Source: an optimization exercise on an open RTL-to-GDS flow (aim: small area, a short achievable clock period and few clock cycles). Production flows keep margins and buffers that such runs may drop.
The RTL was checked by simulation tests, not by an equivalence proof against the original design.
Power is estimated from default activity; no workload was simulated.

==> flow/design.v <==
`timescale 1ns / 1ps 
`timescale 1ns / 1ps
 `timescale 1ns / 1ps 
module alu #(parameter XLEN = 32)
(
    input  [XLEN-1 : 0] a_i,
    input  [XLEN-1 : 0] b_i,              
    input  [ 2 : 0]     operation_sel_i,
    input               shift_sel_i,      
    output [XLEN-1 : 0] alu_result_o
);
wire [XLEN-1 : 0] ones;
wire [XLEN-1 : 0] result_add, result_sll, result_slt, result_sltu;
wire [XLEN-1 : 0] result_xor, result_sr, result_or, result_and;
wire operation_add, operation_sll, operation_slt, operation_sltu;
wire operation_xor, operation_sr, operation_or, operation_and;
assign result_add = a_i + b_i;                                     
assign result_sll = a_i << b_i[4:0];                               
assign result_slt = ($signed(a_i) < $signed(b_i)) ? 1 : 0;         
assign result_sltu = (a_i < b_i) ? 1 : 0;                          
assign result_xor = a_i ^ b_i;                                     
assign result_sr = shift_sel_i? ($signed(a_i) >>> b_i[4:0]) : ($signed(a_i) >> b_i[4:0]);  
assign result_or = a_i | b_i;                                      
assign result_and = a_i & b_i;                                     
assign operation_add  = (operation_sel_i == 3'b000);
assign operation_sll  = (operation_sel_i == 3'b001);
assign operation_slt  = (operation_sel_i == 3'b010);
assign operation_sltu = (operation_sel_i == 3'b011);
assign operation_xor  = (operation_sel_i == 3'b100);
assign operation_sr   = (operation_sel_i == 3'b101);
assign operation_or   = (operation_sel_i == 3'b110);
assign operation_and  = (operation_sel_i == 3'b111);
assign alu_result_o =
       (    {XLEN{operation_add }} & result_add  )
       | (  {XLEN{operation_sll }} & result_sll  )
       | (  {XLEN{operation_slt }} & result_slt  )
       | (  {XLEN{operation_sltu}} & result_sltu )
       | (  {XLEN{operation_xor }} & result_xor  )
       | (  {XLEN{operation_sr  }} & result_sr   )
       | (  {XLEN{operation_or  }} & result_or   )
       | (  {XLEN{operation_and }} & result_and  );
endmodule  
`timescale 1ns / 1ps
 `timescale 1ns / 1ps 
module bcu#(parameter XLEN = 32)
(
    input  [XLEN-1 : 0] a_i,
    input  [XLEN-1 : 0] b_i,
    input  [ 2 : 0]     operation_sel_i,
    output              compare_result_o
);
wire signed [XLEN-1 : 0] signed_a = a_i;
wire signed [XLEN-1 : 0] signed_b = b_i;
wire result_beq  = (a_i == b_i) ? 1 : 0;
wire result_bne  = (a_i != b_i) ? 1 : 0;
wire result_blt  = (signed_a < signed_b) ? 1 : 0;
wire result_bge  = (signed_a >= signed_b) ? 1 : 0;
wire result_bltu = (a_i < b_i) ? 1 : 0;
wire result_bgeu = (a_i >= b_i) ? 1 : 0;
wire operation_beq = (operation_sel_i == 3'b000);
wire operation_bne = (operation_sel_i == 3'b001);
wire operation_blt = (operation_sel_i == 3'b100);
wire operation_bge = (operation_sel_i == 3'b101);
wire operation_bltu = (operation_sel_i == 3'b110);
wire operation_bgeu = (operation_sel_i == 3'b111);
assign compare_result_o =
       (operation_beq & result_beq )
       | (operation_bne & result_bne )
       | (operation_blt & result_blt )
       | (operation_bge & result_bge )
       | (operation_bltu & result_bltu)
       | (operation_bgeu & result_bgeu);
endmodule  
`timescale 1ns / 1ps
module distri_ram
#(parameter ENTRY_NUM = 32,
  parameter XLEN = 32,
  parameter AWDTH = $clog2(ENTRY_NUM))
(
    input                clk_i,
    input                rst_i,
    input                we_i,
    input  [AWDTH-1 : 0] read_addr_i,
    input  [AWDTH-1 : 0] write_addr_i,
    input  [XLEN-1 : 0]  data_i,
    output [XLEN-1 : 0]  data_o
);
reg [XLEN-1 : 0] RAM[ENTRY_NUM-1 : 0];
integer i;
assign data_o = RAM[read_addr_i];
always @(posedge clk_i)
begin
    if (rst_i)
    begin
        for (i = 0; i < ENTRY_NUM; i = i + 1)
            RAM[i] <= 0;
    end
    else if (we_i)
    begin
        RAM[write_addr_i] <= data_i;
    end
end
endmodule
`timescale 1ns / 1ps
 `timescale 1ns / 1ps 
module bpu #( parameter ENTRY_NUM = 64, parameter XLEN = 32 )
(
    input               clk_i,
    input               rst_i,
    input               stall_i,
    input  [XLEN-1 : 0] pc_i,  
    input               is_jal_i,
    input               is_cond_branch_i,
    input  [XLEN-1 : 0] dec_pc_i,  
    input               exe_is_branch_i,
    input               branch_taken_i,
    input               branch_misprediction_i,
    input  [XLEN-1 : 0] branch_target_addr_i,
    output              branch_hit_o,
    output              branch_decision_o,
    output [XLEN-1 : 0] branch_target_addr_o
);
localparam NBITS = $clog2(ENTRY_NUM);
wire [NBITS-1 : 0]      read_addr;
wire [NBITS-1 : 0]      write_addr;
wire [XLEN-1 : 0]       branch_inst_tag;
wire                    we;
reg                     BHT_hit_ff, BHT_hit;
reg  [1 : 0]            branch_likelihood[ENTRY_NUM-1 : 0];
assign we = ~stall_i & (is_cond_branch_i | is_jal_i) & !BHT_hit;
assign read_addr = pc_i[NBITS+2 : 2];
assign write_addr = dec_pc_i[NBITS+2 : 2];
integer idx;
always @(posedge clk_i)
begin
    if (rst_i)
    begin
        for (idx = 0; idx < ENTRY_NUM; idx = idx + 1)
            branch_likelihood[idx] <= 2'b0;
    end
    else if (stall_i)
    begin
        for (idx = 0; idx < ENTRY_NUM; idx = idx + 1)
            branch_likelihood[idx] <= branch_likelihood[idx];
    end
    else
    begin
        if (we)  
        begin
            branch_likelihood[write_addr] <= {branch_taken_i, branch_taken_i};
        end
        else if (exe_is_branch_i)
        begin
            case (branch_likelihood[write_addr])
                2'b00:   
                    if (branch_taken_i)
                        branch_likelihood[write_addr] <= 2'b01;
                    else
                        branch_likelihood[write_addr] <= 2'b00;
                2'b01:   
                    if (branch_taken_i)
                        branch_likelihood[write_addr] <= 2'b11;
                    else
                        branch_likelihood[write_addr] <= 2'b00;
                2'b10:   
                    if (branch_taken_i)
                        branch_likelihood[write_addr] <= 2'b11;
                    else
                        branch_likelihood[write_addr] <= 2'b00;
                2'b11:   
                    if (branch_taken_i)
                        branch_likelihood[write_addr] <= 2'b11;
                    else
                        branch_likelihood[write_addr] <= 2'b10;
            endcase
        end
    end
end
distri_ram #(.ENTRY_NUM(ENTRY_NUM), .XLEN(XLEN*2))
BPU_BHT(
    .clk_i(clk_i),
    .rst_i(rst_i),
    .we_i(we),                   
    .write_addr_i(write_addr),   
    .read_addr_i(read_addr),     
    .data_i({branch_target_addr_i, dec_pc_i}),  
    .data_o({branch_target_addr_o, branch_inst_tag})
);
always @ (posedge clk_i)
begin
    if (rst_i) begin
        BHT_hit_ff <= 1'b0;
        BHT_hit <= 1'b0;
    end
    else if (!stall_i) begin
        BHT_hit_ff <= branch_hit_o;
        BHT_hit <= BHT_hit_ff;
    end
end
assign branch_hit_o = (branch_inst_tag == pc_i);
assign branch_decision_o = branch_likelihood[read_addr][1];
endmodule
`timescale 1ns / 1ps 
 `timescale 1ns / 1ps 
module csr_file #( parameter HART_ID = 0, XLEN = 32 )
(
    input               clk_i,
    input               rst_i,
    input [11: 0]       csr_raddr_i,
    output [XLEN-1 : 0] csr_data_o,
    input               csr_we_i,
    input  [11 : 0]     csr_waddr_i,
    input  [XLEN-1 : 0] csr_wdata_i,
    input               ext_irq_i,  
    input               tmr_irq_i,  
    input               sft_irq_i,  
    output              irq_taken_o,
    output [XLEN-1 : 0] pc_handler_o,
    input  [XLEN-1 : 0] nxt_unwb_PC_i,
    input  [XLEN-1 : 0] pc_i,       
    input               sys_jump_i,
    input  [ 1 : 0]     sys_jump_csr_addr_i,
    output              sys_jump_o,
    output [XLEN-1 : 0] sys_jump_csr_data_o,
    output [ 1 : 0]     privilege_level_o,
    input               xcpt_valid_i,
    input  [ 3 : 0]     xcpt_cause_i,
    input  [XLEN-1 : 0] xcpt_tval_i
);
reg  [XLEN-1 : 0] mstatus_r;
reg  [XLEN-1 : 0] misa_r;
reg  [XLEN-1 : 0] mie_r;
reg  [XLEN-1 : 0] mip_r;
reg  [XLEN-1 : 0] mtvec_r;
reg  [XLEN-1 : 0] mscratch_r;
reg  [XLEN-1 : 0] mepc_r;
reg  [XLEN-1 : 0] mcause_r, mcause_d;
reg  [XLEN-1 : 0] mtval_r;   
reg  [XLEN-1 : 0] medeleg_r;   
reg  [XLEN-1 : 0] mideleg_r;   
reg  [63     : 0] mcycle_r;
reg  [63     : 0] minstret_r= 0;
wire [XLEN-1 : 0] mvendorid = 0;   
wire [XLEN-1 : 0] marchid   = 0;
wire [XLEN-1 : 0] mimpid    = 0;
wire [XLEN-1 : 0] mhartid   = HART_ID;
wire [XLEN-1 : 0] sstatus;
wire [XLEN-1 : 0] sip;
wire [XLEN-1 : 0] sie;
reg  [XLEN-1 : 0] satp_r;
reg  [XLEN-1 : 0] stvec_r;
reg  [XLEN-1 : 0] sscratch_r;
reg  [XLEN-1 : 0] sepc_r;
reg  [XLEN-1 : 0] scause_r, scause_d;
reg  [XLEN-1 : 0] stval_r;   
reg  [63     : 0] cycle_r;
reg  [1      : 0] privilege_level_r;
wire [XLEN-1 : 0] mtvec_base;
wire [XLEN-1 : 0] stvec_base;
wire is_mret = (sys_jump_csr_addr_i == 2'b11);
wire is_sret = (sys_jump_csr_addr_i == 2'b01);
wire is_uret = (sys_jump_csr_addr_i == 2'b00);  
reg  [XLEN-1 : 0] csr_data;
reg               trap_to_M;
reg  [3      : 0] interrupt_cause;
reg               irq_taken;
reg  [XLEN-1 : 0] pc_handler;
always @(posedge clk_i)
begin
    if (rst_i)
    begin
        mstatus_r <= {19'b0, 2'b11, 7'b0, 1'b1, 3'b0}; 
    end
    else if (irq_taken)
        if (trap_to_M)
        begin
            mstatus_r <= {mstatus_r[31:13], privilege_level_r, mstatus_r[10:8], mstatus_r[3], mstatus_r[6:4], 1'b0, mstatus_r[2:0]}; 
        end
        else
        begin
            mstatus_r <= {mstatus_r[31:9], privilege_level_r, mstatus_r[7:6], mstatus_r[1], mstatus_r[4:2], 1'b0, mstatus_r[0]}; 
        end
    else if (sys_jump_i)
    begin
        if (is_mret)
        begin
            mstatus_r <= {mstatus_r[31:8], 1'b1, mstatus_r[6:4], mstatus_r[7], mstatus_r[2:0]}; 
        end
        else if (is_sret)
        begin
            mstatus_r <= {mstatus_r[31:6], 1'b1,mstatus_r[4:2], mstatus_r[5],mstatus_r[0]}; 
        end
    end
    else if (csr_we_i)
    begin
        if (csr_waddr_i == 12'h300)
        begin
            mstatus_r <= csr_wdata_i;
        end
        else if (csr_waddr_i == 12'h100)
        begin
            mstatus_r <= {csr_wdata_i[31], mstatus_r[30:20], csr_wdata_i[19:18], mstatus_r[17], csr_wdata_i[16:13], mstatus_r[12:9], csr_wdata_i[8], mstatus_r[7:6], csr_wdata_i[5:4], mstatus_r[3:2], csr_wdata_i[1:0]};
        end
    end
end
always @(posedge clk_i)
begin
    if (rst_i)
    begin
        mie_r <= 32'b0;
    end
    else if (csr_we_i && csr_waddr_i == 12'h304)
    begin
        mie_r <= csr_wdata_i;
    end
end
always @(posedge clk_i)
begin
    if (rst_i)
    begin
        mip_r <= 32'b0;
    end
    else if (csr_we_i && csr_waddr_i == 12'h304)
    begin
        mip_r <= {22'b0, csr_wdata_i[9:8], 2'b0, csr_wdata_i[5:4], 2'b0, csr_wdata_i[1:0]};
    end
    else
    begin
        mip_r <= {20'b0, ext_irq_i, 3'b0, tmr_irq_i, 3'b0, sft_irq_i, 3'b0} & mie_r;
    end
end
assign mtvec_base = {mtvec_r[XLEN-1 : 2], 2'b00};
always @(posedge clk_i)
begin
    if (rst_i)
    begin
        mtvec_r <= 32'h0;  
    end
    else if (csr_we_i && csr_waddr_i == 12'h305)
    begin
        mtvec_r <= csr_wdata_i;
    end
end
always @(posedge clk_i)
begin
    if (rst_i)
    begin
        mscratch_r <= 32'b0;
    end
    else if (csr_we_i && csr_waddr_i == 12'h340)
    begin
        mscratch_r <= csr_wdata_i;
    end
end
always @(posedge clk_i)
begin
    if (rst_i)
    begin
        mepc_r <= 32'b0;
    end
    else if (irq_taken && trap_to_M)
    begin
        mepc_r <= nxt_unwb_PC_i;
    end
    else if (csr_we_i && csr_waddr_i == 12'h341)
    begin
        mepc_r <= csr_wdata_i;
    end
end
always @(posedge clk_i)
begin
    if (rst_i)
    begin
        mcause_r <= 32'b0;
    end
    else if (irq_taken)
    begin
        mcause_r <= mcause_d;
    end
    else if (csr_we_i && csr_waddr_i == 12'h342)
    begin
        mcause_r <= csr_wdata_i;
    end
end
always @(*)
begin
    mcause_d = mcause_r;
    if (irq_taken && trap_to_M)
    begin
        if (!xcpt_valid_i) mcause_d = {1'b1, 27'b0, interrupt_cause};
        else           mcause_d = {1'b0, 27'b0, xcpt_cause_i};     
    end
end
always @(posedge clk_i)
begin
    if (rst_i)
    begin
        mtval_r <= 32'b0;
    end
    else if (xcpt_valid_i && trap_to_M)
    begin
        if ((xcpt_cause_i >= 'd0  && xcpt_cause_i <= 'd1)  ||
            (xcpt_cause_i >= 'd4  && xcpt_cause_i <= 'd7)  ||
            (xcpt_cause_i >= 'd12 && xcpt_cause_i <= 'd13) ||
            (xcpt_cause_i == 'd15))
        begin
            mtval_r <= xcpt_tval_i;
        end
    end
    else if (csr_we_i && csr_waddr_i == 12'h343)
    begin
        mtval_r <= csr_wdata_i;
    end
end
always @(posedge clk_i)
begin
    if (rst_i)
    begin
        medeleg_r <= 32'b0;
    end
    else if (csr_we_i && csr_waddr_i == 12'h302)
    begin
        medeleg_r <= csr_wdata_i;
    end
end
always @(posedge clk_i)
begin
    if (rst_i)
    begin
        mideleg_r <= 32'b0;
    end
    else if (csr_we_i && csr_waddr_i == 12'h302)
    begin
        mideleg_r <= csr_wdata_i;
    end
end
always @(posedge clk_i)
begin
    if (rst_i)
    begin
        mcycle_r    <= 64'b0;
    end
    else if (csr_we_i)
    begin
        case (csr_waddr_i)
            12'hB00 :
                mcycle_r[31 : 0] <= csr_wdata_i;
            12'hB80 :
                mcycle_r[63: 32] <= csr_wdata_i;
            default : mcycle_r <= mcycle_r;
        endcase
    end
    else
    begin
        mcycle_r <= mcycle_r + 1;
    end
end
assign sstatus = {mstatus_r[31], 11'b0, mstatus_r[19:18], 1'b0, mstatus_r[16:13], 4'b0, mstatus_r[ 8], 2'b0, mstatus_r[ 5: 4], 2'b0, mstatus_r[ 1: 0]};
assign sip = {20'b0, mip_r[9:8], 2'b0, mip_r[5:4], 2'b0, mip_r[1:0]};
assign sie = {20'b0, mie_r[9:8], 2'b0, mie_r[5:4], 2'b0, mie_r[1:0]};
always @(posedge clk_i)
begin
    if (rst_i)
    begin
        satp_r <= 32'b0;
    end
    else if (csr_we_i && csr_waddr_i == 12'h180)
    begin
        satp_r <= csr_wdata_i;
    end
end
assign stvec_base = {stvec_r[XLEN-1 : 2], 2'b00};
always @(posedge clk_i)
begin
    if (rst_i)
    begin
        stvec_r <= 32'h0;  
    end
    else if (csr_we_i && csr_waddr_i == 12'h105)
    begin
        stvec_r <= csr_wdata_i;
    end
end
always @(posedge clk_i)
begin
    if (rst_i)
    begin
        sscratch_r <= 32'b0;
    end
    else if (csr_we_i && csr_waddr_i == 12'h140)
    begin
        sscratch_r <= csr_wdata_i;
    end
end
always @(posedge clk_i)
begin
    if (rst_i)
    begin
        sepc_r <= 32'b0;
    end
    else if (irq_taken && !trap_to_M)
    begin
        sepc_r <= nxt_unwb_PC_i;
    end
    else if (csr_we_i && csr_waddr_i == 12'h141)
    begin
        sepc_r <= csr_wdata_i;
    end
end
always @(posedge clk_i)
begin
    if (rst_i)
    begin
        scause_r <= 32'b0;
    end
    else if (irq_taken)
    begin
        scause_r <= scause_d;
    end
    else if (csr_we_i && csr_waddr_i == 12'h142)
    begin
        scause_r <= csr_wdata_i;
    end
end
always @(*)
begin
    scause_d = scause_r;
    if (irq_taken && !trap_to_M)
    begin
        scause_d = {1'b0, 27'b0, xcpt_cause_i};
    end
end
always @(posedge clk_i)
begin
    if (rst_i)
    begin
        stval_r <= 32'b0;
    end
    else if (xcpt_valid_i && !trap_to_M)
    begin
        if ((xcpt_cause_i >= 'd0  && xcpt_cause_i <= 'd1)  ||
            (xcpt_cause_i >= 'd4  && xcpt_cause_i <= 'd7)  ||
            (xcpt_cause_i >= 'd12 && xcpt_cause_i <= 'd13) ||
            (xcpt_cause_i == 'd15))
        begin
            stval_r <= xcpt_tval_i;
        end
    end
    else if (csr_we_i && csr_waddr_i == 12'h143)
    begin
        stval_r <= csr_wdata_i;
    end
end
always @(posedge clk_i)
begin
    if (rst_i)
    begin
        cycle_r <= 64'b0;
    end
    else if (csr_we_i)
    begin
        case (csr_waddr_i)
            12'hC00 :
                cycle_r[31 : 0] <= csr_wdata_i;
            12'hC00 :
                cycle_r[63: 32] <= csr_wdata_i;
            default : cycle_r <= cycle_r;
        endcase
    end
    else
    begin
        cycle_r <= cycle_r + 1;
    end
end
always @( * )
begin
    case (csr_raddr_i)
        12'h300:
            csr_data = mstatus_r;
        12'h304:
            csr_data = mie_r;
        12'h344:
            csr_data = mip_r;
        12'h305:
            csr_data = mtvec_r;
        12'h340:
            csr_data = mscratch_r;
        12'h341:
            csr_data = mepc_r;
        12'h342:
            csr_data = mcause_r;
        12'h343:       
            csr_data = mtval_r;
        12'hB00:
            csr_data = mcycle_r[31 : 0];
        12'hB80:
            csr_data = mcycle_r[63: 32];
        12'hB02:  csr_data = minstret_r[XLEN-1 : 0];
        12'hB82: csr_data = minstret_r[63 : XLEN];
        12'hF11:
            csr_data = mvendorid;
        12'hF12:
            csr_data = marchid;
        12'hF13:
            csr_data = mimpid;
        12'hF14:
            csr_data = mhartid;
        12'h302:
            csr_data = medeleg_r;
        12'h303:
            csr_data = mideleg_r;
        12'h100:
            csr_data = sstatus;
        12'h304:
            csr_data = sie;
        12'h144:
            csr_data = sip;
        12'h180:
            csr_data = satp_r;
        12'h105:
            csr_data = stvec_r;
        12'h140:
            csr_data = sscratch_r;
        12'h141:
            csr_data = sepc_r;
        12'h142:
            csr_data = scause_r;
        12'h143:
            csr_data = stval_r;
        12'hC00:                        
            csr_data = mcycle_r[31 : 0];   
        12'hC00:                       
            csr_data = mcycle_r[63: 32];   
        default :
            csr_data = 0;
    endcase
end
always@(*) begin
    irq_taken         = 0;
    interrupt_cause   = 0; 
    trap_to_M         = 1;
    if (!xcpt_valid_i)
    begin
        case(privilege_level_r)
            2'b11: if (mstatus_r[3])
                    begin
                        if (ext_irq_i & mie_r[11])     
                        begin
                            irq_taken       = 1;
                            trap_to_M       = 1;
                            interrupt_cause = 'd11;
                        end
                        else if (tmr_irq_i & mie_r[7])
                        begin
                            irq_taken      = 1;
                            trap_to_M      = 1;
                            interrupt_cause = 'd7;
                        end
                        else if (sft_irq_i & mie_r[3])
                        begin
                            irq_taken       = 1;
                            trap_to_M       = 1;
                            interrupt_cause = 'd3;
                        end
                        else
                        begin
                            irq_taken = 0;
                            trap_to_M = 1;
                        end
                    end
            2'b01: irq_taken = 0;
            2'b00: irq_taken = 0;
            default: irq_taken = 0;
        endcase
    end
    else
    begin
        irq_taken = 1;
        trap_to_M = (privilege_level_r == 2'b11)?1:~medeleg_r[xcpt_cause_i];
    end
end
always@(*)
begin
    if (trap_to_M)
    begin
        if (mtvec_r[1: 0] == 2'b00 || !mcause_d[31])
        begin
            pc_handler = mtvec_base;
        end
        else
        begin
            pc_handler = mtvec_base + (mcause_d[30: 0] << 2);
        end
    end
    else
    begin
        if (mtvec_r[1: 0] == 2'b00)
        begin
            pc_handler = stvec_base;
        end
        else
        begin
            pc_handler = stvec_base + (scause_d[30: 0] << 2);
        end
    end
end
always @(posedge clk_i)
begin
    if (rst_i)
    begin 
        privilege_level_r <= 2'b11; 
    end
    else
    begin
        if (is_mret)
        begin
            privilege_level_r <= mstatus_r[12:11];  
        end
        else if (is_sret)
        begin
            privilege_level_r <= {1'b0, mstatus_r[8]};  
        end
        else if (irq_taken)
        begin
            privilege_level_r <= (trap_to_M)?2'b11:2'b01;
        end
    end
end
assign csr_data_o = csr_data;
assign sys_jump_o = sys_jump_i;
assign sys_jump_csr_data_o = is_mret ? mepc_r :
                             is_sret ? sepc_r :
                             32'b0;
assign irq_taken_o  = irq_taken;
assign pc_handler_o = pc_handler;
assign privilege_level_o       = privilege_level_r;
endmodule
`timescale 1ns / 1ps
 `timescale 1ns / 1ps 
module decode #(parameter XLEN = 32)
(
    input                   clk_i,
    input                   rst_i,
    input                   stall_i,
    input                   flush_i,
    input  [XLEN-1 : 0]     pc_i,
    input  [XLEN-1 : 0]     instruction_i,
    input                   branch_hit_i,
    input                   branch_decision_i,
    input  [XLEN-1 : 0]     csr_data_i,
    input  [ 1 : 0]         privilege_lvl_i,
    input  [XLEN-1 : 0]     rs1_data_i,
    input  [XLEN-1 : 0]     rs2_data_i,
    output                  is_load_hazard_o,
    output [ 4 : 0]         rs1_addr_o,
    output [ 4 : 0]         rs2_addr_o,
    output                  unsupported_instr_o,
    output reg [XLEN-1 : 0] imm_o,
    output reg              csr_we_o,
    output reg [ 1 : 0]     inputA_sel_o,
    output reg [ 1 : 0]     inputB_sel_o,
    output reg [ 2 : 0]     operation_sel_o,
    output reg              alu_muldiv_sel_o,
    output reg              shift_sel_o,
    output reg              branch_hit_o,
    output reg              branch_decision_o,
    output reg              is_jalr_o,
    output reg              is_fencei_o,
    output reg [XLEN-1 : 0] pc_o,  
    output reg              is_branch_o,
    output reg              is_jal_o,
    output     [11 : 0]     csr_addr_o,
    output reg [ 4 : 0]     csr_imm_o,
    output reg [ 4 : 0]     rd_addr_o,
    output reg              regfile_we_o,
    output reg [ 2 : 0]     regfile_input_sel_o,
    output reg              we_o,
    output reg              re_o,
    output reg [ 1 : 0]     dsize_sel_o,   
    output reg              signex_sel_o,  
    output reg              is_amo_o,
    output reg [ 4 : 0]     amo_type_o,
    output reg [4 : 0]      rs1_addr2fwd_o,
    output reg [4 : 0]      rs2_addr2fwd_o,
    output reg [XLEN-1 : 0] rs1_data2fwd_o,
    output reg [XLEN-1 : 0] rs2_data2fwd_o,
    output reg [11 : 0]     csr_addr2fwd_o,
    output reg [XLEN-1 : 0] csr_data2fwd_o,
    output reg              sys_jump_o,
    output reg [ 1 : 0]     sys_jump_csr_addr_o,
    input                   fetch_valid_i,
    output reg              fetch_valid_o,
    input                   xcpt_valid_i,
    input  [ 3 : 0]         xcpt_cause_i,
    input  [XLEN-1 : 0]     xcpt_tval_i,
    output reg              xcpt_valid_o,
    output reg [ 3 : 0]     xcpt_cause_o,
    output reg [XLEN-1 : 0] xcpt_tval_o
);
wire [XLEN-1 : 0] imm;
wire [ 4 : 0]     rd_addr;
wire              we;
wire              re;
wire              regfile_we;
reg  [ 1 : 0]     inputA_sel;
reg  [ 1 : 0]     inputB_sel;
reg  [ 2 : 0]     regfile_input_sel;
wire [ 2 : 0]     operation_sel;
wire [ 1 : 0]     dsize_sel;
wire              signex_sel;      
wire              alu_muldiv_sel;  
wire              shift_sel;       
wire [ 4 : 0]     csr_imm;
wire [XLEN-1 : 0] rv32_instr = instruction_i;
wire [ 6 : 0]     opcode = rv32_instr[6: 0];
wire [ 4 : 0]     rv32_shamt = rv32_instr[24: 20];
wire [ 2 : 0]     rv32_funct3 = rv32_instr[14: 12];
wire [ 6 : 0]     rv32_funct7 = rv32_instr[XLEN-1 : 25];
wire [ 4 : 0]     amo_type = rv32_instr[XLEN-1 : 27];
wire [XLEN-1 : 0] immI, immS, immB, immU, immJ;
assign immI = { {21{rv32_instr[31]}}, rv32_instr[30: 25],
                 rv32_instr[24: 21], rv32_instr[20] };
assign immS = { {21{rv32_instr[31]}}, rv32_instr[30: 25], rv32_instr[11: 7] };
assign immB = { {20{rv32_instr[31]}}, rv32_instr[7],
                 rv32_instr[30: 25], rv32_instr[11: 8], 1'b0 };
assign immU = { rv32_instr[31: 12], 12'b0 };
assign immJ = { {12{rv32_instr[31]}}, rv32_instr[19: 12],
                rv32_instr[20], rv32_instr[30: 25], rv32_instr[24: 21], 1'b0 };
wire opcode_1_0_11 = (opcode[1: 0] == 2'b11);  
wire opcode_4_2_000 = (opcode[4: 2] == 3'b000);
wire opcode_4_2_001 = (opcode[4: 2] == 3'b001);
wire opcode_4_2_010 = (opcode[4: 2] == 3'b010);
wire opcode_4_2_011 = (opcode[4: 2] == 3'b011);
wire opcode_4_2_100 = (opcode[4: 2] == 3'b100);
wire opcode_4_2_101 = (opcode[4: 2] == 3'b101);
wire opcode_4_2_110 = (opcode[4: 2] == 3'b110);
wire opcode_4_2_111 = (opcode[4: 2] == 3'b111);
wire opcode_6_5_00 = (opcode[6: 5] == 2'b00);
wire opcode_6_5_01 = (opcode[6: 5] == 2'b01);
wire opcode_6_5_10 = (opcode[6: 5] == 2'b10);
wire opcode_6_5_11 = (opcode[6: 5] == 2'b11);
wire rv32_funct3_000 = (rv32_funct3 == 3'b000);
wire rv32_funct3_001 = (rv32_funct3 == 3'b001);
wire rv32_funct3_010 = (rv32_funct3 == 3'b010);
wire rv32_funct3_011 = (rv32_funct3 == 3'b011);
wire rv32_funct3_100 = (rv32_funct3 == 3'b100);
wire rv32_funct3_101 = (rv32_funct3 == 3'b101);
wire rv32_funct3_110 = (rv32_funct3 == 3'b110);
wire rv32_funct3_111 = (rv32_funct3 == 3'b111);
wire rv32_funct7_0000000 = (rv32_funct7 == 7'b0000000);
wire rv32_funct7_0100000 = (rv32_funct7 == 7'b0100000);
wire rv32_funct7_0000001 = (rv32_funct7 == 7'b0000001);
wire rv32_funct7_0000101 = (rv32_funct7 == 7'b0000101);
wire rv32_funct7_0001001 = (rv32_funct7 == 7'b0001001);
wire rv32_funct7_0001101 = (rv32_funct7 == 7'b0001101);
wire rv32_funct7_0010101 = (rv32_funct7 == 7'b0010101);
wire rv32_funct7_0100001 = (rv32_funct7 == 7'b0100001);
wire rv32_funct7_0010001 = (rv32_funct7 == 7'b0010001);
wire rv32_funct7_0101101 = (rv32_funct7 == 7'b0101101);
wire rv32_funct7_1111111 = (rv32_funct7 == 7'b1111111);
wire rv32_funct7_0000100 = (rv32_funct7 == 7'b0000100);
wire rv32_funct7_0001000 = (rv32_funct7 == 7'b0001000);
wire rv32_funct7_0001100 = (rv32_funct7 == 7'b0001100);
wire rv32_funct7_0101100 = (rv32_funct7 == 7'b0101100);
wire rv32_funct7_0010000 = (rv32_funct7 == 7'b0010000);
wire rv32_funct7_0010100 = (rv32_funct7 == 7'b0010100);
wire rv32_funct7_1100000 = (rv32_funct7 == 7'b1100000);
wire rv32_funct7_1110000 = (rv32_funct7 == 7'b1110000);
wire rv32_funct7_1010000 = (rv32_funct7 == 7'b1010000);
wire rv32_funct7_1101000 = (rv32_funct7 == 7'b1101000);
wire rv32_funct7_1111000 = (rv32_funct7 == 7'b1111000);
wire rv32_funct7_1010001 = (rv32_funct7 == 7'b1010001);
wire rv32_funct7_1110001 = (rv32_funct7 == 7'b1110001);
wire rv32_funct7_1100001 = (rv32_funct7 == 7'b1100001);
wire rv32_funct7_1101001 = (rv32_funct7 == 7'b1101001);
wire rv32_op = opcode_6_5_01 & opcode_4_2_100;       
wire rv32_op_imm = opcode_6_5_00 & opcode_4_2_100;   
wire rv32_jal = opcode_6_5_11 & opcode_4_2_011;      
wire rv32_jalr = opcode_6_5_11 & opcode_4_2_001;     
wire rv32_load = opcode_6_5_00 & opcode_4_2_000;     
wire rv32_store = opcode_6_5_01 & opcode_4_2_000;    
wire rv32_branch = opcode_6_5_11 & opcode_4_2_000;   
wire rv32_lui = opcode_6_5_01 & opcode_4_2_101;      
wire rv32_auipc = opcode_6_5_00 & opcode_4_2_101;    
wire rv32_miscmem = opcode_6_5_00 & opcode_4_2_011;  
wire rv32_system = opcode_6_5_11 & opcode_4_2_100;   
wire rv32_amo = opcode_6_5_01 & opcode_4_2_011;      
wire rv32m = rv32_op & rv32_funct7_0000001;   
wire rv32_imm_seli = rv32_op_imm | rv32_jalr | rv32_load;
wire rv32_imm_sels = rv32_store;
wire rv32_imm_selb = rv32_branch;
wire rv32_imm_selu = rv32_lui | rv32_auipc;
wire rv32_imm_selj = rv32_jal;
wire rv32_sub = rv32_op & rv32_funct3_000 & rv32_funct7_0100000;
wire rv32_beq = rv32_branch & rv32_funct3_000;
wire rv32_bne = rv32_branch & rv32_funct3_001;
wire rv32_blt = rv32_branch & rv32_funct3_100;
wire rv32_bgt = rv32_branch & rv32_funct3_101;
wire rv32_bltu = rv32_branch & rv32_funct3_110;
wire rv32_bgtu = rv32_branch & rv32_funct3_111;
wire rv32_fence  = rv32_miscmem & rv32_funct3_000;
wire rv32_fencei = rv32_miscmem & rv32_funct3_001;
wire rv32_csrrw = rv32_system & rv32_funct3_001;
wire rv32_csrrs = rv32_system & rv32_funct3_010;
wire rv32_csrrc = rv32_system & rv32_funct3_011;
wire rv32_csrrwi = rv32_system & rv32_funct3_101;
wire rv32_csrrsi = rv32_system & rv32_funct3_110;
wire rv32_csrrci = rv32_system & rv32_funct3_111;
wire rv32_csr = rv32_system & (~rv32_funct3_000);
wire rv32_sys_op = rv32_system & rv32_funct3_000;
wire rv32_ecall = rv32_sys_op & (rv32_instr[31: 20] == 12'b0000_0000_0000);
wire rv32_ebreak = rv32_sys_op & (rv32_instr[31: 20] == 12'b0000_0000_0001);
wire rv32_mret = rv32_sys_op & (rv32_instr[31: 20] == 12'b0011_0000_0010);
wire rv32_sret = rv32_sys_op & (rv32_instr[31: 20] == 12'b0001_0000_0010);
wire rv32_lb = rv32_load & rv32_funct3_000;
wire rv32_lh = rv32_load & rv32_funct3_001;
wire rv32_lw = rv32_load & rv32_funct3_010;
wire rv32_lbu = rv32_load & rv32_funct3_100;
wire rv32_lhu = rv32_load & rv32_funct3_101;
wire rv32_sb = rv32_store & rv32_funct3_000;
wire rv32_sh = rv32_store & rv32_funct3_001;
wire rv32_sw = rv32_store & rv32_funct3_010;
wire         xcpt_valid   = rv32_ecall;
wire [ 3: 0] xcpt_cause = (privilege_lvl_i == 2'b11)?'d11:
                         (privilege_lvl_i == 2'b01)?'d9 :'d8;
wire [31: 0] xcpt_tval  = 0;
assign imm =
       ({32{rv32_imm_seli}} & immI)
       | ({32{rv32_imm_sels}} & immS)
       | ({32{rv32_imm_selb}} & immB)
       | ({32{rv32_imm_selu}} & immU)
       | ({32{rv32_imm_selj}} & immJ)
       ;
assign regfile_we = rv32_lui | rv32_auipc | rv32_load | rv32_op_imm |
                    rv32_op | rv32_csr | rv32_amo | rv32_jal | rv32_jalr;
assign re = rv32_load | rv32_amo;  
assign we = rv32_store | rv32_fencei;
assign rd_addr = rv32_instr[11: 7];
assign rs1_addr_o = rv32_instr[19: 15];
assign rs2_addr_o = rv32_instr[24: 20];
assign dsize_sel = rv32_funct3[1: 0];              
assign signex_sel = rv32_funct3[2];                
assign alu_muldiv_sel = rv32m;                     
assign operation_sel = (rv32_lui | rv32_auipc) ?   
       3'b000 : rv32_funct3;                       
assign shift_sel = rv32_funct7_0100000;            
assign csr_addr_o = rv32_instr[31: 20];
assign csr_imm = rv32_instr[19: 15];
wire is_r_type     = (rv32_op || rv32_system) && opcode_1_0_11;
wire is_i_type     = (rv32_load || rv32_op_imm || rv32_jalr) && opcode_1_0_11;
wire is_s_type     = rv32_store && opcode_1_0_11;
wire is_b_type     = rv32_branch && opcode_1_0_11;
wire is_fence      = rv32_fence && opcode_1_0_11;
wire is_csr_type   = (rv32_csrrw || rv32_csrrs || rv32_csrrc) && opcode_1_0_11;
wire is_amo_type   = rv32_amo && opcode_1_0_11;
wire is_rs1_rd_same = (rs1_addr_o == rd_addr_o) &&
                      (is_r_type || is_s_type || is_b_type || is_i_type ||
                       is_fence || is_csr_type || is_amo_type);
wire is_rs2_rd_same = (rs2_addr_o == rd_addr_o) && (is_r_type || is_s_type || is_b_type);
assign is_load_hazard_o = (is_rs1_rd_same | is_rs2_rd_same) && re_o;
always @(*)
begin
    if (rv32_auipc | rv32_jal | rv32_branch)
        inputA_sel = 1;  
    else if (rv32_lui | rv32_store)
        inputA_sel = 0;  
    else
        inputA_sel = 2;  
end
always @(*)
begin
    if (rv32_sub)
        inputB_sel = 2;  
    else if (rv32_store | rv32_op | rv32_amo)
        inputB_sel = 1;  
    else
        inputB_sel = 0;  
end
always @(*)
begin
    if (rv32_lb | rv32_lbu)
        regfile_input_sel = 0;  
    else if (rv32_lh | rv32_lhu)
        regfile_input_sel = 1;  
    else if (rv32_lw | rv32_amo)
        regfile_input_sel = 2;  
    else if (rv32_jal | rv32_jalr)
        regfile_input_sel = 3;  
    else if (rv32_csr)
        regfile_input_sel = 5;  
    else
        regfile_input_sel = 4;  
end
assign unsupported_instr_o = rv32_fence | rv32_ebreak;
always @(posedge clk_i)
begin
    if (rst_i || (flush_i && !stall_i))  
    begin
        pc_o <= (flush_i)? pc_i : 0;
        fetch_valid_o <= 0;
        rs1_data2fwd_o <= 0;
        rs2_data2fwd_o <= 0;
        imm_o <= 0;
        inputA_sel_o <= 2;
        inputB_sel_o <= 0;
        operation_sel_o <= 0;
        signex_sel_o <= 0;
        dsize_sel_o <= 0;
        alu_muldiv_sel_o <= 0;
        shift_sel_o <= 0;
        is_branch_o <= 0;
        is_jal_o <= 0;
        is_jalr_o <= 0;
        regfile_we_o <= 1;
        regfile_input_sel_o <= 4;  
        we_o <= 0;
        re_o <= 0;
        dsize_sel_o <= 0;
        rd_addr_o <= 0;
        rs1_addr2fwd_o <= 0;
        rs2_addr2fwd_o <= 0;
        csr_we_o <= 0;
        csr_imm_o <= 0;
        branch_hit_o <= 0;
        branch_decision_o <= 0;
        is_fencei_o <= 0;
        amo_type_o <= 0;
        is_amo_o <= 0;
        sys_jump_o <= 0;
        sys_jump_csr_addr_o <= 0;
        xcpt_valid_o <= 0;
        xcpt_cause_o <= 0;
        xcpt_tval_o <= 0;
        csr_data2fwd_o <= 0;
        csr_addr2fwd_o <= 0;
    end
    else if (stall_i)
    begin
        pc_o <= pc_o;
        fetch_valid_o <= fetch_valid_o;
        rs1_data2fwd_o <= rs1_data2fwd_o;
        rs2_data2fwd_o <= rs2_data2fwd_o;
        imm_o <= imm_o;
        inputA_sel_o <= inputA_sel_o;
        inputB_sel_o <= inputB_sel_o;
        operation_sel_o <= operation_sel_o;
        signex_sel_o <= signex_sel_o;
        alu_muldiv_sel_o <= alu_muldiv_sel_o;
        shift_sel_o <= shift_sel_o;
        is_branch_o <= is_branch_o;
        is_jal_o <= is_jal_o;
        is_jalr_o <= is_jalr_o;
        regfile_we_o <= regfile_we_o;
        regfile_input_sel_o <= regfile_input_sel_o;
        we_o <= we_o;
        re_o <= re_o;
        dsize_sel_o <= dsize_sel_o;
        rd_addr_o <= rd_addr_o;
        rs1_addr2fwd_o <= rs1_addr2fwd_o;
        rs2_addr2fwd_o <= rs2_addr2fwd_o;
        csr_we_o <= csr_we_o;
        csr_imm_o <= csr_imm_o;
        branch_hit_o <= branch_hit_o;
        branch_decision_o <= branch_decision_o;
        is_fencei_o <= is_fencei_o;
        amo_type_o <= amo_type_o;
        is_amo_o <= is_amo_o;
        sys_jump_o <= sys_jump_o;
        sys_jump_csr_addr_o <= sys_jump_csr_addr_o;
        xcpt_valid_o <= xcpt_valid_o;
        xcpt_cause_o <= xcpt_cause_o;
        xcpt_tval_o <= xcpt_tval_o;
        csr_data2fwd_o <= csr_data2fwd_o;
        csr_addr2fwd_o <= csr_addr2fwd_o;
    end
    else if (xcpt_valid)
    begin
        pc_o <= pc_i;
        fetch_valid_o <= 1;
        rs1_data2fwd_o <= 0;
        rs2_data2fwd_o <= 0;
        imm_o <= 0;
        inputA_sel_o <= 2;
        inputB_sel_o <= 0;
        operation_sel_o <= 0;
        signex_sel_o <= 0;
        dsize_sel_o <= 0;
        alu_muldiv_sel_o <= 0;
        shift_sel_o <= 0;
        is_branch_o <= 0;
        is_jal_o <= 0;
        is_jalr_o <= 0;
        regfile_we_o <= 1;
        regfile_input_sel_o <= 4;   
        we_o <= 0;
        re_o <= 0;
        dsize_sel_o <= 0;
        rd_addr_o <= 0;
        rs1_addr2fwd_o <= 0;
        rs2_addr2fwd_o <= 0;
        csr_we_o <= 0;
        csr_imm_o <= 0;
        branch_hit_o <= 0;
        branch_decision_o <= 0;
        is_fencei_o <= 0;
        amo_type_o <= 0;
        is_amo_o <= 0;
        sys_jump_o <= 0;
        sys_jump_csr_addr_o <= 0;
        xcpt_valid_o <= xcpt_valid;
        xcpt_cause_o <= xcpt_cause;
        xcpt_tval_o <= xcpt_tval;
        csr_data2fwd_o <= 0;
        csr_addr2fwd_o <= 0;
    end
    else
    begin
        pc_o <= pc_i;
        fetch_valid_o <= fetch_valid_i;
        rs1_data2fwd_o <= rs1_data_i;
        rs2_data2fwd_o <= rs2_data_i;
        imm_o <= imm;
        inputA_sel_o <= inputA_sel;
        inputB_sel_o <= inputB_sel;
        operation_sel_o <= operation_sel;
        signex_sel_o <= signex_sel;
        alu_muldiv_sel_o <= alu_muldiv_sel;
        shift_sel_o <= shift_sel;
        is_branch_o <= rv32_branch;
        is_jal_o <= rv32_jal;
        is_jalr_o <= rv32_jalr;
        regfile_we_o <= regfile_we;
        regfile_input_sel_o <= regfile_input_sel;
        we_o <= we;
        re_o <= re;
        dsize_sel_o <= dsize_sel;
        rd_addr_o <= rd_addr;
        rs1_addr2fwd_o <= rs1_addr_o;
        rs2_addr2fwd_o <= rs2_addr_o;
        csr_we_o <= rv32_csr & !((rv32_csrrs | rv32_csrrc) & rv32_instr[19: 15] == 5'b00000);
        csr_imm_o <= csr_imm;
        branch_hit_o <= branch_hit_i;
        branch_decision_o <= branch_decision_i;
        is_fencei_o <= rv32_fencei;
        amo_type_o <= amo_type;
        is_amo_o <= rv32_amo;
        sys_jump_o <= rv32_mret | rv32_sret;
        sys_jump_csr_addr_o <= ({2{rv32_mret}} & 2'b11) | ({2{rv32_sret}} & 2'b01);
        xcpt_valid_o <= xcpt_valid_i;
        xcpt_cause_o <= xcpt_cause_i;
        xcpt_tval_o <= xcpt_tval_i;
        csr_data2fwd_o <= csr_data_i;
        csr_addr2fwd_o <= csr_addr_o;
    end
end
endmodule
`timescale 1ns / 1ps
 `timescale 1ns / 1ps 
module execute #( parameter XLEN = 32 )
(
    input                   clk_i,
    input                   rst_i,
    input                   stall_i,
    input                   flush_i,
    input  [XLEN-1 : 0]     imm_i,
    input  [ 1 : 0]         inputA_sel_i,
    input  [ 1 : 0]         inputB_sel_i,
    input  [ 2 : 0]         operation_sel_i,
    input                   alu_muldiv_sel_i,
    input                   shift_sel_i,
    input                   is_branch_i,
    input                   is_jal_i,
    input                   is_jalr_i,
    input                   branch_hit_i,
    input                   branch_decision_i,
    input                   regfile_we_i,
    input  [ 2 : 0]         regfile_input_sel_i,
    input                   we_i,
    input                   re_i,
    input  [ 1 : 0]         dsize_sel_i,
    input                   signex_sel_i,
    input  [ 4 : 0]         rd_addr_i,
    input                   is_fencei_i,
    input                   is_amo_i,
    input  [4 : 0]          amo_type_i,
    input  [ 4 : 0]         csr_imm_i,
    input                   csr_we_i,
    input  [11 : 0]         csr_we_addr_i,
    input  [XLEN-1 : 0]     rs1_data_i,
    input  [XLEN-1 : 0]     rs2_data_i,
    input  [XLEN-1 : 0]     csr_data_i,
    output [XLEN-1 : 0]     branch_restore_pc_o,     
    output [XLEN-1 : 0]     branch_target_addr_o,    
    output                  is_branch_o,
    output                  branch_taken_o,
    output                  branch_misprediction_o,
    output                  stall_from_exe_o,
    output reg              we_o,
    output reg              re_o,
    output reg              is_fencei_o,
    output reg              is_amo_o,
    output reg [ 4 : 0]     amo_type_o,
    output reg [XLEN-1 : 0] rs2_data_o,
    output reg [XLEN-1 : 0] addr_o,
    output reg [ 1 : 0]     dsize_sel_o,
    output reg [ 2 : 0]     regfile_input_sel_o,
    output reg              regfile_we_o,
    output reg [ 4 : 0]     rd_addr_o,
    output reg [XLEN-1 : 0] p_data_o,
    output reg              csr_we_o,
    output reg [11 : 0]     csr_we_addr_o,
    output reg [XLEN-1 : 0] csr_we_data_o,
    output reg              signex_sel_o,
    input  [XLEN-1 : 0]     pc_i,
    output reg [XLEN-1 : 0] pc_o,
    input                   sys_jump_i,
    input  [ 1 : 0]         sys_jump_csr_addr_i,
    output reg              sys_jump_o,
    output reg [ 1 : 0]     sys_jump_csr_addr_o,
    input                   fetch_valid_i,
    output reg              fetch_valid_o,
    input                   xcpt_valid_i,
    input  [ 3 : 0]         xcpt_cause_i,
    input  [XLEN-1 : 0]     xcpt_tval_i,
    output reg              xcpt_valid_o,
    output reg [ 3 : 0]     xcpt_cause_o,
    output reg [XLEN-1 : 0] xcpt_tval_o
);
reg  [XLEN-1 : 0] inputA, inputB;
wire [XLEN-1 : 0] alu_result;
wire [XLEN-1 : 0] muldiv_result;
wire              compare_result, stall_from_muldiv, muldiv_ready;
wire [XLEN-1 : 0] result;
wire [XLEN-1 : 0] mem_addr;
always @(*)
begin
    case (inputA_sel_i)
        3'd0: inputA = 0;
        3'd1: inputA = pc_i;
        3'd2: inputA = rs1_data_i;
        default: inputA = 0;
    endcase
end
always @(*)
begin
    case (inputB_sel_i)
        3'd0: inputB = imm_i;
        3'd1: inputB = rs2_data_i;
        3'd2: inputB = ~rs2_data_i + 1'b1;
        default: inputB = 0;
    endcase
end
wire [2: 0] alu_operation = (is_branch_i | is_jal_i | is_jalr_i)? 3'b000 : operation_sel_i;
wire [2: 0] muldiv_operation = operation_sel_i;
wire muldiv_req = alu_muldiv_sel_i & !muldiv_ready;
wire [2: 0] branch_operation = operation_sel_i;
alu ALU(
    .a_i(inputA),
    .b_i(inputB),
    .operation_sel_i(alu_operation),
    .shift_sel_i(shift_sel_i),
    .alu_result_o(alu_result)
);
muldiv MulDiv(
    .clk_i(clk_i),
    .rst_i(rst_i),
    .stall_i(stall_i),
    .a_i(inputA),
    .b_i(inputB),
    .req_i(muldiv_req),
    .operation_sel_i(muldiv_operation),
    .muldiv_result_o(muldiv_result),
    .ready_o(muldiv_ready)
);
bcu BCU(
    .a_i(rs1_data_i),
    .b_i(rs2_data_i),
    .operation_sel_i(branch_operation),
    .compare_result_o(compare_result)
);
assign mem_addr = rs1_data_i + imm_i;      
assign branch_target_addr_o = alu_result;  
assign branch_restore_pc_o = pc_i + 'd4;   
assign is_branch_o = is_branch_i | is_jal_i;
assign branch_taken_o = (is_branch_i & compare_result) | is_jal_i | is_jalr_i;
assign branch_misprediction_o = branch_hit_i & (branch_decision_i ^ branch_taken_o);
assign result = alu_muldiv_sel_i ? muldiv_result : alu_result;
assign stall_from_exe_o = alu_muldiv_sel_i & !muldiv_ready;
wire [XLEN-1 : 0] csr_inputA = csr_data_i;
wire [XLEN-1 : 0] csr_inputB = operation_sel_i[2] ? {27'b0, csr_imm_i} : rs1_data_i;
reg  [XLEN-1 : 0] csr_update_data;
always @(*)
begin
    case (operation_sel_i[1: 0])
        2'b01:
            csr_update_data = csr_inputB;
        2'b10:
            csr_update_data = csr_inputA | csr_inputB;
        2'b11:
            csr_update_data = csr_inputA & ~csr_inputB;
        default:
            csr_update_data = csr_inputA;
    endcase
end
always @(posedge clk_i)
begin
    if (rst_i || (flush_i && !stall_i))  
    begin
        we_o <= 0;
        re_o <= 0;
        rs2_data_o <= 0;
        addr_o <= 0;
        dsize_sel_o <= 0;
        signex_sel_o <= 0;
        regfile_input_sel_o <= 0;
        regfile_we_o <= 0;
        rd_addr_o <= 0;
        is_fencei_o <= 0;
        is_amo_o <= 0;
        amo_type_o <= 0;
        sys_jump_o <= 0;
        sys_jump_csr_addr_o <= 0;
        xcpt_valid_o <= 0;
        xcpt_cause_o <= 0;
        xcpt_tval_o <= 0;
        pc_o <= 0;
        fetch_valid_o <= 0;
        csr_we_o <= 0;
        csr_we_addr_o <= 0;
        csr_we_data_o <= 0;
    end
    else if (stall_i || stall_from_exe_o)
    begin
        we_o <= we_o;
        re_o <= re_o;
        rs2_data_o <= rs2_data_o;
        addr_o <= addr_o;
        dsize_sel_o <= dsize_sel_o;
        signex_sel_o <= signex_sel_o;
        regfile_input_sel_o <= regfile_input_sel_o;
        regfile_we_o <= regfile_we_o;
        rd_addr_o <= rd_addr_o;
        is_fencei_o <= is_fencei_o;
        is_amo_o <= is_amo_o;
        amo_type_o <= amo_type_o;
        sys_jump_o <= sys_jump_o;
        sys_jump_csr_addr_o <= sys_jump_csr_addr_o;
        xcpt_valid_o <= xcpt_valid_o;
        xcpt_cause_o <= xcpt_cause_o;
        xcpt_tval_o <= xcpt_tval_o;
        pc_o <= pc_o;
        fetch_valid_o <= fetch_valid_o;
        csr_we_o <= csr_we_o;
        csr_we_addr_o <= csr_we_addr_o;
        csr_we_data_o <= csr_we_data_o;
    end
    else
    begin
        we_o <= we_i ;
        re_o <= re_i;
        rs2_data_o <= rs2_data_i;
        addr_o  <= mem_addr;
        dsize_sel_o <= dsize_sel_i;
        signex_sel_o <= signex_sel_i;
        regfile_input_sel_o <= regfile_input_sel_i;
        regfile_we_o <= regfile_we_i;
        rd_addr_o <= rd_addr_i;
        is_fencei_o <= is_fencei_i;
        is_amo_o <= is_amo_i;
        amo_type_o <= amo_type_i;
        sys_jump_o <= sys_jump_i;
        sys_jump_csr_addr_o <= sys_jump_csr_addr_i;
        xcpt_valid_o <= xcpt_valid_i;
        xcpt_cause_o <= xcpt_cause_i;
        xcpt_tval_o <= xcpt_tval_i;
        pc_o <= pc_i;
        fetch_valid_o <= fetch_valid_i;
        csr_we_o <= csr_we_i;
        csr_we_addr_o <= csr_we_addr_i;
        csr_we_data_o <= csr_update_data;
    end
end
always @(posedge clk_i)
begin
    if (rst_i || (flush_i && !stall_i))  
    begin
        p_data_o <= 0;   
    end
    else if (stall_i || stall_from_exe_o)
    begin
        p_data_o <= p_data_o;
    end
    else
    begin
        case (regfile_input_sel_i)
            3'b011: p_data_o <= branch_restore_pc_o;
            3'b100: p_data_o <= result;
            3'b101: p_data_o <= csr_data_i;
            default: p_data_o <= 0;
        endcase
    end
end
endmodule
`timescale 1ns / 1ps
 `timescale 1ns / 1ps 
module fetch #( parameter XLEN = 32 )
(
    input                   clk_i,
    input                   rst_i,
    input                   stall_i,
    input                   flush_i,
    input  [XLEN-1 : 0]     instruction_i,
    input  [XLEN-1 : 0]     pc_i,
    input                   branch_hit_i,
    input                   branch_decision_i,
    output reg [XLEN-1 : 0] pc_o,
    output reg [XLEN-1 : 0] instruction_o,
    output reg              branch_hit_o,
    output reg              branch_decision_o,
    output reg              fetch_valid_o,  
    output reg              xcpt_valid_o,   
    output reg [ 3 : 0]     xcpt_cause_o,   
    output reg [XLEN-1 : 0] xcpt_tval_o     
);
reg stall_delay;
reg flush_delay;
reg [31: 0] instruction_delay;
always @(posedge clk_i)
begin
    stall_delay <= stall_i;
    flush_delay <= flush_i;
    instruction_delay <= stall_delay ? instruction_delay : instruction_i;
end
always @(*)
begin
    if (rst_i)
        instruction_o = 32'h00000013;
    else if (~fetch_valid_o)
        instruction_o = 32'h00000013;
    else if (stall_delay)
        instruction_o = instruction_delay;
    else if (flush_delay)
        instruction_o = 32'h00000013;
    else
        instruction_o = instruction_i;
end
always @(posedge clk_i)
begin
    if (rst_i)
    begin
        pc_o <= 32'h00000000;
        fetch_valid_o <= 0;
        branch_hit_o <= 0;
        branch_decision_o <= 0;
    end
    else if (stall_i)
    begin
        pc_o <= pc_o;
        fetch_valid_o <= fetch_valid_o;
        branch_hit_o <= branch_hit_o;
        branch_decision_o <= branch_decision_o;
    end
    else if (flush_i)
    begin
        pc_o <= pc_i;
        fetch_valid_o <= 0;
        branch_hit_o <= 0;
        branch_decision_o <= 0;
    end
    else
    begin
        pc_o <= pc_i;
        fetch_valid_o <= 1;  
        branch_hit_o <= branch_hit_i;
        branch_decision_o <= branch_decision_i;
    end
end
always @(posedge clk_i)
begin
    xcpt_valid_o <= 0;
    xcpt_cause_o <= 0;
    xcpt_tval_o <= 0;
end
endmodule
`timescale 1ns / 1ps
 `timescale 1ns / 1ps 
module forwarding_unit #( parameter XLEN = 32 )
(
    input  [4: 0]       rs1_addr_i,
    input  [4: 0]       rs2_addr_i,
    input  [11: 0]      csr_addr_i,
    input  [XLEN-1 : 0] rs1_data_i,
    input  [XLEN-1 : 0] rs2_data_i,
    input  [XLEN-1 : 0] csr_data_i,
    input  [4: 0]       exe_rd_addr_i,
    input               exe_regfile_we_i,
    input  [2: 0]       exe_regfile_input_sel_i,
    input  [XLEN-1 : 0] exe_p_data_i,
    input  [11: 0]      exe_csr_addr_i,
    input               exe_csr_we_i,
    input  [XLEN-1 : 0] exe_csr_data_i,
    input  [4: 0]       wbk_rd_addr_i,
    input               wbk_regfile_we_i,
    input  [XLEN-1 : 0] wbk_rd_data_i,
    input  [11: 0]      wbk_csr_addr_i,
    input               wbk_csr_we_i,
    input  [XLEN-1 : 0] wbk_csr_data_i,
    output [XLEN-1 : 0] rs1_o,
    output [XLEN-1 : 0] rs2_o,
    output [XLEN-1 : 0] csr_data_o
);
wire is_rs1_rd_EXE_MEM_same, is_rs2_rd_EXE_MEM_same, is_csr_addr_EXE_MEM_same;
wire is_rs1_rd_MEM_WB_same, is_rs2_rd_MEM_WB_same, is_csr_addr_MEM_WB_same;
wire is_rd_EXE_MEM_not_zero, is_rd_MEM_WB_not_zero;
wire rs1_EXE_MEM_fwd, rs2_EXE_MEM_fwd, csr_EXE_MEM_fwd;
wire rs1_MEM_WB_fwd, rs2_MEM_WB_fwd, csr_MEM_WB_fwd;
wire [XLEN-1 : 0] correct_rs1_data, correct_rs2_data, correct_csr_data;
wire [XLEN-1 : 0] correct_fwd_src2;
wire [XLEN-1 : 0] correct_fwd_src1;
assign is_rs1_rd_EXE_MEM_same = (rs1_addr_i == exe_rd_addr_i);
assign is_rs2_rd_EXE_MEM_same = (rs2_addr_i == exe_rd_addr_i);
assign is_csr_addr_EXE_MEM_same = (csr_addr_i == exe_csr_addr_i);
assign is_rs1_rd_MEM_WB_same = (rs1_addr_i == wbk_rd_addr_i);
assign is_rs2_rd_MEM_WB_same = (rs2_addr_i == wbk_rd_addr_i);
assign is_csr_addr_MEM_WB_same = (csr_addr_i == wbk_csr_addr_i);
assign is_rd_EXE_MEM_not_zero = ( | exe_rd_addr_i);
assign is_rd_MEM_WB_not_zero = ( | wbk_rd_addr_i);
assign rs1_EXE_MEM_fwd = exe_regfile_we_i & is_rs1_rd_EXE_MEM_same & is_rd_EXE_MEM_not_zero;
assign rs2_EXE_MEM_fwd = exe_regfile_we_i & is_rs2_rd_EXE_MEM_same & is_rd_EXE_MEM_not_zero;
assign csr_EXE_MEM_fwd = exe_csr_we_i & is_csr_addr_EXE_MEM_same;
assign rs1_MEM_WB_fwd = wbk_regfile_we_i & is_rs1_rd_MEM_WB_same & is_rd_MEM_WB_not_zero;
assign rs2_MEM_WB_fwd = wbk_regfile_we_i & is_rs2_rd_MEM_WB_same & is_rd_MEM_WB_not_zero;
assign csr_MEM_WB_fwd = wbk_csr_we_i & is_csr_addr_MEM_WB_same;
assign correct_fwd_src2 = wbk_rd_data_i;
assign correct_fwd_src1 = exe_p_data_i;     
assign correct_rs1_data =
       rs1_EXE_MEM_fwd ? correct_fwd_src1
       : rs1_MEM_WB_fwd ? correct_fwd_src2
       : rs1_data_i;
assign correct_rs2_data =
       rs2_EXE_MEM_fwd ? correct_fwd_src1
       : rs2_MEM_WB_fwd ? correct_fwd_src2
       : rs2_data_i;
assign correct_csr_data =
       csr_EXE_MEM_fwd ? exe_csr_data_i
       : csr_MEM_WB_fwd ? wbk_csr_data_i
       : csr_data_i;
assign rs1_o = correct_rs1_data;
assign rs2_o = correct_rs2_data;
assign csr_data_o = correct_csr_data;
endmodule    
`timescale 1ns / 1ps
 `timescale 1ns / 1ps 
module memory #( parameter XLEN = 32 )
(
    input  [XLEN-1 : 0]     mem_addr_i,
    input  [1 : 0]          dsize_sel_i,       
    input  [XLEN-1 : 0]     unaligned_data_i,  
    input                   we_i,
    input                   re_i,
    output reg [XLEN-1 : 0] data_o,            
    output reg [ 3 : 0]     byte_sel_o,
    output reg              mem_align_exception_o,
    input  [XLEN-1 : 0]     pc_i,
    output [XLEN-1 : 0]     pc_o,
    input                   sys_jump_i,
    input  [ 1 : 0]         sys_jump_csr_addr_i,
    output                  sys_jump_o,
    output [ 1 : 0]         sys_jump_csr_addr_o,
    input                   fetch_valid_i,
    output                  fetch_valid_o,
    input                   xcpt_valid_i,
    input  [ 3 : 0]         xcpt_cause_i,
    input  [XLEN-1 : 0]     xcpt_tval_i,
    output reg              xcpt_valid_o,
    output reg [ 3 : 0]     xcpt_cause_o,
    output reg [XLEN-1 : 0] xcpt_tval_o
);
assign sys_jump_o = sys_jump_i;
assign sys_jump_csr_addr_o = sys_jump_csr_addr_i;
assign pc_o = pc_i;
assign fetch_valid_o = fetch_valid_i;
always@(*)
begin
    if (mem_align_exception_o && (we_i || re_i))
    begin
        xcpt_valid_o = 1'b1;
        xcpt_cause_o = (we_i)?'d6:'d4;
        xcpt_tval_o  = mem_addr_i;
    end
    else
    begin
        xcpt_valid_o = xcpt_valid_i;
        xcpt_cause_o = xcpt_cause_i;
        xcpt_tval_o  = xcpt_tval_i;
    end
end
always @(*)
begin
    case (mem_addr_i[1:0])
        2'b00:
        begin
            case (dsize_sel_i)
                2'b00:
                begin    
                    data_o = {24'b0, unaligned_data_i[7: 0]};
                    byte_sel_o = 4'b0001;
                    mem_align_exception_o = 0;
                end
                2'b01:
                begin    
                    data_o = {16'b0, unaligned_data_i[15: 0]};
                    byte_sel_o = 4'b0011;
                    mem_align_exception_o = 0;
                end
                2'b10:
                begin    
                    data_o = unaligned_data_i;
                    byte_sel_o = 4'b1111;
                    mem_align_exception_o = 0;
                end
                default:
                begin
                    data_o = 0;
                    byte_sel_o = 4'b0000;
                    mem_align_exception_o = 1;
                end
            endcase
        end
        2'b01:
        begin
            case (dsize_sel_i)
                2'b00:
                begin    
                    data_o = {16'b0, unaligned_data_i[7: 0], 8'b0};
                    byte_sel_o = 4'b0010;
                    mem_align_exception_o = 0;
                end
                default:
                begin
                    data_o = 0;
                    byte_sel_o = 4'b0000;
                    mem_align_exception_o = 1;
                end
            endcase
        end
        2'b10:
        begin
            case (dsize_sel_i)
                2'b00:
                begin
                    data_o = {8'b0, unaligned_data_i[7: 0], 16'b0};
                    byte_sel_o = 4'b0100;
                    mem_align_exception_o = 0;
                end
                2'b01:
                begin
                    data_o = {unaligned_data_i[15: 0], 16'b0};
                    byte_sel_o = 4'b1100;
                    mem_align_exception_o = 0;
                end
                default:
                begin
                    data_o = 0;
                    byte_sel_o = 4'b0000;
                    mem_align_exception_o = 1;
                end
            endcase
        end
        2'b11:
        begin
            case (dsize_sel_i)
                2'b00:
                begin
                    data_o = {unaligned_data_i[7: 0], 24'b0};
                    byte_sel_o = 4'b1000;
                    mem_align_exception_o = 0;
                end
                default:
                begin
                    data_o = 0;
                    byte_sel_o = 4'b0000;
                    mem_align_exception_o = 1;
                end
            endcase
        end
    endcase
end
endmodule
`timescale 1ns / 1ps
 `timescale 1ns / 1ps 
module muldiv#(parameter XLEN = 32)
(
    input                   clk_i,
    input                   rst_i,
    input                   stall_i,
    input  [XLEN-1 : 0]     a_i,
    input  [XLEN-1 : 0]     b_i,
    input                   req_i,
    input  [ 2 : 0]         operation_sel_i,
    output reg [XLEN-1 : 0] muldiv_result_o,
    output reg              ready_o
);
function [XLEN-1 : 0] abs;
    input [XLEN-1 : 0] num;
    abs = num[XLEN-1] ? -num : num;
endfunction
wire operation_mul, operation_mulh, operation_mulhsu, operation_mulhu,
     operation_div, operation_divu, operation_rem, operation_remu;
assign operation_mul = (operation_sel_i == 3'b000);
assign operation_mulh = (operation_sel_i == 3'b001);
assign operation_mulhsu = (operation_sel_i == 3'b010);
assign operation_mulhu = (operation_sel_i == 3'b011);
assign operation_div = (operation_sel_i == 3'b100);
assign operation_divu = (operation_sel_i == 3'b101);
assign operation_rem = (operation_sel_i == 3'b110);
assign operation_remu = (operation_sel_i == 3'b111);
wire is_divider, is_a_zero, is_b_zero,
     is_a_neg, is_b_neg, signed_adjust, mul_overflow;
assign is_divider = operation_sel_i[2];
assign is_a_zero = (a_i == 32'b0);
assign is_b_zero = (b_i == 32'b0);
assign is_a_neg  = a_i[31] & (operation_mulh | operation_mulhsu | operation_div | operation_rem);
assign is_b_neg  = b_i[31] & (operation_mulh | operation_div | operation_rem);
assign signed_adjust = is_a_neg ^ is_b_neg;
assign mul_overflow   = (is_a_neg & (a_i[30: 0] == 31'b0));
wire [XLEN-1 : 0] op_a, op_b;
assign op_a = ( | is_a_neg)? abs(a_i) : a_i;
assign op_b = ( | is_b_neg)? abs(b_i) : b_i;
wire              is_calc_done;
reg  [XLEN-1 : 0] reg32;
reg  [XLEN*2 : 0] result;        
reg  [ 5 : 0]     cnt;
reg  [XLEN-1 : 0]   op_a_r, op_b_r;
reg  [XLEN*2-1 : 0] fast_result, mul0, mul1;
reg  [ 1 : 0]       fast_mul_counter;
assign is_calc_done = !(operation_mul | operation_mulh | operation_mulhsu |
                        operation_mulhu)? ~|cnt : & fast_mul_counter;
wire [XLEN-1 : 0] mull, mulh, quotient, remainder;
assign mull = result[31 : 0];
assign mulh = result[63 : 32];
assign quotient = result[31 : 0];
assign remainder = result[64 : 33];
localparam S_IDLE        = 3'b000,
           S_CALC        = 3'b001,
           S_SIGN_ADJUST = 3'b010,
           S_DONE        = 3'b011,
           S_STALL       = 3'b100;
reg [2 : 0] S, S_nxt;
always @(posedge clk_i)
begin
    if (rst_i)
        S <= S_IDLE;
    else
        S <= S_nxt;
end
always @(*)
begin
    case (S)
        S_IDLE:
            S_nxt = (req_i)? (is_a_zero | is_b_zero)? S_DONE : S_CALC : S_IDLE;
        S_CALC:
            S_nxt = (is_calc_done)? S_SIGN_ADJUST : S_CALC;
        S_SIGN_ADJUST:
            S_nxt = S_DONE;
        S_DONE:
            S_nxt = (stall_i)? S_STALL : S_IDLE;
        S_STALL:
            S_nxt = (stall_i)? S_STALL : S_IDLE;
        default:
            S_nxt = S_IDLE;
    endcase
end
wire mul_add = result[0];
wire div_sub = (result[63: 32] >= reg32);
wire [32 : 0] adder_opa, adder_opb;
assign adder_opa = is_divider ? -reg32 : reg32;
assign adder_opb = result[63: 32];
wire [32 : 0] adder_tmp = adder_opa + adder_opb;
wire [64 : 0] result_tmp = {adder_tmp, result[31: 0]};
always @(posedge clk_i)
begin
    if (rst_i || ((S == S_IDLE) & req_i)) begin
        fast_result <= 32'b0;
        fast_mul_counter <= 2'b0; 
    end
    else begin
        op_a_r <= op_a;
        op_b_r <= op_b;
        mul0 <= op_a_r * op_b_r;
        mul1 <= mul0;
        fast_result <= mul1;
        fast_mul_counter <= (& fast_mul_counter)? fast_mul_counter : fast_mul_counter + 1;
    end
end
always @(posedge clk_i)
begin
    if ( (S == S_IDLE) & req_i)
    begin
        if (is_divider)
        begin                        
            if (is_b_zero)
            begin                    
                result[64: 33] <= a_i;
                result[32]  <= 1'b0;
                result[31: 0] <= {32{1'b1}};
            end
            else
            begin
                cnt <= 'd32;
                reg32 <= op_b;
                result <= {1'b0, 32'b0, op_a};   
            end
        end
        else
        begin                        
            if (is_a_zero | is_b_zero)
            begin
                result <= 65'b0;
            end
            else
            begin
                cnt <= 'd31;
                reg32 <= op_a;
                result <= {1'b0, 32'b0, op_b};   
            end
        end
    end
    else if (S == S_CALC)
    begin
        cnt <= cnt - 'd1;
        if (is_divider)
        begin
            result <= (div_sub)? {result_tmp[63 : 0], 1'b1} : {result[63 : 0], 1'b0};
        end
        else
        begin
            result <= (mul_add)? {1'b0, result_tmp[64 : 1]} : {1'b0, result[64 : 1]};
        end
    end
    else if (S == S_SIGN_ADJUST)
    begin
        if (is_divider)
        begin
            result[64: 33] <= (is_a_neg)? -remainder : remainder;
            result[31: 0] <= (signed_adjust)? -quotient : quotient;
        end
        else
        begin
            result <= (operation_mulh | operation_mulhu)? (signed_adjust)? -fast_result : fast_result
                    : (operation_mulhsu)? (is_a_neg)? -fast_result : fast_result : fast_result;
        end
    end
end
always @(posedge clk_i)
begin
    if (S == S_DONE || S == S_STALL)
        ready_o <= 1;
    else
        ready_o <= 0;
end
always @(posedge clk_i)
begin
    if (S == S_DONE)
        muldiv_result_o <= ( {32{operation_mul}} & mull)
                      | ( {32{operation_mulh | operation_mulhsu | operation_mulhu}} & mulh)
                      | ( {32{operation_div | operation_divu}} & quotient)
                      | ( {32{operation_rem | operation_remu}} & remainder)
                      ;
    else
        muldiv_result_o <= muldiv_result_o;
end
endmodule
`timescale 1ns / 1ps
 `timescale 1ns / 1ps 
module pipeline_control(
    input        unsupported_instr_i,
    input        is_load_hazard,
    input        branch_hit_i,
    input        branch_taken_i,
    input        branch_misprediction_i,
    input        is_fencei_i,
    input        sys_jump_i,
    output       flush2fet_o,
    output       flush2dec_o,
    output       flush2exe_o,
    output       flush2wbk_o,
    output       data_hazard_o
);
wire branch_flush;
    assign branch_flush = (branch_taken_i & !branch_hit_i) | branch_misprediction_i;
assign flush2fet_o = branch_flush | sys_jump_i | is_fencei_i;
assign flush2dec_o = branch_flush | sys_jump_i | is_fencei_i | is_load_hazard | unsupported_instr_i;
assign flush2exe_o = is_fencei_i | sys_jump_i;
assign flush2wbk_o = sys_jump_i;
assign data_hazard_o = is_load_hazard;
endmodule
`timescale 1ns / 1ps 
 `timescale 1ns / 1ps 
module program_counter #( parameter XLEN = 32 )
(
    input               clk_i,
    input               rst_i,
    input  [XLEN-1 : 0] init_pc_addr_i,
    input               irq_taken_i,
    input  [XLEN-1 : 0] PC_handler_i,
    input               stall_i,
    input               bpu_branch_hit_i,
    input               bpu_branch_decision_i,
    input  [XLEN-1 : 0] bpu_branch_target_addr_i,
    input               sys_jump_i,
    input  [XLEN-1 : 0] sys_jump_data_i,
    input               dec_branch_hit_i,
    input               dec_branch_decision_i,
    input  [XLEN-1 : 0] dec_pc_i,
    input               exe_branch_misprediction_i,
    input               exe_branch_taken_i,
    input  [XLEN-1 : 0] exe_branch_target_addr_i,
    input  [XLEN-1 : 0] exe_branch_restore_addr_i,   
    input               is_fencei_i,
    output [XLEN-1 : 0] pc_o
);
reg  [XLEN-1 : 0] pc_r;
wire              rv32 = 1;
wire [ 2 : 0]     pc_offset = rv32 ? 4 : 2;
wire [XLEN-1 : 0] pc_increment;
reg               is_busy_waiting = 0;
assign pc_increment = pc_r + pc_offset;
always @(posedge clk_i)
begin
    if (rst_i)
        pc_r <= init_pc_addr_i;
    else if (stall_i)              
        pc_r <= pc_r;
    else if (irq_taken_i)
        pc_r <= PC_handler_i;
    else
    if (is_fencei_i)
        pc_r <= dec_pc_i;
    else
    if (exe_branch_taken_i & !dec_branch_hit_i)
        pc_r <= exe_branch_target_addr_i;
    else if (exe_branch_misprediction_i)
        pc_r <= dec_branch_decision_i ? exe_branch_restore_addr_i : exe_branch_target_addr_i;
    else if (sys_jump_i)
        pc_r <= sys_jump_data_i;
    else if (bpu_branch_hit_i & bpu_branch_decision_i)
        pc_r <= bpu_branch_target_addr_i;
    else
        pc_r <= pc_increment;
end
assign pc_o = pc_r;
endmodule    
`timescale 1ns / 1ps
 `timescale 1ns / 1ps 
module reg_file #(
    parameter NUM_REGS = 32,
    parameter XLEN = 32,
    parameter NRLEN = $clog2(NUM_REGS) )
(
    input                clk_i,
    input                rst_i,
    input  [NRLEN-1 : 0] rs1_addr_i,
    input  [NRLEN-1 : 0] rs2_addr_i,
    input                rd_we_i,
    input  [NRLEN-1 : 0] rd_addr_i,
    input  [XLEN-1 : 0]  rd_data_i,
    output [XLEN-1 : 0]  rs1_data_o,
    output [XLEN-1 : 0]  rs2_data_o
);
wire we = rd_we_i & ( | rd_addr_i);  
reg [XLEN-1 : 0] x[0 : NUM_REGS-1];
assign rs1_data_o = (we & (rs1_addr_i == rd_addr_i)) ? rd_data_i : x[rs1_addr_i];
assign rs2_data_o = (we & (rs2_addr_i == rd_addr_i)) ? rd_data_i : x[rs2_addr_i];
wire [XLEN-1 : 0] ra  = x[ 1];  
wire [XLEN-1 : 0] sp  = x[ 2];  
wire [XLEN-1 : 0] gp  = x[ 3];  
wire [XLEN-1 : 0] tp  = x[ 4];  
wire [XLEN-1 : 0] t0  = x[ 5];  
wire [XLEN-1 : 0] t1  = x[ 6];  
wire [XLEN-1 : 0] t2  = x[ 7];  
wire [XLEN-1 : 0] s0  = x[ 8];  
wire [XLEN-1 : 0] s1  = x[ 9];  
wire [XLEN-1 : 0] a0  = x[10];  
wire [XLEN-1 : 0] a1  = x[11];  
wire [XLEN-1 : 0] a2  = x[12];  
wire [XLEN-1 : 0] a3  = x[13];  
wire [XLEN-1 : 0] a4  = x[14];  
wire [XLEN-1 : 0] a5  = x[15];  
wire [XLEN-1 : 0] a6  = x[16];  
wire [XLEN-1 : 0] a7  = x[17];  
wire [XLEN-1 : 0] s2  = x[18];  
wire [XLEN-1 : 0] s3  = x[19];  
wire [XLEN-1 : 0] s4  = x[20];  
wire [XLEN-1 : 0] s5  = x[21];  
wire [XLEN-1 : 0] s6  = x[22];  
wire [XLEN-1 : 0] s7  = x[23];  
wire [XLEN-1 : 0] s8  = x[24];  
wire [XLEN-1 : 0] s9  = x[25];  
wire [XLEN-1 : 0] s10 = x[26];  
wire [XLEN-1 : 0] s11 = x[27];  
wire [XLEN-1 : 0] t3  = x[28];  
wire [XLEN-1 : 0] t4  = x[29];  
wire [XLEN-1 : 0] t5  = x[30];  
wire [XLEN-1 : 0] t6  = x[31];  
always @(posedge clk_i)
begin
    if (rst_i)  
    begin
        x[0] <= {XLEN{1'b0}};
        x[2] <= {XLEN{1'b0}};
    end
    else
    begin
        if (we)
        begin
            x[rd_addr_i] <= rd_data_i;
        end
    end
end
endmodule
`timescale 1ns / 1ps
 `timescale 1ns / 1ps 
module writeback #( parameter XLEN = 32 )
(
    input               clk_i,
    input               rst_i,
    input               stall_i,
    input               flush_i,
    input               regfile_we_i,
    input  [ 4 : 0]     rd_addr_i,
    input  [ 2 : 0]     regfile_input_sel_i,
    input               signex_sel_i,
    input  [ 1 : 0]     addr_alignment_i,
    input  [XLEN-1 : 0] p_data_i,
    input               csr_we_i,
    input  [11: 0]      csr_we_addr_i,
    input  [XLEN-1 : 0] csr_we_data_i,
    input  [XLEN-1 : 0] m_data_i,
    output              rd_we_o,
    output [ 4 : 0]     rd_addr_o,
    output [XLEN-1 : 0] rd_data_o,
    input  [XLEN-1 : 0] pc_i,
    output [XLEN-1 : 0] pc_o,
    input               sys_jump_i,
    input  [ 1 : 0]     sys_jump_csr_addr_i,
    output              sys_jump_o,
    output [ 1 : 0]     sys_jump_csr_addr_o,
    input               fetch_valid_i,
    output              fetch_valid_o,
    output              csr_we_o,
    output [11 : 0]     csr_we_addr_o,
    output [XLEN-1 : 0] csr_we_data_o,
    input               xcpt_valid_i,
    input  [ 3 : 0]     xcpt_cause_i,
    input  [XLEN-1 : 0] xcpt_tval_i,
    output              xcpt_valid_o,
    output [ 3 : 0]     xcpt_cause_o,
    output [XLEN-1 : 0] xcpt_tval_o,
    output              wribktoac_o,
    output [4 : 0]      wribktoacaddr_o,
    output [XLEN-1 : 0] wribktoacdata_o,
    input               actowribk_i,
    input [XLEN-1 : 0]  actowribkdata_i
);
reg [ 2 : 0]            regfile_input_sel_r;
reg                     regfile_we_r;
reg [ 4 : 0]            rd_addr_r;
reg                     signex_sel_r;
reg [ 1 : 0]            addr_alignment_r;
reg [XLEN-1 : 0]        p_data_r, m_data_r;
reg [XLEN-1 : 0]        rd_data;
reg [XLEN-1 : 0]        aligned_data;
reg                     xcpt_valid_r;
reg [ 3 : 0]            xcpt_cause_r;
reg [XLEN-1 : 0]        xcpt_tval_r;
reg                     sys_jump_r;
reg [ 1 : 0]            sys_jump_csr_addr_r;
reg [XLEN-1 : 0]        pc_r;
reg                     fetch_valid_r;
reg                     csr_we_r;
reg [XLEN-1 : 0]        csr_we_addr_r;
reg [XLEN-1 : 0]        csr_we_data_r;
reg    busy_waiting;
reg    change_a2;
reg [XLEN-1 : 0] max;
always @(posedge clk_i) begin
    if (rst_i) begin
        busy_waiting <= 0;
        change_a2    <= 0;
    end
    else if(pc_r == 32'h80001000)
        busy_waiting <= 1;
    else if(actowribk_i) begin
        change_a2    <= 1;
        busy_waiting <= 0;
        max          <= actowribkdata_i;
    end
    else begin
        change_a2    <= 0;
        busy_waiting <= 0;
    end
end
always @(posedge clk_i)
begin
    if (rst_i || (flush_i && !stall_i))  
    begin
        regfile_we_r <= 0;
        rd_addr_r <= 0;
        regfile_input_sel_r <= 4;
        signex_sel_r <= 0;
        addr_alignment_r <= 0;
        p_data_r <= 0;
        csr_we_r <= 0;
        csr_we_addr_r <= 0;
        csr_we_data_r <= 0;
        sys_jump_r <= 0;
        sys_jump_csr_addr_r <= 0;
        xcpt_valid_r <= 0;
        xcpt_cause_r <= 0;
        xcpt_tval_r <= 0;
        pc_r <= 0;
        fetch_valid_r <= 0;
    end
    else if (stall_i)
    begin
        regfile_we_r <= regfile_we_r;
        rd_addr_r <= rd_addr_r;
        regfile_input_sel_r <= regfile_input_sel_r;
        signex_sel_r <= signex_sel_r;
        addr_alignment_r <= addr_alignment_r;
        p_data_r <= p_data_r;
        csr_we_r <= csr_we_r;
        csr_we_addr_r <= csr_we_addr_r;
        csr_we_data_r <= csr_we_data_r;
        sys_jump_r <= sys_jump_r;
        sys_jump_csr_addr_r <= sys_jump_csr_addr_r;
        xcpt_valid_r <= xcpt_valid_r;
        xcpt_cause_r <= xcpt_cause_r;
        xcpt_tval_r <= xcpt_tval_r;
        pc_r <= pc_r;
        fetch_valid_r <= fetch_valid_r;
    end
    else if (xcpt_valid_i)
    begin
        regfile_we_r <= 0;
        rd_addr_r <= 0;
        regfile_input_sel_r <= 4;
        signex_sel_r <= 0;
        addr_alignment_r <= 0;
        p_data_r <= 0;
        csr_we_r <= 0;
        csr_we_addr_r <= 0;
        csr_we_data_r <= 0;
        sys_jump_r <= 0;
        sys_jump_csr_addr_r <= 0;
        xcpt_valid_r <= xcpt_valid_i;
        xcpt_cause_r <= xcpt_cause_i;
        xcpt_tval_r <= xcpt_tval_i;
        pc_r <= pc_i;
        fetch_valid_r <= 1;
    end
    else
    begin
        regfile_we_r <= regfile_we_i;
        rd_addr_r <= rd_addr_i;
        regfile_input_sel_r <= regfile_input_sel_i;
        signex_sel_r <= signex_sel_i;
        addr_alignment_r <= addr_alignment_i;
        p_data_r <= p_data_i;
        csr_we_r <= csr_we_i;
        csr_we_addr_r <= csr_we_addr_i;
        csr_we_data_r <= csr_we_data_i;
        sys_jump_r <= sys_jump_i;
        sys_jump_csr_addr_r <= sys_jump_csr_addr_i;
        xcpt_valid_r <= xcpt_valid_i;
        xcpt_cause_r <= xcpt_cause_i;
        xcpt_tval_r <= xcpt_tval_i;
        pc_r <= pc_i;
        fetch_valid_r <= fetch_valid_i;
    end
end
always @(posedge clk_i)
begin
    if (rst_i)
        m_data_r <= 32'b0;
    else if (stall_i)
        m_data_r <= m_data_r;
    else if (xcpt_valid_i)
        m_data_r <= 32'b0;
    else
        m_data_r <= m_data_i;
end
always @(*)
begin
    case (addr_alignment_r)
        2'b00: aligned_data = m_data_r;
        2'b01: aligned_data = {m_data_r[ 7: 0], m_data_r[31: 8]};
        2'b10: aligned_data = {m_data_r[15: 0], m_data_r[31: 16]};
        2'b11: aligned_data = {m_data_r[23: 0], m_data_r[31: 24]};
    endcase
end
always @(*)
begin
    case (regfile_input_sel_r)
        3'b000: rd_data = signex_sel_r ?
                          {24'b0, aligned_data[7 : 0]} :
                          {{24{aligned_data[7]}}, aligned_data[7 : 0]};    
        3'b001: rd_data = signex_sel_r ?
                          {16'b0, aligned_data[15 : 0]} :
                          {{16{aligned_data[15]}}, aligned_data[15 : 0]};  
        3'b010: rd_data = aligned_data;                                    
        default: rd_data = p_data_r;                                       
    endcase
end
assign rd_we_o = change_a2 ? 1 : regfile_we_r;
assign rd_addr_o = change_a2 ? 12 : rd_addr_r;
assign rd_data_o = change_a2 ? max : rd_data;
assign sys_jump_o = sys_jump_r;
assign sys_jump_csr_addr_o = sys_jump_csr_addr_r;
assign csr_we_o = csr_we_r;
assign csr_we_addr_o = csr_we_addr_r;
assign csr_we_data_o = csr_we_data_r;
assign xcpt_valid_o = xcpt_valid_r;
assign xcpt_cause_o = xcpt_cause_r;
assign xcpt_tval_o = xcpt_tval_r;
assign pc_o = pc_r;
assign fetch_valid_o = fetch_valid_r;
assign wribktoacaddr_o = rd_addr_r;
assign wribktoacdata_o = rd_data;
assign wribktoac_o = busy_waiting;
endmodule
`timescale 1ns / 1ps
 `timescale 1ns / 1ps 
module core_top #(
    parameter HART_ID       = 0,
    parameter XLEN          = 32
)
(
    input                 clk_i,
    input                 rst_i,
    input                 stall_i,
    input  [XLEN-1 : 0]   init_pc_addr_i,
    input  [XLEN-1 : 0]   code_i,
    input                 code_ready_i,
    output [XLEN-1 : 0]   code_addr_o,
    output                code_req_o,
    input  [XLEN-1 : 0]   data_i,
    input                 data_ready_i,
    output [XLEN-1 : 0]   data_o,
    output [XLEN-1 : 0]   data_addr_o,
    output                data_rw_o,       
    output [XLEN/8-1 : 0] data_byte_enable_o,
    output                data_req_o,
    output                data_is_amo_o,
    output [ 4: 0]        data_amo_type_o,
    input                 data_addr_ext_i,
    output                cache_flush_o,
    input                 ext_irq_i,
    input                 tmr_irq_i,
    input                 sft_irq_i,
    output [1 : 0]        wribktoac_o,
    output [4 : 0]        wribktoacaddr_o,
    output [XLEN-1 : 0]   wribktoacdata_o,
    input [1 : 0]         actowribk_i,
    input [XLEN-1 : 0]    actowribkdata_i
);
wire [XLEN-1 : 0] fet_instr2dec;
wire [XLEN-1 : 0] fet_pc2dec;
wire              fet_branch_hit;
wire              fet_branch_decision;
wire              fet_valid2dec;
wire              fet_xcpt_valid2dec;
wire [ 3 : 0]     fet_xcpt_cause2dec;
wire [XLEN-1 : 0] fet_xcpt_tval2dec;
wire [XLEN-1 : 0] dec_pc;
wire              dec_is_branch, dec_is_jal, dec_is_jalr;
wire              dec_branch_hit, dec_branch_decision;
wire              dec_load_hazard2plc;
wire              dec_unsupported_instr;
wire [ 4 : 0]     dec_rs1_addr2rfu, dec_rs2_addr2rfu;
wire [ 4 : 0]     dec_rs1_addr2fwd, dec_rs2_addr2fwd;
wire [XLEN-1 : 0] dec_rs1_data2fwd, dec_rs2_data2fwd;
wire [11: 0]      dec_csr_addr2fwd;
wire [XLEN-1 : 0] dec_csr_data2fwd;
wire [11 : 0]     dec_csr_addr2csr;
wire [ 4 : 0]     dec_rd_addr2exe;
wire              dec_we2exe, dec_re2exe;
wire [XLEN-1 : 0] dec_imm2exe;
wire              dec_csr_we2exe;
wire [ 4 : 0]     dec_csr_imm2exe;
wire [ 1 : 0]     dec_inA_sel2exe, dec_inB_sel2exe, dec_dsize_sel2exe;
wire [ 2 : 0]     dec_regfile_sel2exe, dec_operation_sel2exe;
wire              dec_regfile_we2exe, dec_signex_sel2exe;
wire              dec_alu_muldiv_sel2exe, dec_shift_sel2exe;
wire              dec_is_fencei2exe;
wire              dec_is_amo2exe;
wire [ 4 : 0]     dec_amo_type2exe;
wire              dec_fetch_valid2exe;
wire              dec_sys_jump2exe;
wire [ 1 : 0]     dec_sys_jump_csr_addr2exe;
wire              dec_xcpt_valid2exe;
wire [ 3 : 0]     dec_xcpt_cause2exe;
wire [XLEN-1 : 0] dec_xcpt_tval2exe;
wire              exe_branch_taken;
wire [XLEN-1 : 0] exe_branch_restore_pc, exe_branch_target_addr;
wire              exe_is_branch2bpu;
wire              exe_we, exe_re;
wire              exe_regfile_we2wbk;
wire [ 1 : 0]     exe_dsize_sel2mem;
wire              exe_signex_sel2wbk;
wire [XLEN-1 : 0] exe_rs2_data2mem, exe_addr2mem, exe_p_data;
wire [ 4 : 0]     exe_rd_addr2wbk;
wire [ 2 : 0]     exe_regfile_input_sel2wbk;
wire              exe_branch_misprediction;
wire              exe_is_fencei;
wire              exe_is_amo2mem;
wire [ 4 : 0]     exe_amo_type2mem;
wire              exe_csr_we;
wire [11 : 0]     exe_csr_addr;
wire [XLEN-1 : 0] exe_csr_data;
wire              exe_fetch_valid2mem;
wire              exe_sys_jump2mem;
wire [ 1 : 0]     exe_sys_jump_csr_addr2mem;
wire              exe_xcpt_valid2mem;
wire [ 3 : 0]     exe_xcpt_cause2mem;
wire [XLEN-1 : 0] exe_xcpt_tval2mem;
wire [XLEN-1 : 0] exe_pc2mem;
wire [XLEN-1 : 0] mem_dataout;
wire [ 3 : 0]     mem_byte_sel;
wire              mem_align_exception;
wire              mem_fetch_valid2wbk;
wire              mem_sys_jump2wbk;
wire [ 1 : 0]     mem_sys_jump_csr_addr2wbk;
wire              mem_xcpt_valid2wbk;
wire [ 3 : 0]     mem_xcpt_cause2wbk;
wire [XLEN-1 : 0] mem_xcpt_tval2wbk;
(* mark_debug = "true" *) wire [XLEN-1 : 0] mem_pc2wbk;
wire [XLEN-1 : 0] wbk_rd_data;
wire              wbk_rd_we;
wire [ 4 : 0]     wbk_rd_addr;
wire              wbk_csr_we;
wire [11 : 0]     wbk_csr_addr;
wire [XLEN-1 : 0] wbk_csr_data;
wire              wbk_fetch_valid2csr;
wire              wbk_sys_jump2csr;
wire [ 1 : 0]     wbk_sys_jump_csr_addr2csr;
wire              wbk_xcpt_valid2csr;
wire [ 3 : 0]     wbk_xcpt_cause2csr;
wire [XLEN-1 : 0] wbk_xcpt_tval2csr;
wire [XLEN-1 : 0] wbk_pc2csr;
wire plc_flush2fet, plc_flush2dec, plc_flush2exe, plc_flush2wbk;
wire [XLEN-1 : 0] pcu_pc;
wire [XLEN-1 : 0] fwd_rs1, fwd_rs2;
wire [XLEN-1 : 0] fwd_csr_data2exe;
wire [XLEN-1 : 0] rfu_rs1_data2dec, rfu_rs2_data2dec;
wire              csr_irq_taken;
reg               csr_irq_taken_r;
wire [XLEN-1 : 0] csr_pc_handler;
wire [XLEN-1 : 0] csr_data2dec;
wire              csr_sys_jump;
wire [XLEN-1 : 0] csr_sys_jump_data;
wire              bpu_branch_hit, bpu_branch_decision;
wire [XLEN-1 : 0] bpu_branch_target_addr;
wire              irq_enable;
wire              irq_taken;
reg  [XLEN-1 : 0] nxt_unwb_PC;
wire [ 1 : 0]     privilege_level;
wire                wribktoac;
wire [4 : 0]        wribktoacaddr;
wire [XLEN-1 : 0]   wribktoacdata;
wire                actowribk;
wire [XLEN-1 : 0]    actowribkdata;
assign wribktoac_o = wribktoac;
assign wribktoacaddr_o = wribktoacaddr;
assign wribktoacdata_o = wribktoacdata;
assign actowribk = actowribk_i;
assign actowribkdata = actowribkdata_i;
assign code_addr_o = pcu_pc;
assign data_addr_o = exe_addr2mem;
assign data_rw_o = exe_we;
assign data_o = mem_dataout;
assign data_byte_enable_o = mem_byte_sel;
assign cache_flush_o = exe_is_fencei;
assign data_is_amo_o = exe_is_amo2mem;
assign data_amo_type_o = exe_amo_type2mem;
assign irq_enable = ~((data_addr_ext_i && (exe_we|exe_re)) || exe_is_amo2mem);
localparam i_NEXT = 0, i_WAIT = 1;
localparam d_IDLE = 0, d_WAIT = 1, d_STALL = 2;
reg iS, iS_nxt;
reg [1:0] dS, dS_nxt;
wire stall_data_hazard;  
wire stall_from_exe;     
wire stall_instr_fetch;
wire stall_data_fetch;
wire stall_pipeline;
assign stall_instr_fetch = (!code_ready_i);
assign stall_data_fetch = (dS_nxt == d_WAIT) && (! exe_is_fencei);
assign stall_pipeline = stall_instr_fetch | stall_data_fetch | stall_from_exe;
assign irq_taken = csr_irq_taken | csr_irq_taken_r;
always @(posedge clk_i)
begin
    if (rst_i)
        csr_irq_taken_r <= 0;
    else if (stall_instr_fetch | stall_data_fetch | stall_from_exe)
        csr_irq_taken_r <= csr_irq_taken_r | csr_irq_taken;
    else
        csr_irq_taken_r <= 0;
end
always@(*) begin
    if (!wbk_xcpt_valid2csr) begin
        if (mem_fetch_valid2wbk)
            nxt_unwb_PC = mem_pc2wbk;
        else if (exe_fetch_valid2mem)
            nxt_unwb_PC = exe_pc2mem;
        else if (dec_fetch_valid2exe)
            nxt_unwb_PC = dec_pc;
        else if(fet_valid2dec)
            nxt_unwb_PC = fet_pc2dec;
        else
            nxt_unwb_PC = pcu_pc;
    end else begin
        nxt_unwb_PC = wbk_pc2csr;
    end
end
always @(posedge clk_i)
begin
    if (rst_i)
        iS <= i_NEXT;
    else
        iS <= iS_nxt;
end
always @(*)
begin
    case (iS)
        i_NEXT:  
            if (code_ready_i)
                iS_nxt = i_NEXT;
            else
                iS_nxt = i_WAIT;
        i_WAIT:
            if (code_ready_i)
                iS_nxt = i_NEXT;  
            else
                iS_nxt = i_WAIT;
    endcase
end
always @(posedge clk_i)
begin
    if (rst_i)
        dS <= d_IDLE;
    else
        dS <= dS_nxt;
end
always @(*)
begin
    case (dS)
        d_IDLE:
            if ((exe_re || exe_we) && !mem_align_exception)
                dS_nxt = d_WAIT;
            else
                dS_nxt = d_IDLE;
        d_WAIT:
            if (data_ready_i)
                if (stall_instr_fetch || stall_from_exe)
                    dS_nxt = d_STALL;
                else
                    dS_nxt = d_IDLE;
            else
                dS_nxt = d_WAIT;
        d_STALL:
            if (stall_instr_fetch || stall_from_exe)
                dS_nxt = d_STALL;
            else
                dS_nxt = d_IDLE;
        default:
            dS_nxt = d_IDLE;
    endcase
end
assign code_req_o = (iS == i_NEXT);
assign data_req_o = (dS == d_IDLE) && (exe_re || exe_we);
reg  [XLEN-1 : 0] data_read_reg;
wire [XLEN-1 : 0] data_read2wbk;
always @(posedge clk_i) begin
    if (rst_i)
        data_read_reg <= 0;
    else if (data_ready_i)
        data_read_reg <= data_i;
end
assign data_read2wbk = (dS == d_STALL) ? data_read_reg : data_i;
pipeline_control Pipeline_Control(
    .unsupported_instr_i(dec_unsupported_instr),
    .branch_hit_i(dec_branch_hit),
    .is_load_hazard(dec_load_hazard2plc),
    .branch_taken_i(exe_branch_taken),
    .branch_misprediction_i(exe_branch_misprediction),
    .is_fencei_i(exe_is_fencei),
    .sys_jump_i(csr_sys_jump),
    .flush2fet_o(plc_flush2fet),
    .flush2dec_o(plc_flush2dec),
    .flush2exe_o(plc_flush2exe),
    .flush2wbk_o(plc_flush2wbk),
    .data_hazard_o(stall_data_hazard)
);
forwarding_unit Forwarding_Unit(
    .rs1_addr_i(dec_rs1_addr2fwd),
    .rs2_addr_i(dec_rs2_addr2fwd),
    .csr_addr_i(dec_csr_addr2fwd),
    .rs1_data_i(dec_rs1_data2fwd),
    .rs2_data_i(dec_rs2_data2fwd),
    .csr_data_i(dec_csr_data2fwd),
    .exe_rd_addr_i(exe_rd_addr2wbk),
    .exe_regfile_we_i(exe_regfile_we2wbk),
    .exe_regfile_input_sel_i(exe_regfile_input_sel2wbk),
    .exe_p_data_i(exe_p_data),
    .exe_csr_addr_i(exe_csr_addr),
    .exe_csr_we_i(exe_csr_we),
    .exe_csr_data_i(exe_csr_data),
    .wbk_rd_addr_i(wbk_rd_addr),
    .wbk_regfile_we_i(wbk_rd_we),
    .wbk_rd_data_i(wbk_rd_data),
    .wbk_csr_addr_i(wbk_csr_addr),
    .wbk_csr_we_i(wbk_csr_we),
    .wbk_csr_data_i(wbk_csr_data),
    .rs1_o(fwd_rs1),
    .rs2_o(fwd_rs2),
    .csr_data_o(fwd_csr_data2exe)
);
bpu #(.ENTRY_NUM(16), .XLEN(XLEN)) Branch_Prediction_Unit(
    .clk_i(clk_i),
    .rst_i(rst_i),
    .stall_i(stall_pipeline),
    .pc_i(pcu_pc),
    .is_jal_i(dec_is_jal),
    .is_cond_branch_i(dec_is_branch),
    .dec_pc_i(dec_pc),
    .exe_is_branch_i(exe_is_branch2bpu),
    .branch_taken_i(exe_branch_taken),
    .branch_misprediction_i(exe_branch_misprediction),
    .branch_target_addr_i(exe_branch_target_addr),
    .branch_hit_o(bpu_branch_hit),
    .branch_decision_o(bpu_branch_decision),
    .branch_target_addr_o(bpu_branch_target_addr)
);
reg_file Register_File(
    .clk_i(clk_i),
    .rst_i(rst_i),
    .rs1_addr_i(dec_rs1_addr2rfu),
    .rs2_addr_i(dec_rs2_addr2rfu),
    .rd_we_i(wbk_rd_we),
    .rd_addr_i(wbk_rd_addr),
    .rd_data_i(wbk_rd_data),
    .rs1_data_o(rfu_rs1_data2dec),
    .rs2_data_o(rfu_rs2_data2dec)
);
program_counter Program_Counter(
    .clk_i(clk_i),
    .rst_i(rst_i),
    .init_pc_addr_i(init_pc_addr_i),
    .irq_taken_i(irq_taken),
    .PC_handler_i(csr_pc_handler),
    .stall_i(stall_pipeline || (stall_data_hazard && !irq_taken)),
    .bpu_branch_hit_i(bpu_branch_hit),
    .bpu_branch_decision_i(bpu_branch_decision),
    .bpu_branch_target_addr_i(bpu_branch_target_addr),
    .sys_jump_i(csr_sys_jump),
    .sys_jump_data_i(csr_sys_jump_data),
    .dec_branch_hit_i(dec_branch_hit),
    .dec_branch_decision_i(dec_branch_decision),
    .dec_pc_i(dec_pc),
    .exe_branch_misprediction_i(exe_branch_misprediction),
    .exe_branch_taken_i(exe_branch_taken),
    .exe_branch_target_addr_i(exe_branch_target_addr),
    .exe_branch_restore_addr_i(exe_branch_restore_pc),
    .is_fencei_i(exe_is_fencei),
    .pc_o(pcu_pc)
);
fetch Fetch(
    .clk_i(clk_i),
    .rst_i(rst_i),
    .stall_i(stall_pipeline || (stall_data_hazard && !irq_taken)),
    .flush_i(plc_flush2fet || irq_taken),
    .branch_hit_i(bpu_branch_hit),
    .branch_decision_i(bpu_branch_decision),
    .instruction_i(code_i),
    .pc_i(pcu_pc),
    .pc_o(fet_pc2dec),
    .instruction_o(fet_instr2dec),
    .branch_hit_o(fet_branch_hit),
    .branch_decision_o(fet_branch_decision),
    .fetch_valid_o(fet_valid2dec),    
    .xcpt_valid_o(fet_xcpt_valid2dec),  
    .xcpt_cause_o(fet_xcpt_cause2dec),  
    .xcpt_tval_o(fet_xcpt_tval2dec)     
);
decode Decode(
    .clk_i(clk_i),
    .rst_i(rst_i),
    .stall_i(stall_pipeline),
    .flush_i(plc_flush2dec || irq_taken),
    .instruction_i(fet_instr2dec),
    .branch_hit_i(fet_branch_hit),
    .branch_decision_i(fet_branch_decision),
    .csr_data_i(csr_data2dec),
    .privilege_lvl_i(privilege_level),
    .rs1_data_i(rfu_rs1_data2dec),
    .rs2_data_i(rfu_rs2_data2dec),
    .rs1_addr_o(dec_rs1_addr2rfu),
    .rs2_addr_o(dec_rs2_addr2rfu),
    .unsupported_instr_o(dec_unsupported_instr),
    .imm_o(dec_imm2exe),
    .csr_we_o(dec_csr_we2exe),
    .csr_imm_o(dec_csr_imm2exe),
    .inputA_sel_o(dec_inA_sel2exe),
    .inputB_sel_o(dec_inB_sel2exe),
    .operation_sel_o(dec_operation_sel2exe),
    .alu_muldiv_sel_o(dec_alu_muldiv_sel2exe),
    .shift_sel_o(dec_shift_sel2exe),
    .branch_hit_o(dec_branch_hit),  
    .branch_decision_o(dec_branch_decision),
    .is_jalr_o(dec_is_jalr),
    .is_fencei_o(dec_is_fencei2exe),
    .is_branch_o(dec_is_branch),
    .is_jal_o(dec_is_jal),
    .csr_addr_o(dec_csr_addr2csr),
    .rd_addr_o(dec_rd_addr2exe),
    .regfile_we_o(dec_regfile_we2exe),
    .regfile_input_sel_o(dec_regfile_sel2exe),
    .we_o(dec_we),
    .re_o(dec_re),
    .dsize_sel_o(dec_dsize_sel2exe),
    .signex_sel_o(dec_signex_sel2exe),
    .is_amo_o(dec_is_amo2exe),
    .amo_type_o(dec_amo_type2exe),
    .is_load_hazard_o(dec_load_hazard2plc),
    .rs1_addr2fwd_o(dec_rs1_addr2fwd),
    .rs2_addr2fwd_o(dec_rs2_addr2fwd),
    .rs1_data2fwd_o(dec_rs1_data2fwd),
    .rs2_data2fwd_o(dec_rs2_data2fwd),
    .csr_addr2fwd_o(dec_csr_addr2fwd),  
    .csr_data2fwd_o(dec_csr_data2fwd),
    .pc_i(fet_pc2dec),
    .pc_o(dec_pc),
    .sys_jump_o(dec_sys_jump2exe),
    .sys_jump_csr_addr_o(dec_sys_jump_csr_addr2exe),
    .fetch_valid_i(fet_valid2dec),
    .fetch_valid_o(dec_fetch_valid2exe),
    .xcpt_valid_i(fet_xcpt_valid2dec),
    .xcpt_cause_i(fet_xcpt_cause2dec),
    .xcpt_tval_i(fet_xcpt_tval2dec),
    .xcpt_valid_o(dec_xcpt_valid2exe),
    .xcpt_cause_o(dec_xcpt_cause2exe),
    .xcpt_tval_o(dec_xcpt_tval2exe)
);
execute Execute(
    .clk_i(clk_i),
    .rst_i(rst_i),
    .stall_i(stall_instr_fetch | stall_data_fetch),
    .flush_i(plc_flush2exe || irq_taken),
    .imm_i(dec_imm2exe),
    .inputA_sel_i(dec_inA_sel2exe),
    .inputB_sel_i(dec_inB_sel2exe),
    .operation_sel_i(dec_operation_sel2exe),
    .alu_muldiv_sel_i(dec_alu_muldiv_sel2exe),
    .shift_sel_i(dec_shift_sel2exe),
    .is_branch_i(dec_is_branch),
    .is_jal_i(dec_is_jal),
    .is_jalr_i(dec_is_jalr),
    .is_fencei_i(dec_is_fencei2exe),
    .branch_hit_i(dec_branch_hit),
    .branch_decision_i(dec_branch_decision),
    .regfile_we_i(dec_regfile_we2exe),
    .regfile_input_sel_i(dec_regfile_sel2exe),
    .we_i(dec_we),
    .re_i(dec_re),
    .dsize_sel_i(dec_dsize_sel2exe),
    .signex_sel_i(dec_signex_sel2exe),
    .rd_addr_i(dec_rd_addr2exe),
    .is_amo_i(dec_is_amo2exe),
    .amo_type_i(dec_amo_type2exe),
    .csr_imm_i(dec_csr_imm2exe),
    .csr_we_i(dec_csr_we2exe),
    .csr_we_addr_i(dec_csr_addr2fwd),
    .rs1_data_i(fwd_rs1),
    .rs2_data_i(fwd_rs2),
    .csr_data_i(fwd_csr_data2exe),
    .is_branch_o(exe_is_branch2bpu),
    .branch_taken_o(exe_branch_taken),
    .branch_misprediction_o(exe_branch_misprediction),
    .branch_target_addr_o(exe_branch_target_addr),      
    .branch_restore_pc_o(exe_branch_restore_pc),        
    .stall_from_exe_o(stall_from_exe),
    .we_o(exe_we),
    .re_o(exe_re),
    .is_fencei_o(exe_is_fencei),
    .is_amo_o(exe_is_amo2mem),
    .amo_type_o(exe_amo_type2mem),
    .rs2_data_o(exe_rs2_data2mem),
    .addr_o(exe_addr2mem),
    .dsize_sel_o(exe_dsize_sel2mem),
    .regfile_we_o(exe_regfile_we2wbk),
    .regfile_input_sel_o(exe_regfile_input_sel2wbk),
    .rd_addr_o(exe_rd_addr2wbk),
    .p_data_o(exe_p_data),
    .csr_we_o(exe_csr_we),
    .csr_we_addr_o(exe_csr_addr),
    .csr_we_data_o(exe_csr_data),
    .signex_sel_o(exe_signex_sel2wbk),
    .pc_i(dec_pc),
    .pc_o(exe_pc2mem),
    .sys_jump_i(dec_sys_jump2exe),
    .sys_jump_csr_addr_i(dec_sys_jump_csr_addr2exe),
    .sys_jump_o(exe_sys_jump2mem),
    .sys_jump_csr_addr_o(exe_sys_jump_csr_addr2mem),
    .fetch_valid_i(dec_fetch_valid2exe),
    .fetch_valid_o(exe_fetch_valid2mem),
    .xcpt_valid_i(dec_xcpt_valid2exe),
    .xcpt_cause_i(dec_xcpt_cause2exe),
    .xcpt_tval_i(dec_xcpt_tval2exe),
    .xcpt_valid_o(exe_xcpt_valid2mem),
    .xcpt_cause_o(exe_xcpt_cause2mem),
    .xcpt_tval_o(exe_xcpt_tval2mem)
);
memory Memory(
    .mem_addr_i(exe_addr2mem),
    .unaligned_data_i(exe_rs2_data2mem),       
    .dsize_sel_i(exe_dsize_sel2mem),
    .we_i(exe_we),
    .re_i(exe_re),
    .data_o(mem_dataout),                      
    .byte_sel_o(mem_byte_sel),
    .mem_align_exception_o(mem_align_exception),
    .pc_i(exe_pc2mem),
    .pc_o(mem_pc2wbk),
    .sys_jump_i(exe_sys_jump2mem),
    .sys_jump_csr_addr_i(exe_sys_jump_csr_addr2mem),
    .sys_jump_o(mem_sys_jump2wbk),
    .sys_jump_csr_addr_o(mem_sys_jump_csr_addr2wbk),
    .fetch_valid_i(exe_fetch_valid2mem),
    .fetch_valid_o(mem_fetch_valid2wbk),
    .xcpt_valid_i(exe_xcpt_valid2mem),
    .xcpt_cause_i(exe_xcpt_cause2mem),
    .xcpt_tval_i(exe_xcpt_tval2mem),
    .xcpt_valid_o(mem_xcpt_valid2wbk),
    .xcpt_cause_o(mem_xcpt_cause2wbk),
    .xcpt_tval_o(mem_xcpt_tval2wbk)
);
writeback Writeback(
    .clk_i(clk_i),
    .rst_i(rst_i),
    .stall_i(stall_pipeline),
    .flush_i(plc_flush2wbk || irq_taken),
    .regfile_we_i(exe_regfile_we2wbk),
    .rd_addr_i(exe_rd_addr2wbk),
    .regfile_input_sel_i(exe_regfile_input_sel2wbk),
    .signex_sel_i(exe_signex_sel2wbk),
    .addr_alignment_i(exe_addr2mem[1: 0]),
    .p_data_i(exe_p_data),
    .csr_we_i(exe_csr_we),
    .csr_we_addr_i(exe_csr_addr),
    .csr_we_data_i(exe_csr_data),
    .m_data_i(data_read2wbk),
    .rd_we_o(wbk_rd_we),
    .rd_addr_o(wbk_rd_addr),
    .rd_data_o(wbk_rd_data),
    .pc_i(mem_pc2wbk),
    .pc_o(wbk_pc2csr),
    .sys_jump_i(mem_sys_jump2wbk),
    .sys_jump_csr_addr_i(mem_sys_jump_csr_addr2wbk),
    .sys_jump_o(wbk_sys_jump2csr),
    .sys_jump_csr_addr_o(wbk_sys_jump_csr_addr2csr),
    .fetch_valid_i(mem_fetch_valid2wbk),
    .fetch_valid_o(wbk_fetch_valid2csr),
    .csr_we_o(wbk_csr_we),
    .csr_we_addr_o(wbk_csr_addr),
    .csr_we_data_o(wbk_csr_data),
    .xcpt_valid_i(mem_xcpt_valid2wbk),
    .xcpt_cause_i(mem_xcpt_cause2wbk),
    .xcpt_tval_i(mem_xcpt_tval2wbk),
    .xcpt_valid_o(wbk_xcpt_valid2csr),
    .xcpt_cause_o(wbk_xcpt_cause2csr),
    .xcpt_tval_o(wbk_xcpt_tval2csr),
    .wribktoac_o(wribktoac),
    .wribktoacaddr_o(wribktoacaddr),
    .wribktoacdata_o(wribktoacdata),
    .actowribk_i(actowribk),
    .actowribkdata_i(actowribkdata)
);
csr_file #( .HART_ID(HART_ID) )
CSR(
    .clk_i(clk_i),
    .rst_i(rst_i),
    .csr_raddr_i(dec_csr_addr2csr),
    .csr_data_o(csr_data2dec),
    .csr_we_i(wbk_csr_we),
    .csr_waddr_i(wbk_csr_addr),
    .csr_wdata_i(wbk_csr_data),
    .ext_irq_i(ext_irq_i & irq_enable),
    .tmr_irq_i(tmr_irq_i & irq_enable),
    .sft_irq_i(sft_irq_i & irq_enable),
    .irq_taken_o(csr_irq_taken),
    .pc_handler_o(csr_pc_handler),
    .nxt_unwb_PC_i(nxt_unwb_PC),
    .pc_i(wbk_pc2csr),
    .sys_jump_i(wbk_sys_jump2csr),
    .sys_jump_csr_addr_i(wbk_sys_jump_csr_addr2csr),
    .sys_jump_csr_data_o(csr_sys_jump_data),
    .sys_jump_o(csr_sys_jump),
    .privilege_level_o(privilege_level),
    .xcpt_valid_i(wbk_xcpt_valid2csr),
    .xcpt_cause_i(wbk_xcpt_cause2csr),
    .xcpt_tval_i(wbk_xcpt_tval2csr)
);
endmodule
`timescale 1ns / 1ps
module aquila_core (
    input         clk_i,
    input         rst_i,
    input  [31:0] init_pc_addr_i,
    input  [31:0] code_i,
    input         code_ready_i,
    output [31:0] code_addr_o,
    output        code_req_o,
    input  [31:0] data_i,
    input         data_ready_i,
    output [31:0] data_o,
    output [31:0] data_addr_o,
    output        data_rw_o,
    output [3:0]  data_byte_enable_o,
    output        data_req_o,
    output        data_is_amo_o,
    output [4:0]  data_amo_type_o,
    input         data_addr_ext_i,
    output        cache_flush_o,
    input         ext_irq_i,
    input         tmr_irq_i,
    input         sft_irq_i
);
wire [1:0]  wribktoac_unused;
wire [4:0]  wribktoacaddr_unused;
wire [31:0] wribktoacdata_unused;
core_top #(.HART_ID(0), .XLEN(32)) core (
    .clk_i(clk_i),
    .rst_i(rst_i),
    .stall_i(1'b0),
    .init_pc_addr_i(init_pc_addr_i),
    .code_i(code_i),
    .code_ready_i(code_ready_i),
    .code_addr_o(code_addr_o),
    .code_req_o(code_req_o),
    .data_i(data_i),
    .data_ready_i(data_ready_i),
    .data_o(data_o),
    .data_addr_o(data_addr_o),
    .data_rw_o(data_rw_o),
    .data_byte_enable_o(data_byte_enable_o),
    .data_req_o(data_req_o),
    .data_is_amo_o(data_is_amo_o),
    .data_amo_type_o(data_amo_type_o),
    .data_addr_ext_i(data_addr_ext_i),
    .cache_flush_o(cache_flush_o),
    .ext_irq_i(ext_irq_i),
    .tmr_irq_i(tmr_irq_i),
    .sft_irq_i(sft_irq_i),
    .wribktoac_o(wribktoac_unused),
    .wribktoacaddr_o(wribktoacaddr_unused),
    .wribktoacdata_o(wribktoacdata_unused),
    .actowribk_i(2'b00),
    .actowribkdata_i(32'd0)
);
endmodule
==> flow/run.sh <==
#!/bin/bash
# synth_recipe.tcl (not shown) runs the flow's synth.tcl, then flattens the netlist and writes it again
# the make line also repeats each setting of config.mk as NAME=value (left out here)
make -C /OpenROAD-flow-scripts/flow DESIGN_CONFIG=/design/flow/config.mk WORK_HOME=/design/flow/orfs CLKGATE_MAP_FILE= SYNTH_SCRIPT=/design/flow/synth_recipe.tcl finish
==> flow/config.mk <==
export PLATFORM = sky130hd
export DESIGN_NAME = aquila_core
export DESIGN_NICKNAME = aquila_core
export VERILOG_FILES = /design/flow/design.v
export SDC_FILE = /design/flow/constraint.sdc
export NUM_CORES = 8
export LEC_CHECK = 0
export CAP_MARGIN = 20
export CORE_MARGIN = 2
export CORE_UTILIZATION = 35
export PLACE_DENSITY = 0.55
export SLEW_MARGIN = 20
==> flow/constraint.sdc <==
create_clock -name core_clock -period 15.0 [get_ports {clk_i}]
set_input_delay 3.0000 -clock core_clock [delete_from_list [all_inputs] [get_ports {clk_i}]]
set_output_delay 3.0000 -clock core_clock [all_outputs]
set_load 0.01 [all_outputs]
==> results by group <==
Clocking
  • Total CTS buffers: around 430
  • Post-CTS Setup Inserts: 0
  • TritonCTS Sinks: about 3700
  • TritonCTS clock tree: done
  • Insertion delay to the later sink of the worst-skew pair: about 1200 ps
  • Hold_buf cts: 0
  • Cts repair resizes: 0
  • CTS clk-pin slew, worst paths: roughly 60 ps

Power
  • Int Pwr: roughly 23000 uW
  • PwrDens: approximately 140 mW/mm^2
  • Total power draw: roughly 36000 uW
  • Peak supply drop: around 0.35 mV
  • Lkg Pwr: 0.0950 uW
  • Sw power: about 13000 uW
  • Clock share of power: 0.301

Place
  • Dpl hpwl: a little over 700000 um
  • Placer Congestion: between 1 and 1.5
  • Cell total after placement: roughly 31000

Critical path
  • CP required: around 16000 ps
  • CP max FO: between 40 and 50
  • Crit. End Element: flip-flop
  • Crit path DAT: about 11000 ps
  • Delay-heaviest family, CP: compound AO/OA/AOI/OAI gates
  • Critical Path Max Stage Delay: 900 ps
  • RR Startpoint: core.Decode.csr_addr2fwd_o[4]$_SDFFE_PN0N_

Timing
  • TNS Setup: 0 ps
  • Max_slew headroom: 0.139
  • Fin. Hold Viols: 0
  • Max-slew violations: 0
  • Final WS setup: 5020 ps
  • Least-Margin Pin Slew: about 1300 ps

Run status
  • Status: complete, no violations

Detailed routing
  • Initial DRT Pass Iterations: 8
  • Remaining routing DRC violations: 0
  • DR WL/cell: about 33 um

Synthesis
  • Post-synth EDFFs: 2470
  • Synthesized area: 0.228 mm^2
  • Asr flop ratio synth: 0
  • Top FF cell, synth: edfxtp_1
  • Mapped Cells: around 24000
  • Synthesized flop and latch total: around 3700
  • Yosys cell types: between 100 and 150

GRT
  • First-pass GRT wire length: 1460000 um
  • GR met1 Demand/Resource: 0.403
  • Pin count of the biggest net entering global routing: approximately 210
  • Antenna violations before repair: 78
  • Total track usage: 0.307
  • GRT met3 Usage: 0.0767
  • M2 GR Usage: 0.456
  • GRT busiest layer: met2

Min path
  • Hold endpoint: core.Execute.MulDiv.mul1[18]$_DFFE_PN_

Die
  • Row cnt: ~300
  • Die Ht: roughly 810 um
  • Initial core utilization: 0.351
  • Die Wd: between 800 and 900 um

Cells and area
  • Most common cell after layout, fill and taps aside: nand2_1
  • Nets: around 24000
  • Commonest non-fill, non-tap cells in the layout: 3660 x nand2_1, 2470 x edfxtp_1, 1868 x nor2_1, 1401 x a21oi_1, 1256 x dfxtp_1
  • Fin cells: between 30000 and 40000

Flow run
  • Max cap viols: 0
Testbench counts, summed over its fixed seeds: cycles 396,743.
==> synthesized netlist by cell type, types with 28 or more instances <==
library cell  count  area share
edfxtp_1       2470        0.33
clkbuf_1       1758       0.029
a211o_1          40      0.0015
a32oi_1          44      0.0017
xor2_1          224      0.0086
nand3_1         825       0.018
a211oi_1        496       0.016
or2_2            50      0.0014
nand2b_1         80      0.0022
a21o_1           99      0.0033
fa_1            901       0.079
a311oi_1        250      0.0096
mux4_2          351       0.035
a21oi_1        1408       0.031
mux2_2          135      0.0067
a22oi_1         282      0.0093
nand4_1         110      0.0030
a221oi_1        138      0.0053
nor2_1         1966       0.032
nor3_1          337      0.0074
dfxtp_1        1278        0.11
nand2_1        3693       0.061
or3_1            79      0.0022
o21a_1           42      0.0014
nor4_1           84      0.0023
o211ai_1        139      0.0046
a22o_1           85      0.0033
o22ai_1         379       0.010
a222oi_1         68      0.0030
a31oi_1         306      0.0084
and2_1          770       0.021
o221ai_1        127      0.0049
or4_1            33      0.0011
o21ai_0         572       0.013
nor2b_1          97      0.0027
ha_1            570       0.031
a2111oi_0        28      0.0011
xnor2_1         381       0.015
inv_1          1236       0.020
and3_1          275      0.0075
buf_1           183      0.0030
buf_2            28     0.00061
o21bai_1         38      0.0013
o31ai_1          71      0.0023
mux2i_1         597       0.026
==> metal layers <==
metal,share of wire,vias to the layer above
met5,0.00015,-
met4,0.072,28
met3,0.11,2490
met2,0.43,12300
met1,0.39,97900
li1,-,82500
==> stage by stage <==
step | hold slack [ps] | instance area, um^2
6_report | 413 | 255000
5_1_grt | 415 | 255000
4_1_cts | 412 | 255000
3_5_place_dp | 405 | 241000
3_3_place_gp | 402 | 241000
2_1_floorplan | 400 | 228000
==> power groups by stage <==
stage / Sequential [uW] / Combinational, uW / Clock [uW]
2_1_floorplan: 12200 / 8710 / 0
3_3_place_gp: 12400 / 13000 / 0
3_5_place_dp: 12400 / 13000 / 0
4_1_cts: 12200 / 13100 / 11000
5_1_grt: 12200 / 14500 / 11400
6_report: 12200 / 13200 / 10900
==> kinds of logic (layout without fill, tap and decap cells) <==
| logic type | after synthesis | in the layout | synth area share |
|---|---|---|---|
| other cells | 1 | 60 | 0.0000164 |
| xor+xnor | 605 | 605 | 0.0232 |
| buf+inv | 3236 | 2964 | 0.0537 |
| flops | 3748 | 3748 | 0.437 |
| compound gates | 4873 | 4873 | 0.141 |
| mux | 1083 | 1083 | 0.0675 |
| fa+ha+maj | 1471 | 1471 | 0.110 |
| simple gates | 8504 | 8504 | 0.166 |
==> worst max path at each step <==
stage	startpoint	endpoint	slack, ps	cells after the start
6_report	core.Decode.csr_addr2fwd_o[4]$_SDFFE_PN0N_	core.Program_Counter.pc_r[27]$_DFFE_PN_	5020	26
5_1_grt	core.Execute.MulDiv.op_a_r[16]$_DFFE_PN_	core.Execute.MulDiv.mul0[57]$_DFFE_PN_	4620	31
4_1_cts	core.Execute.MulDiv.op_a_r[13]$_DFFE_PN_	core.Execute.MulDiv.mul0[57]$_DFFE_PN_	5220	31
3_5_place_dp	core.Execute.MulDiv.op_a_r[13]$_DFFE_PN_	core.Execute.MulDiv.mul0[57]$_DFFE_PN_	5220	31
3_3_place_gp	core.Execute.MulDiv.op_a_r[13]$_DFFE_PN_	core.Execute.MulDiv.mul0[57]$_DFFE_PN_	5240	31
2_1_floorplan	rst_i	core.Execute.MulDiv.mul0[0]$_DFFE_PN_	2460	5
==> cell type report <==
| class | count | area share |
|---|---|---|
| repair buffers | 920 | 0.0304 |
| multi-input cells | 16600 | 0.461 |
| diodes | 44 | 0.000431 |
| well taps | 8642 | 0.0424 |
| clock inverters | 224 | 0.00928 |
| flip-flops and latches | 3748 | 0.391 |
| inverters | 1252 | 0.0184 |
| clock buffers | 568 | 0.0468 |
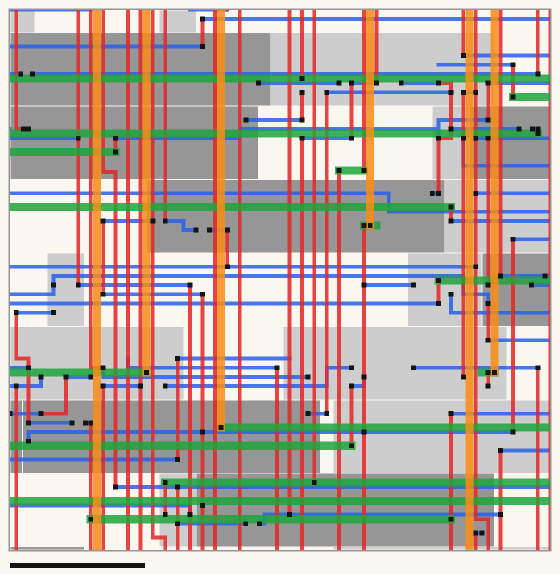
zoom.png
Bar = 5 um. Region (598, 193) to (618, 213) um. Cells in gray, sequential cells in the stronger gray; small squares are vias.
- met3: green
- met2: red
- met1: blue
- met4: orange
- sequential cells in the window: 5
- most frequent: edfxtp_1 (5), mux4_2 (3), nor2_1 (3)
- cells with their middle in the window: 13
- netlist names of flops here include: `core.Branch_Prediction_Unit.BPU_BHT.RAM` (5)

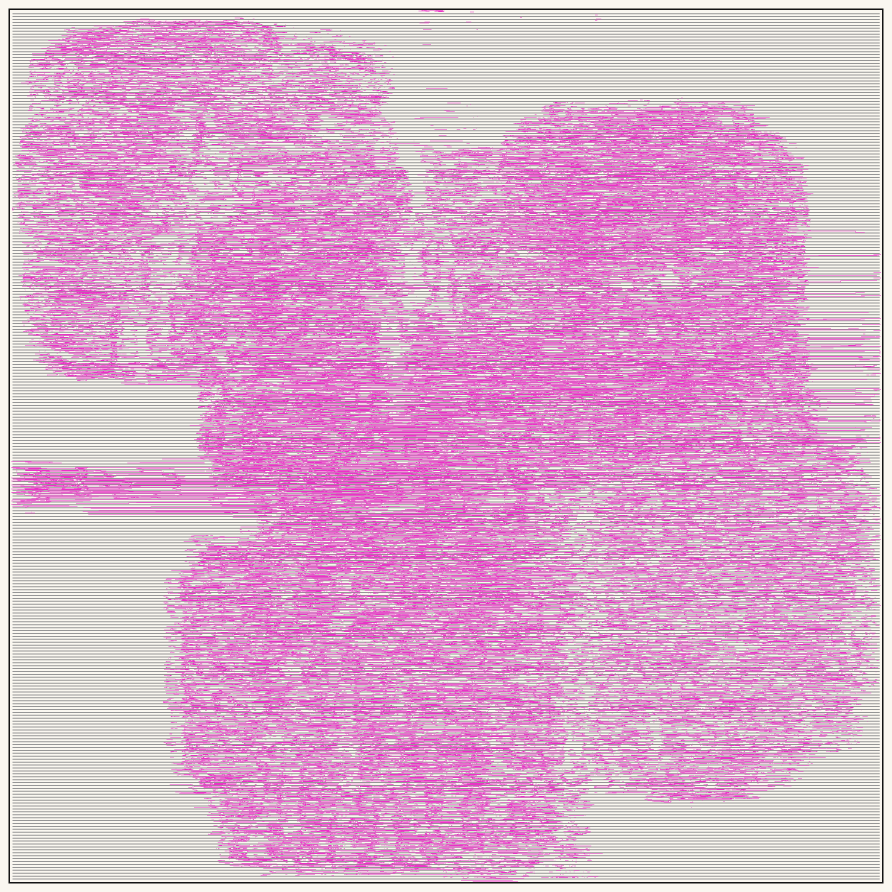
met1.png
Supply wires on this layer in gray.
- nets with wire on the layer: 22979
- wire length on this layer: 407 mm
- longest straight run: 164 um
- main direction: horizontal
vias post-DR: 195000
Final Routed Wirelength: 1050000 um

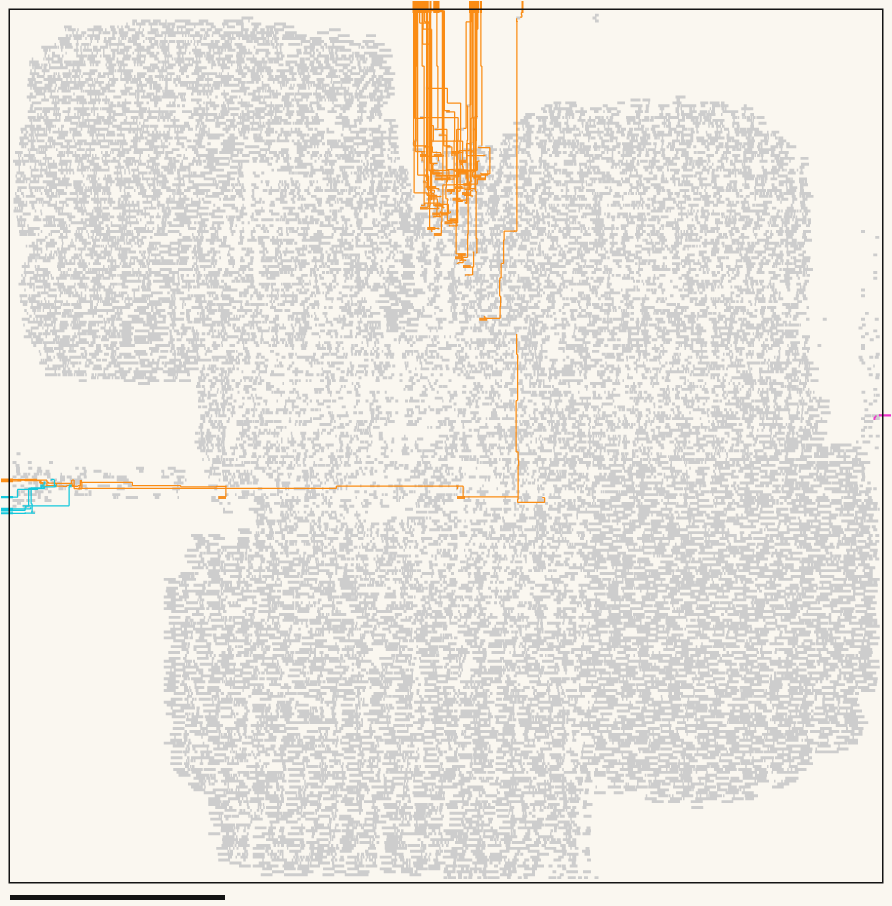
port_nets.png
Bar = 200 um.
- `code_req_o`: magenta (bits 1; direction output; end cells 1; buffers 1; wire 5.10 um)
- `data_addr_o`: orange (bits 32; direction output; end cells 32; buffers 33; wire 7300 um)
- `data_byte_enable_o`: cyan (bits 4; direction output; end cells 4; buffers 4; wire 256 um)
number of buffers added on ports: 213
I/O Pins: 214

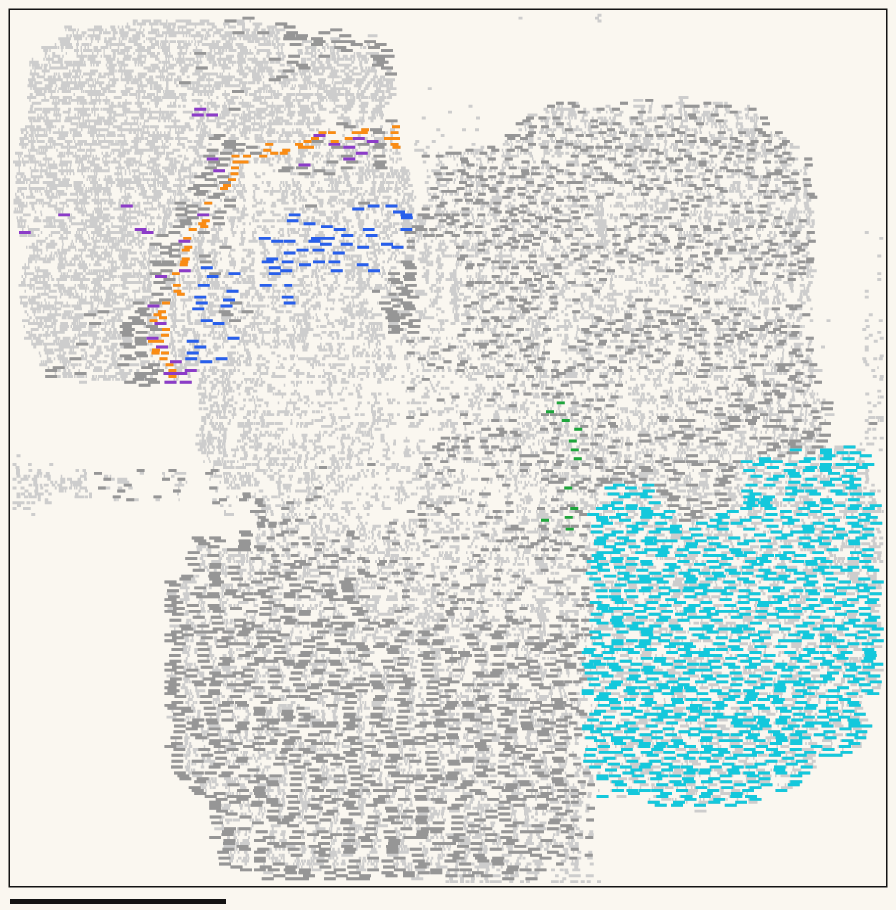
registers.png
Bar = 200 um. Other sequential cells in the stronger gray, the rest of the logic in the fainter gray.
- `core.Execute.MulDiv.op_a_r`: purple (placed flops 32; where north-west)
- `core.Branch_Prediction_Unit.BPU_BHT.RAM`: cyan (placed flops 1024)
- `core.Writeback.csr_we_addr_r`: green (placed flops 12)
- `core.Execute.MulDiv.fast_result`: orange (placed flops 64; where north-west)
- `core.Execute.MulDiv.result`: blue (placed flops 65)
- not colored: 2551

[static timing again, ports no longer ideal]
How much do the figures lean on ideal ports? The routed layout below was timed once more, with nothing changed but the port constraints. Step 1: set_driving_cell puts a clkbuf_16 on clk_i and a buf_2 on each other input, an assumption about the parent block. Step 2, shift: input delay + t, output delay - t, t = (earliest + latest rising clock arrival at the registers) / 2. This alone moves slack from input paths to output paths. a / b / c = ideal / step 1 / step 2; a / b = the first two.
shift t [ns]: 1.224
setup slack, ns: 5.019 / 5.019 / 4.886
pins driven straight from the clock port: 1
After both steps this run still meets setup and hold. The setup slack of this run moves by 0.000 ns with the drivers and by -0.133 ns with both steps.
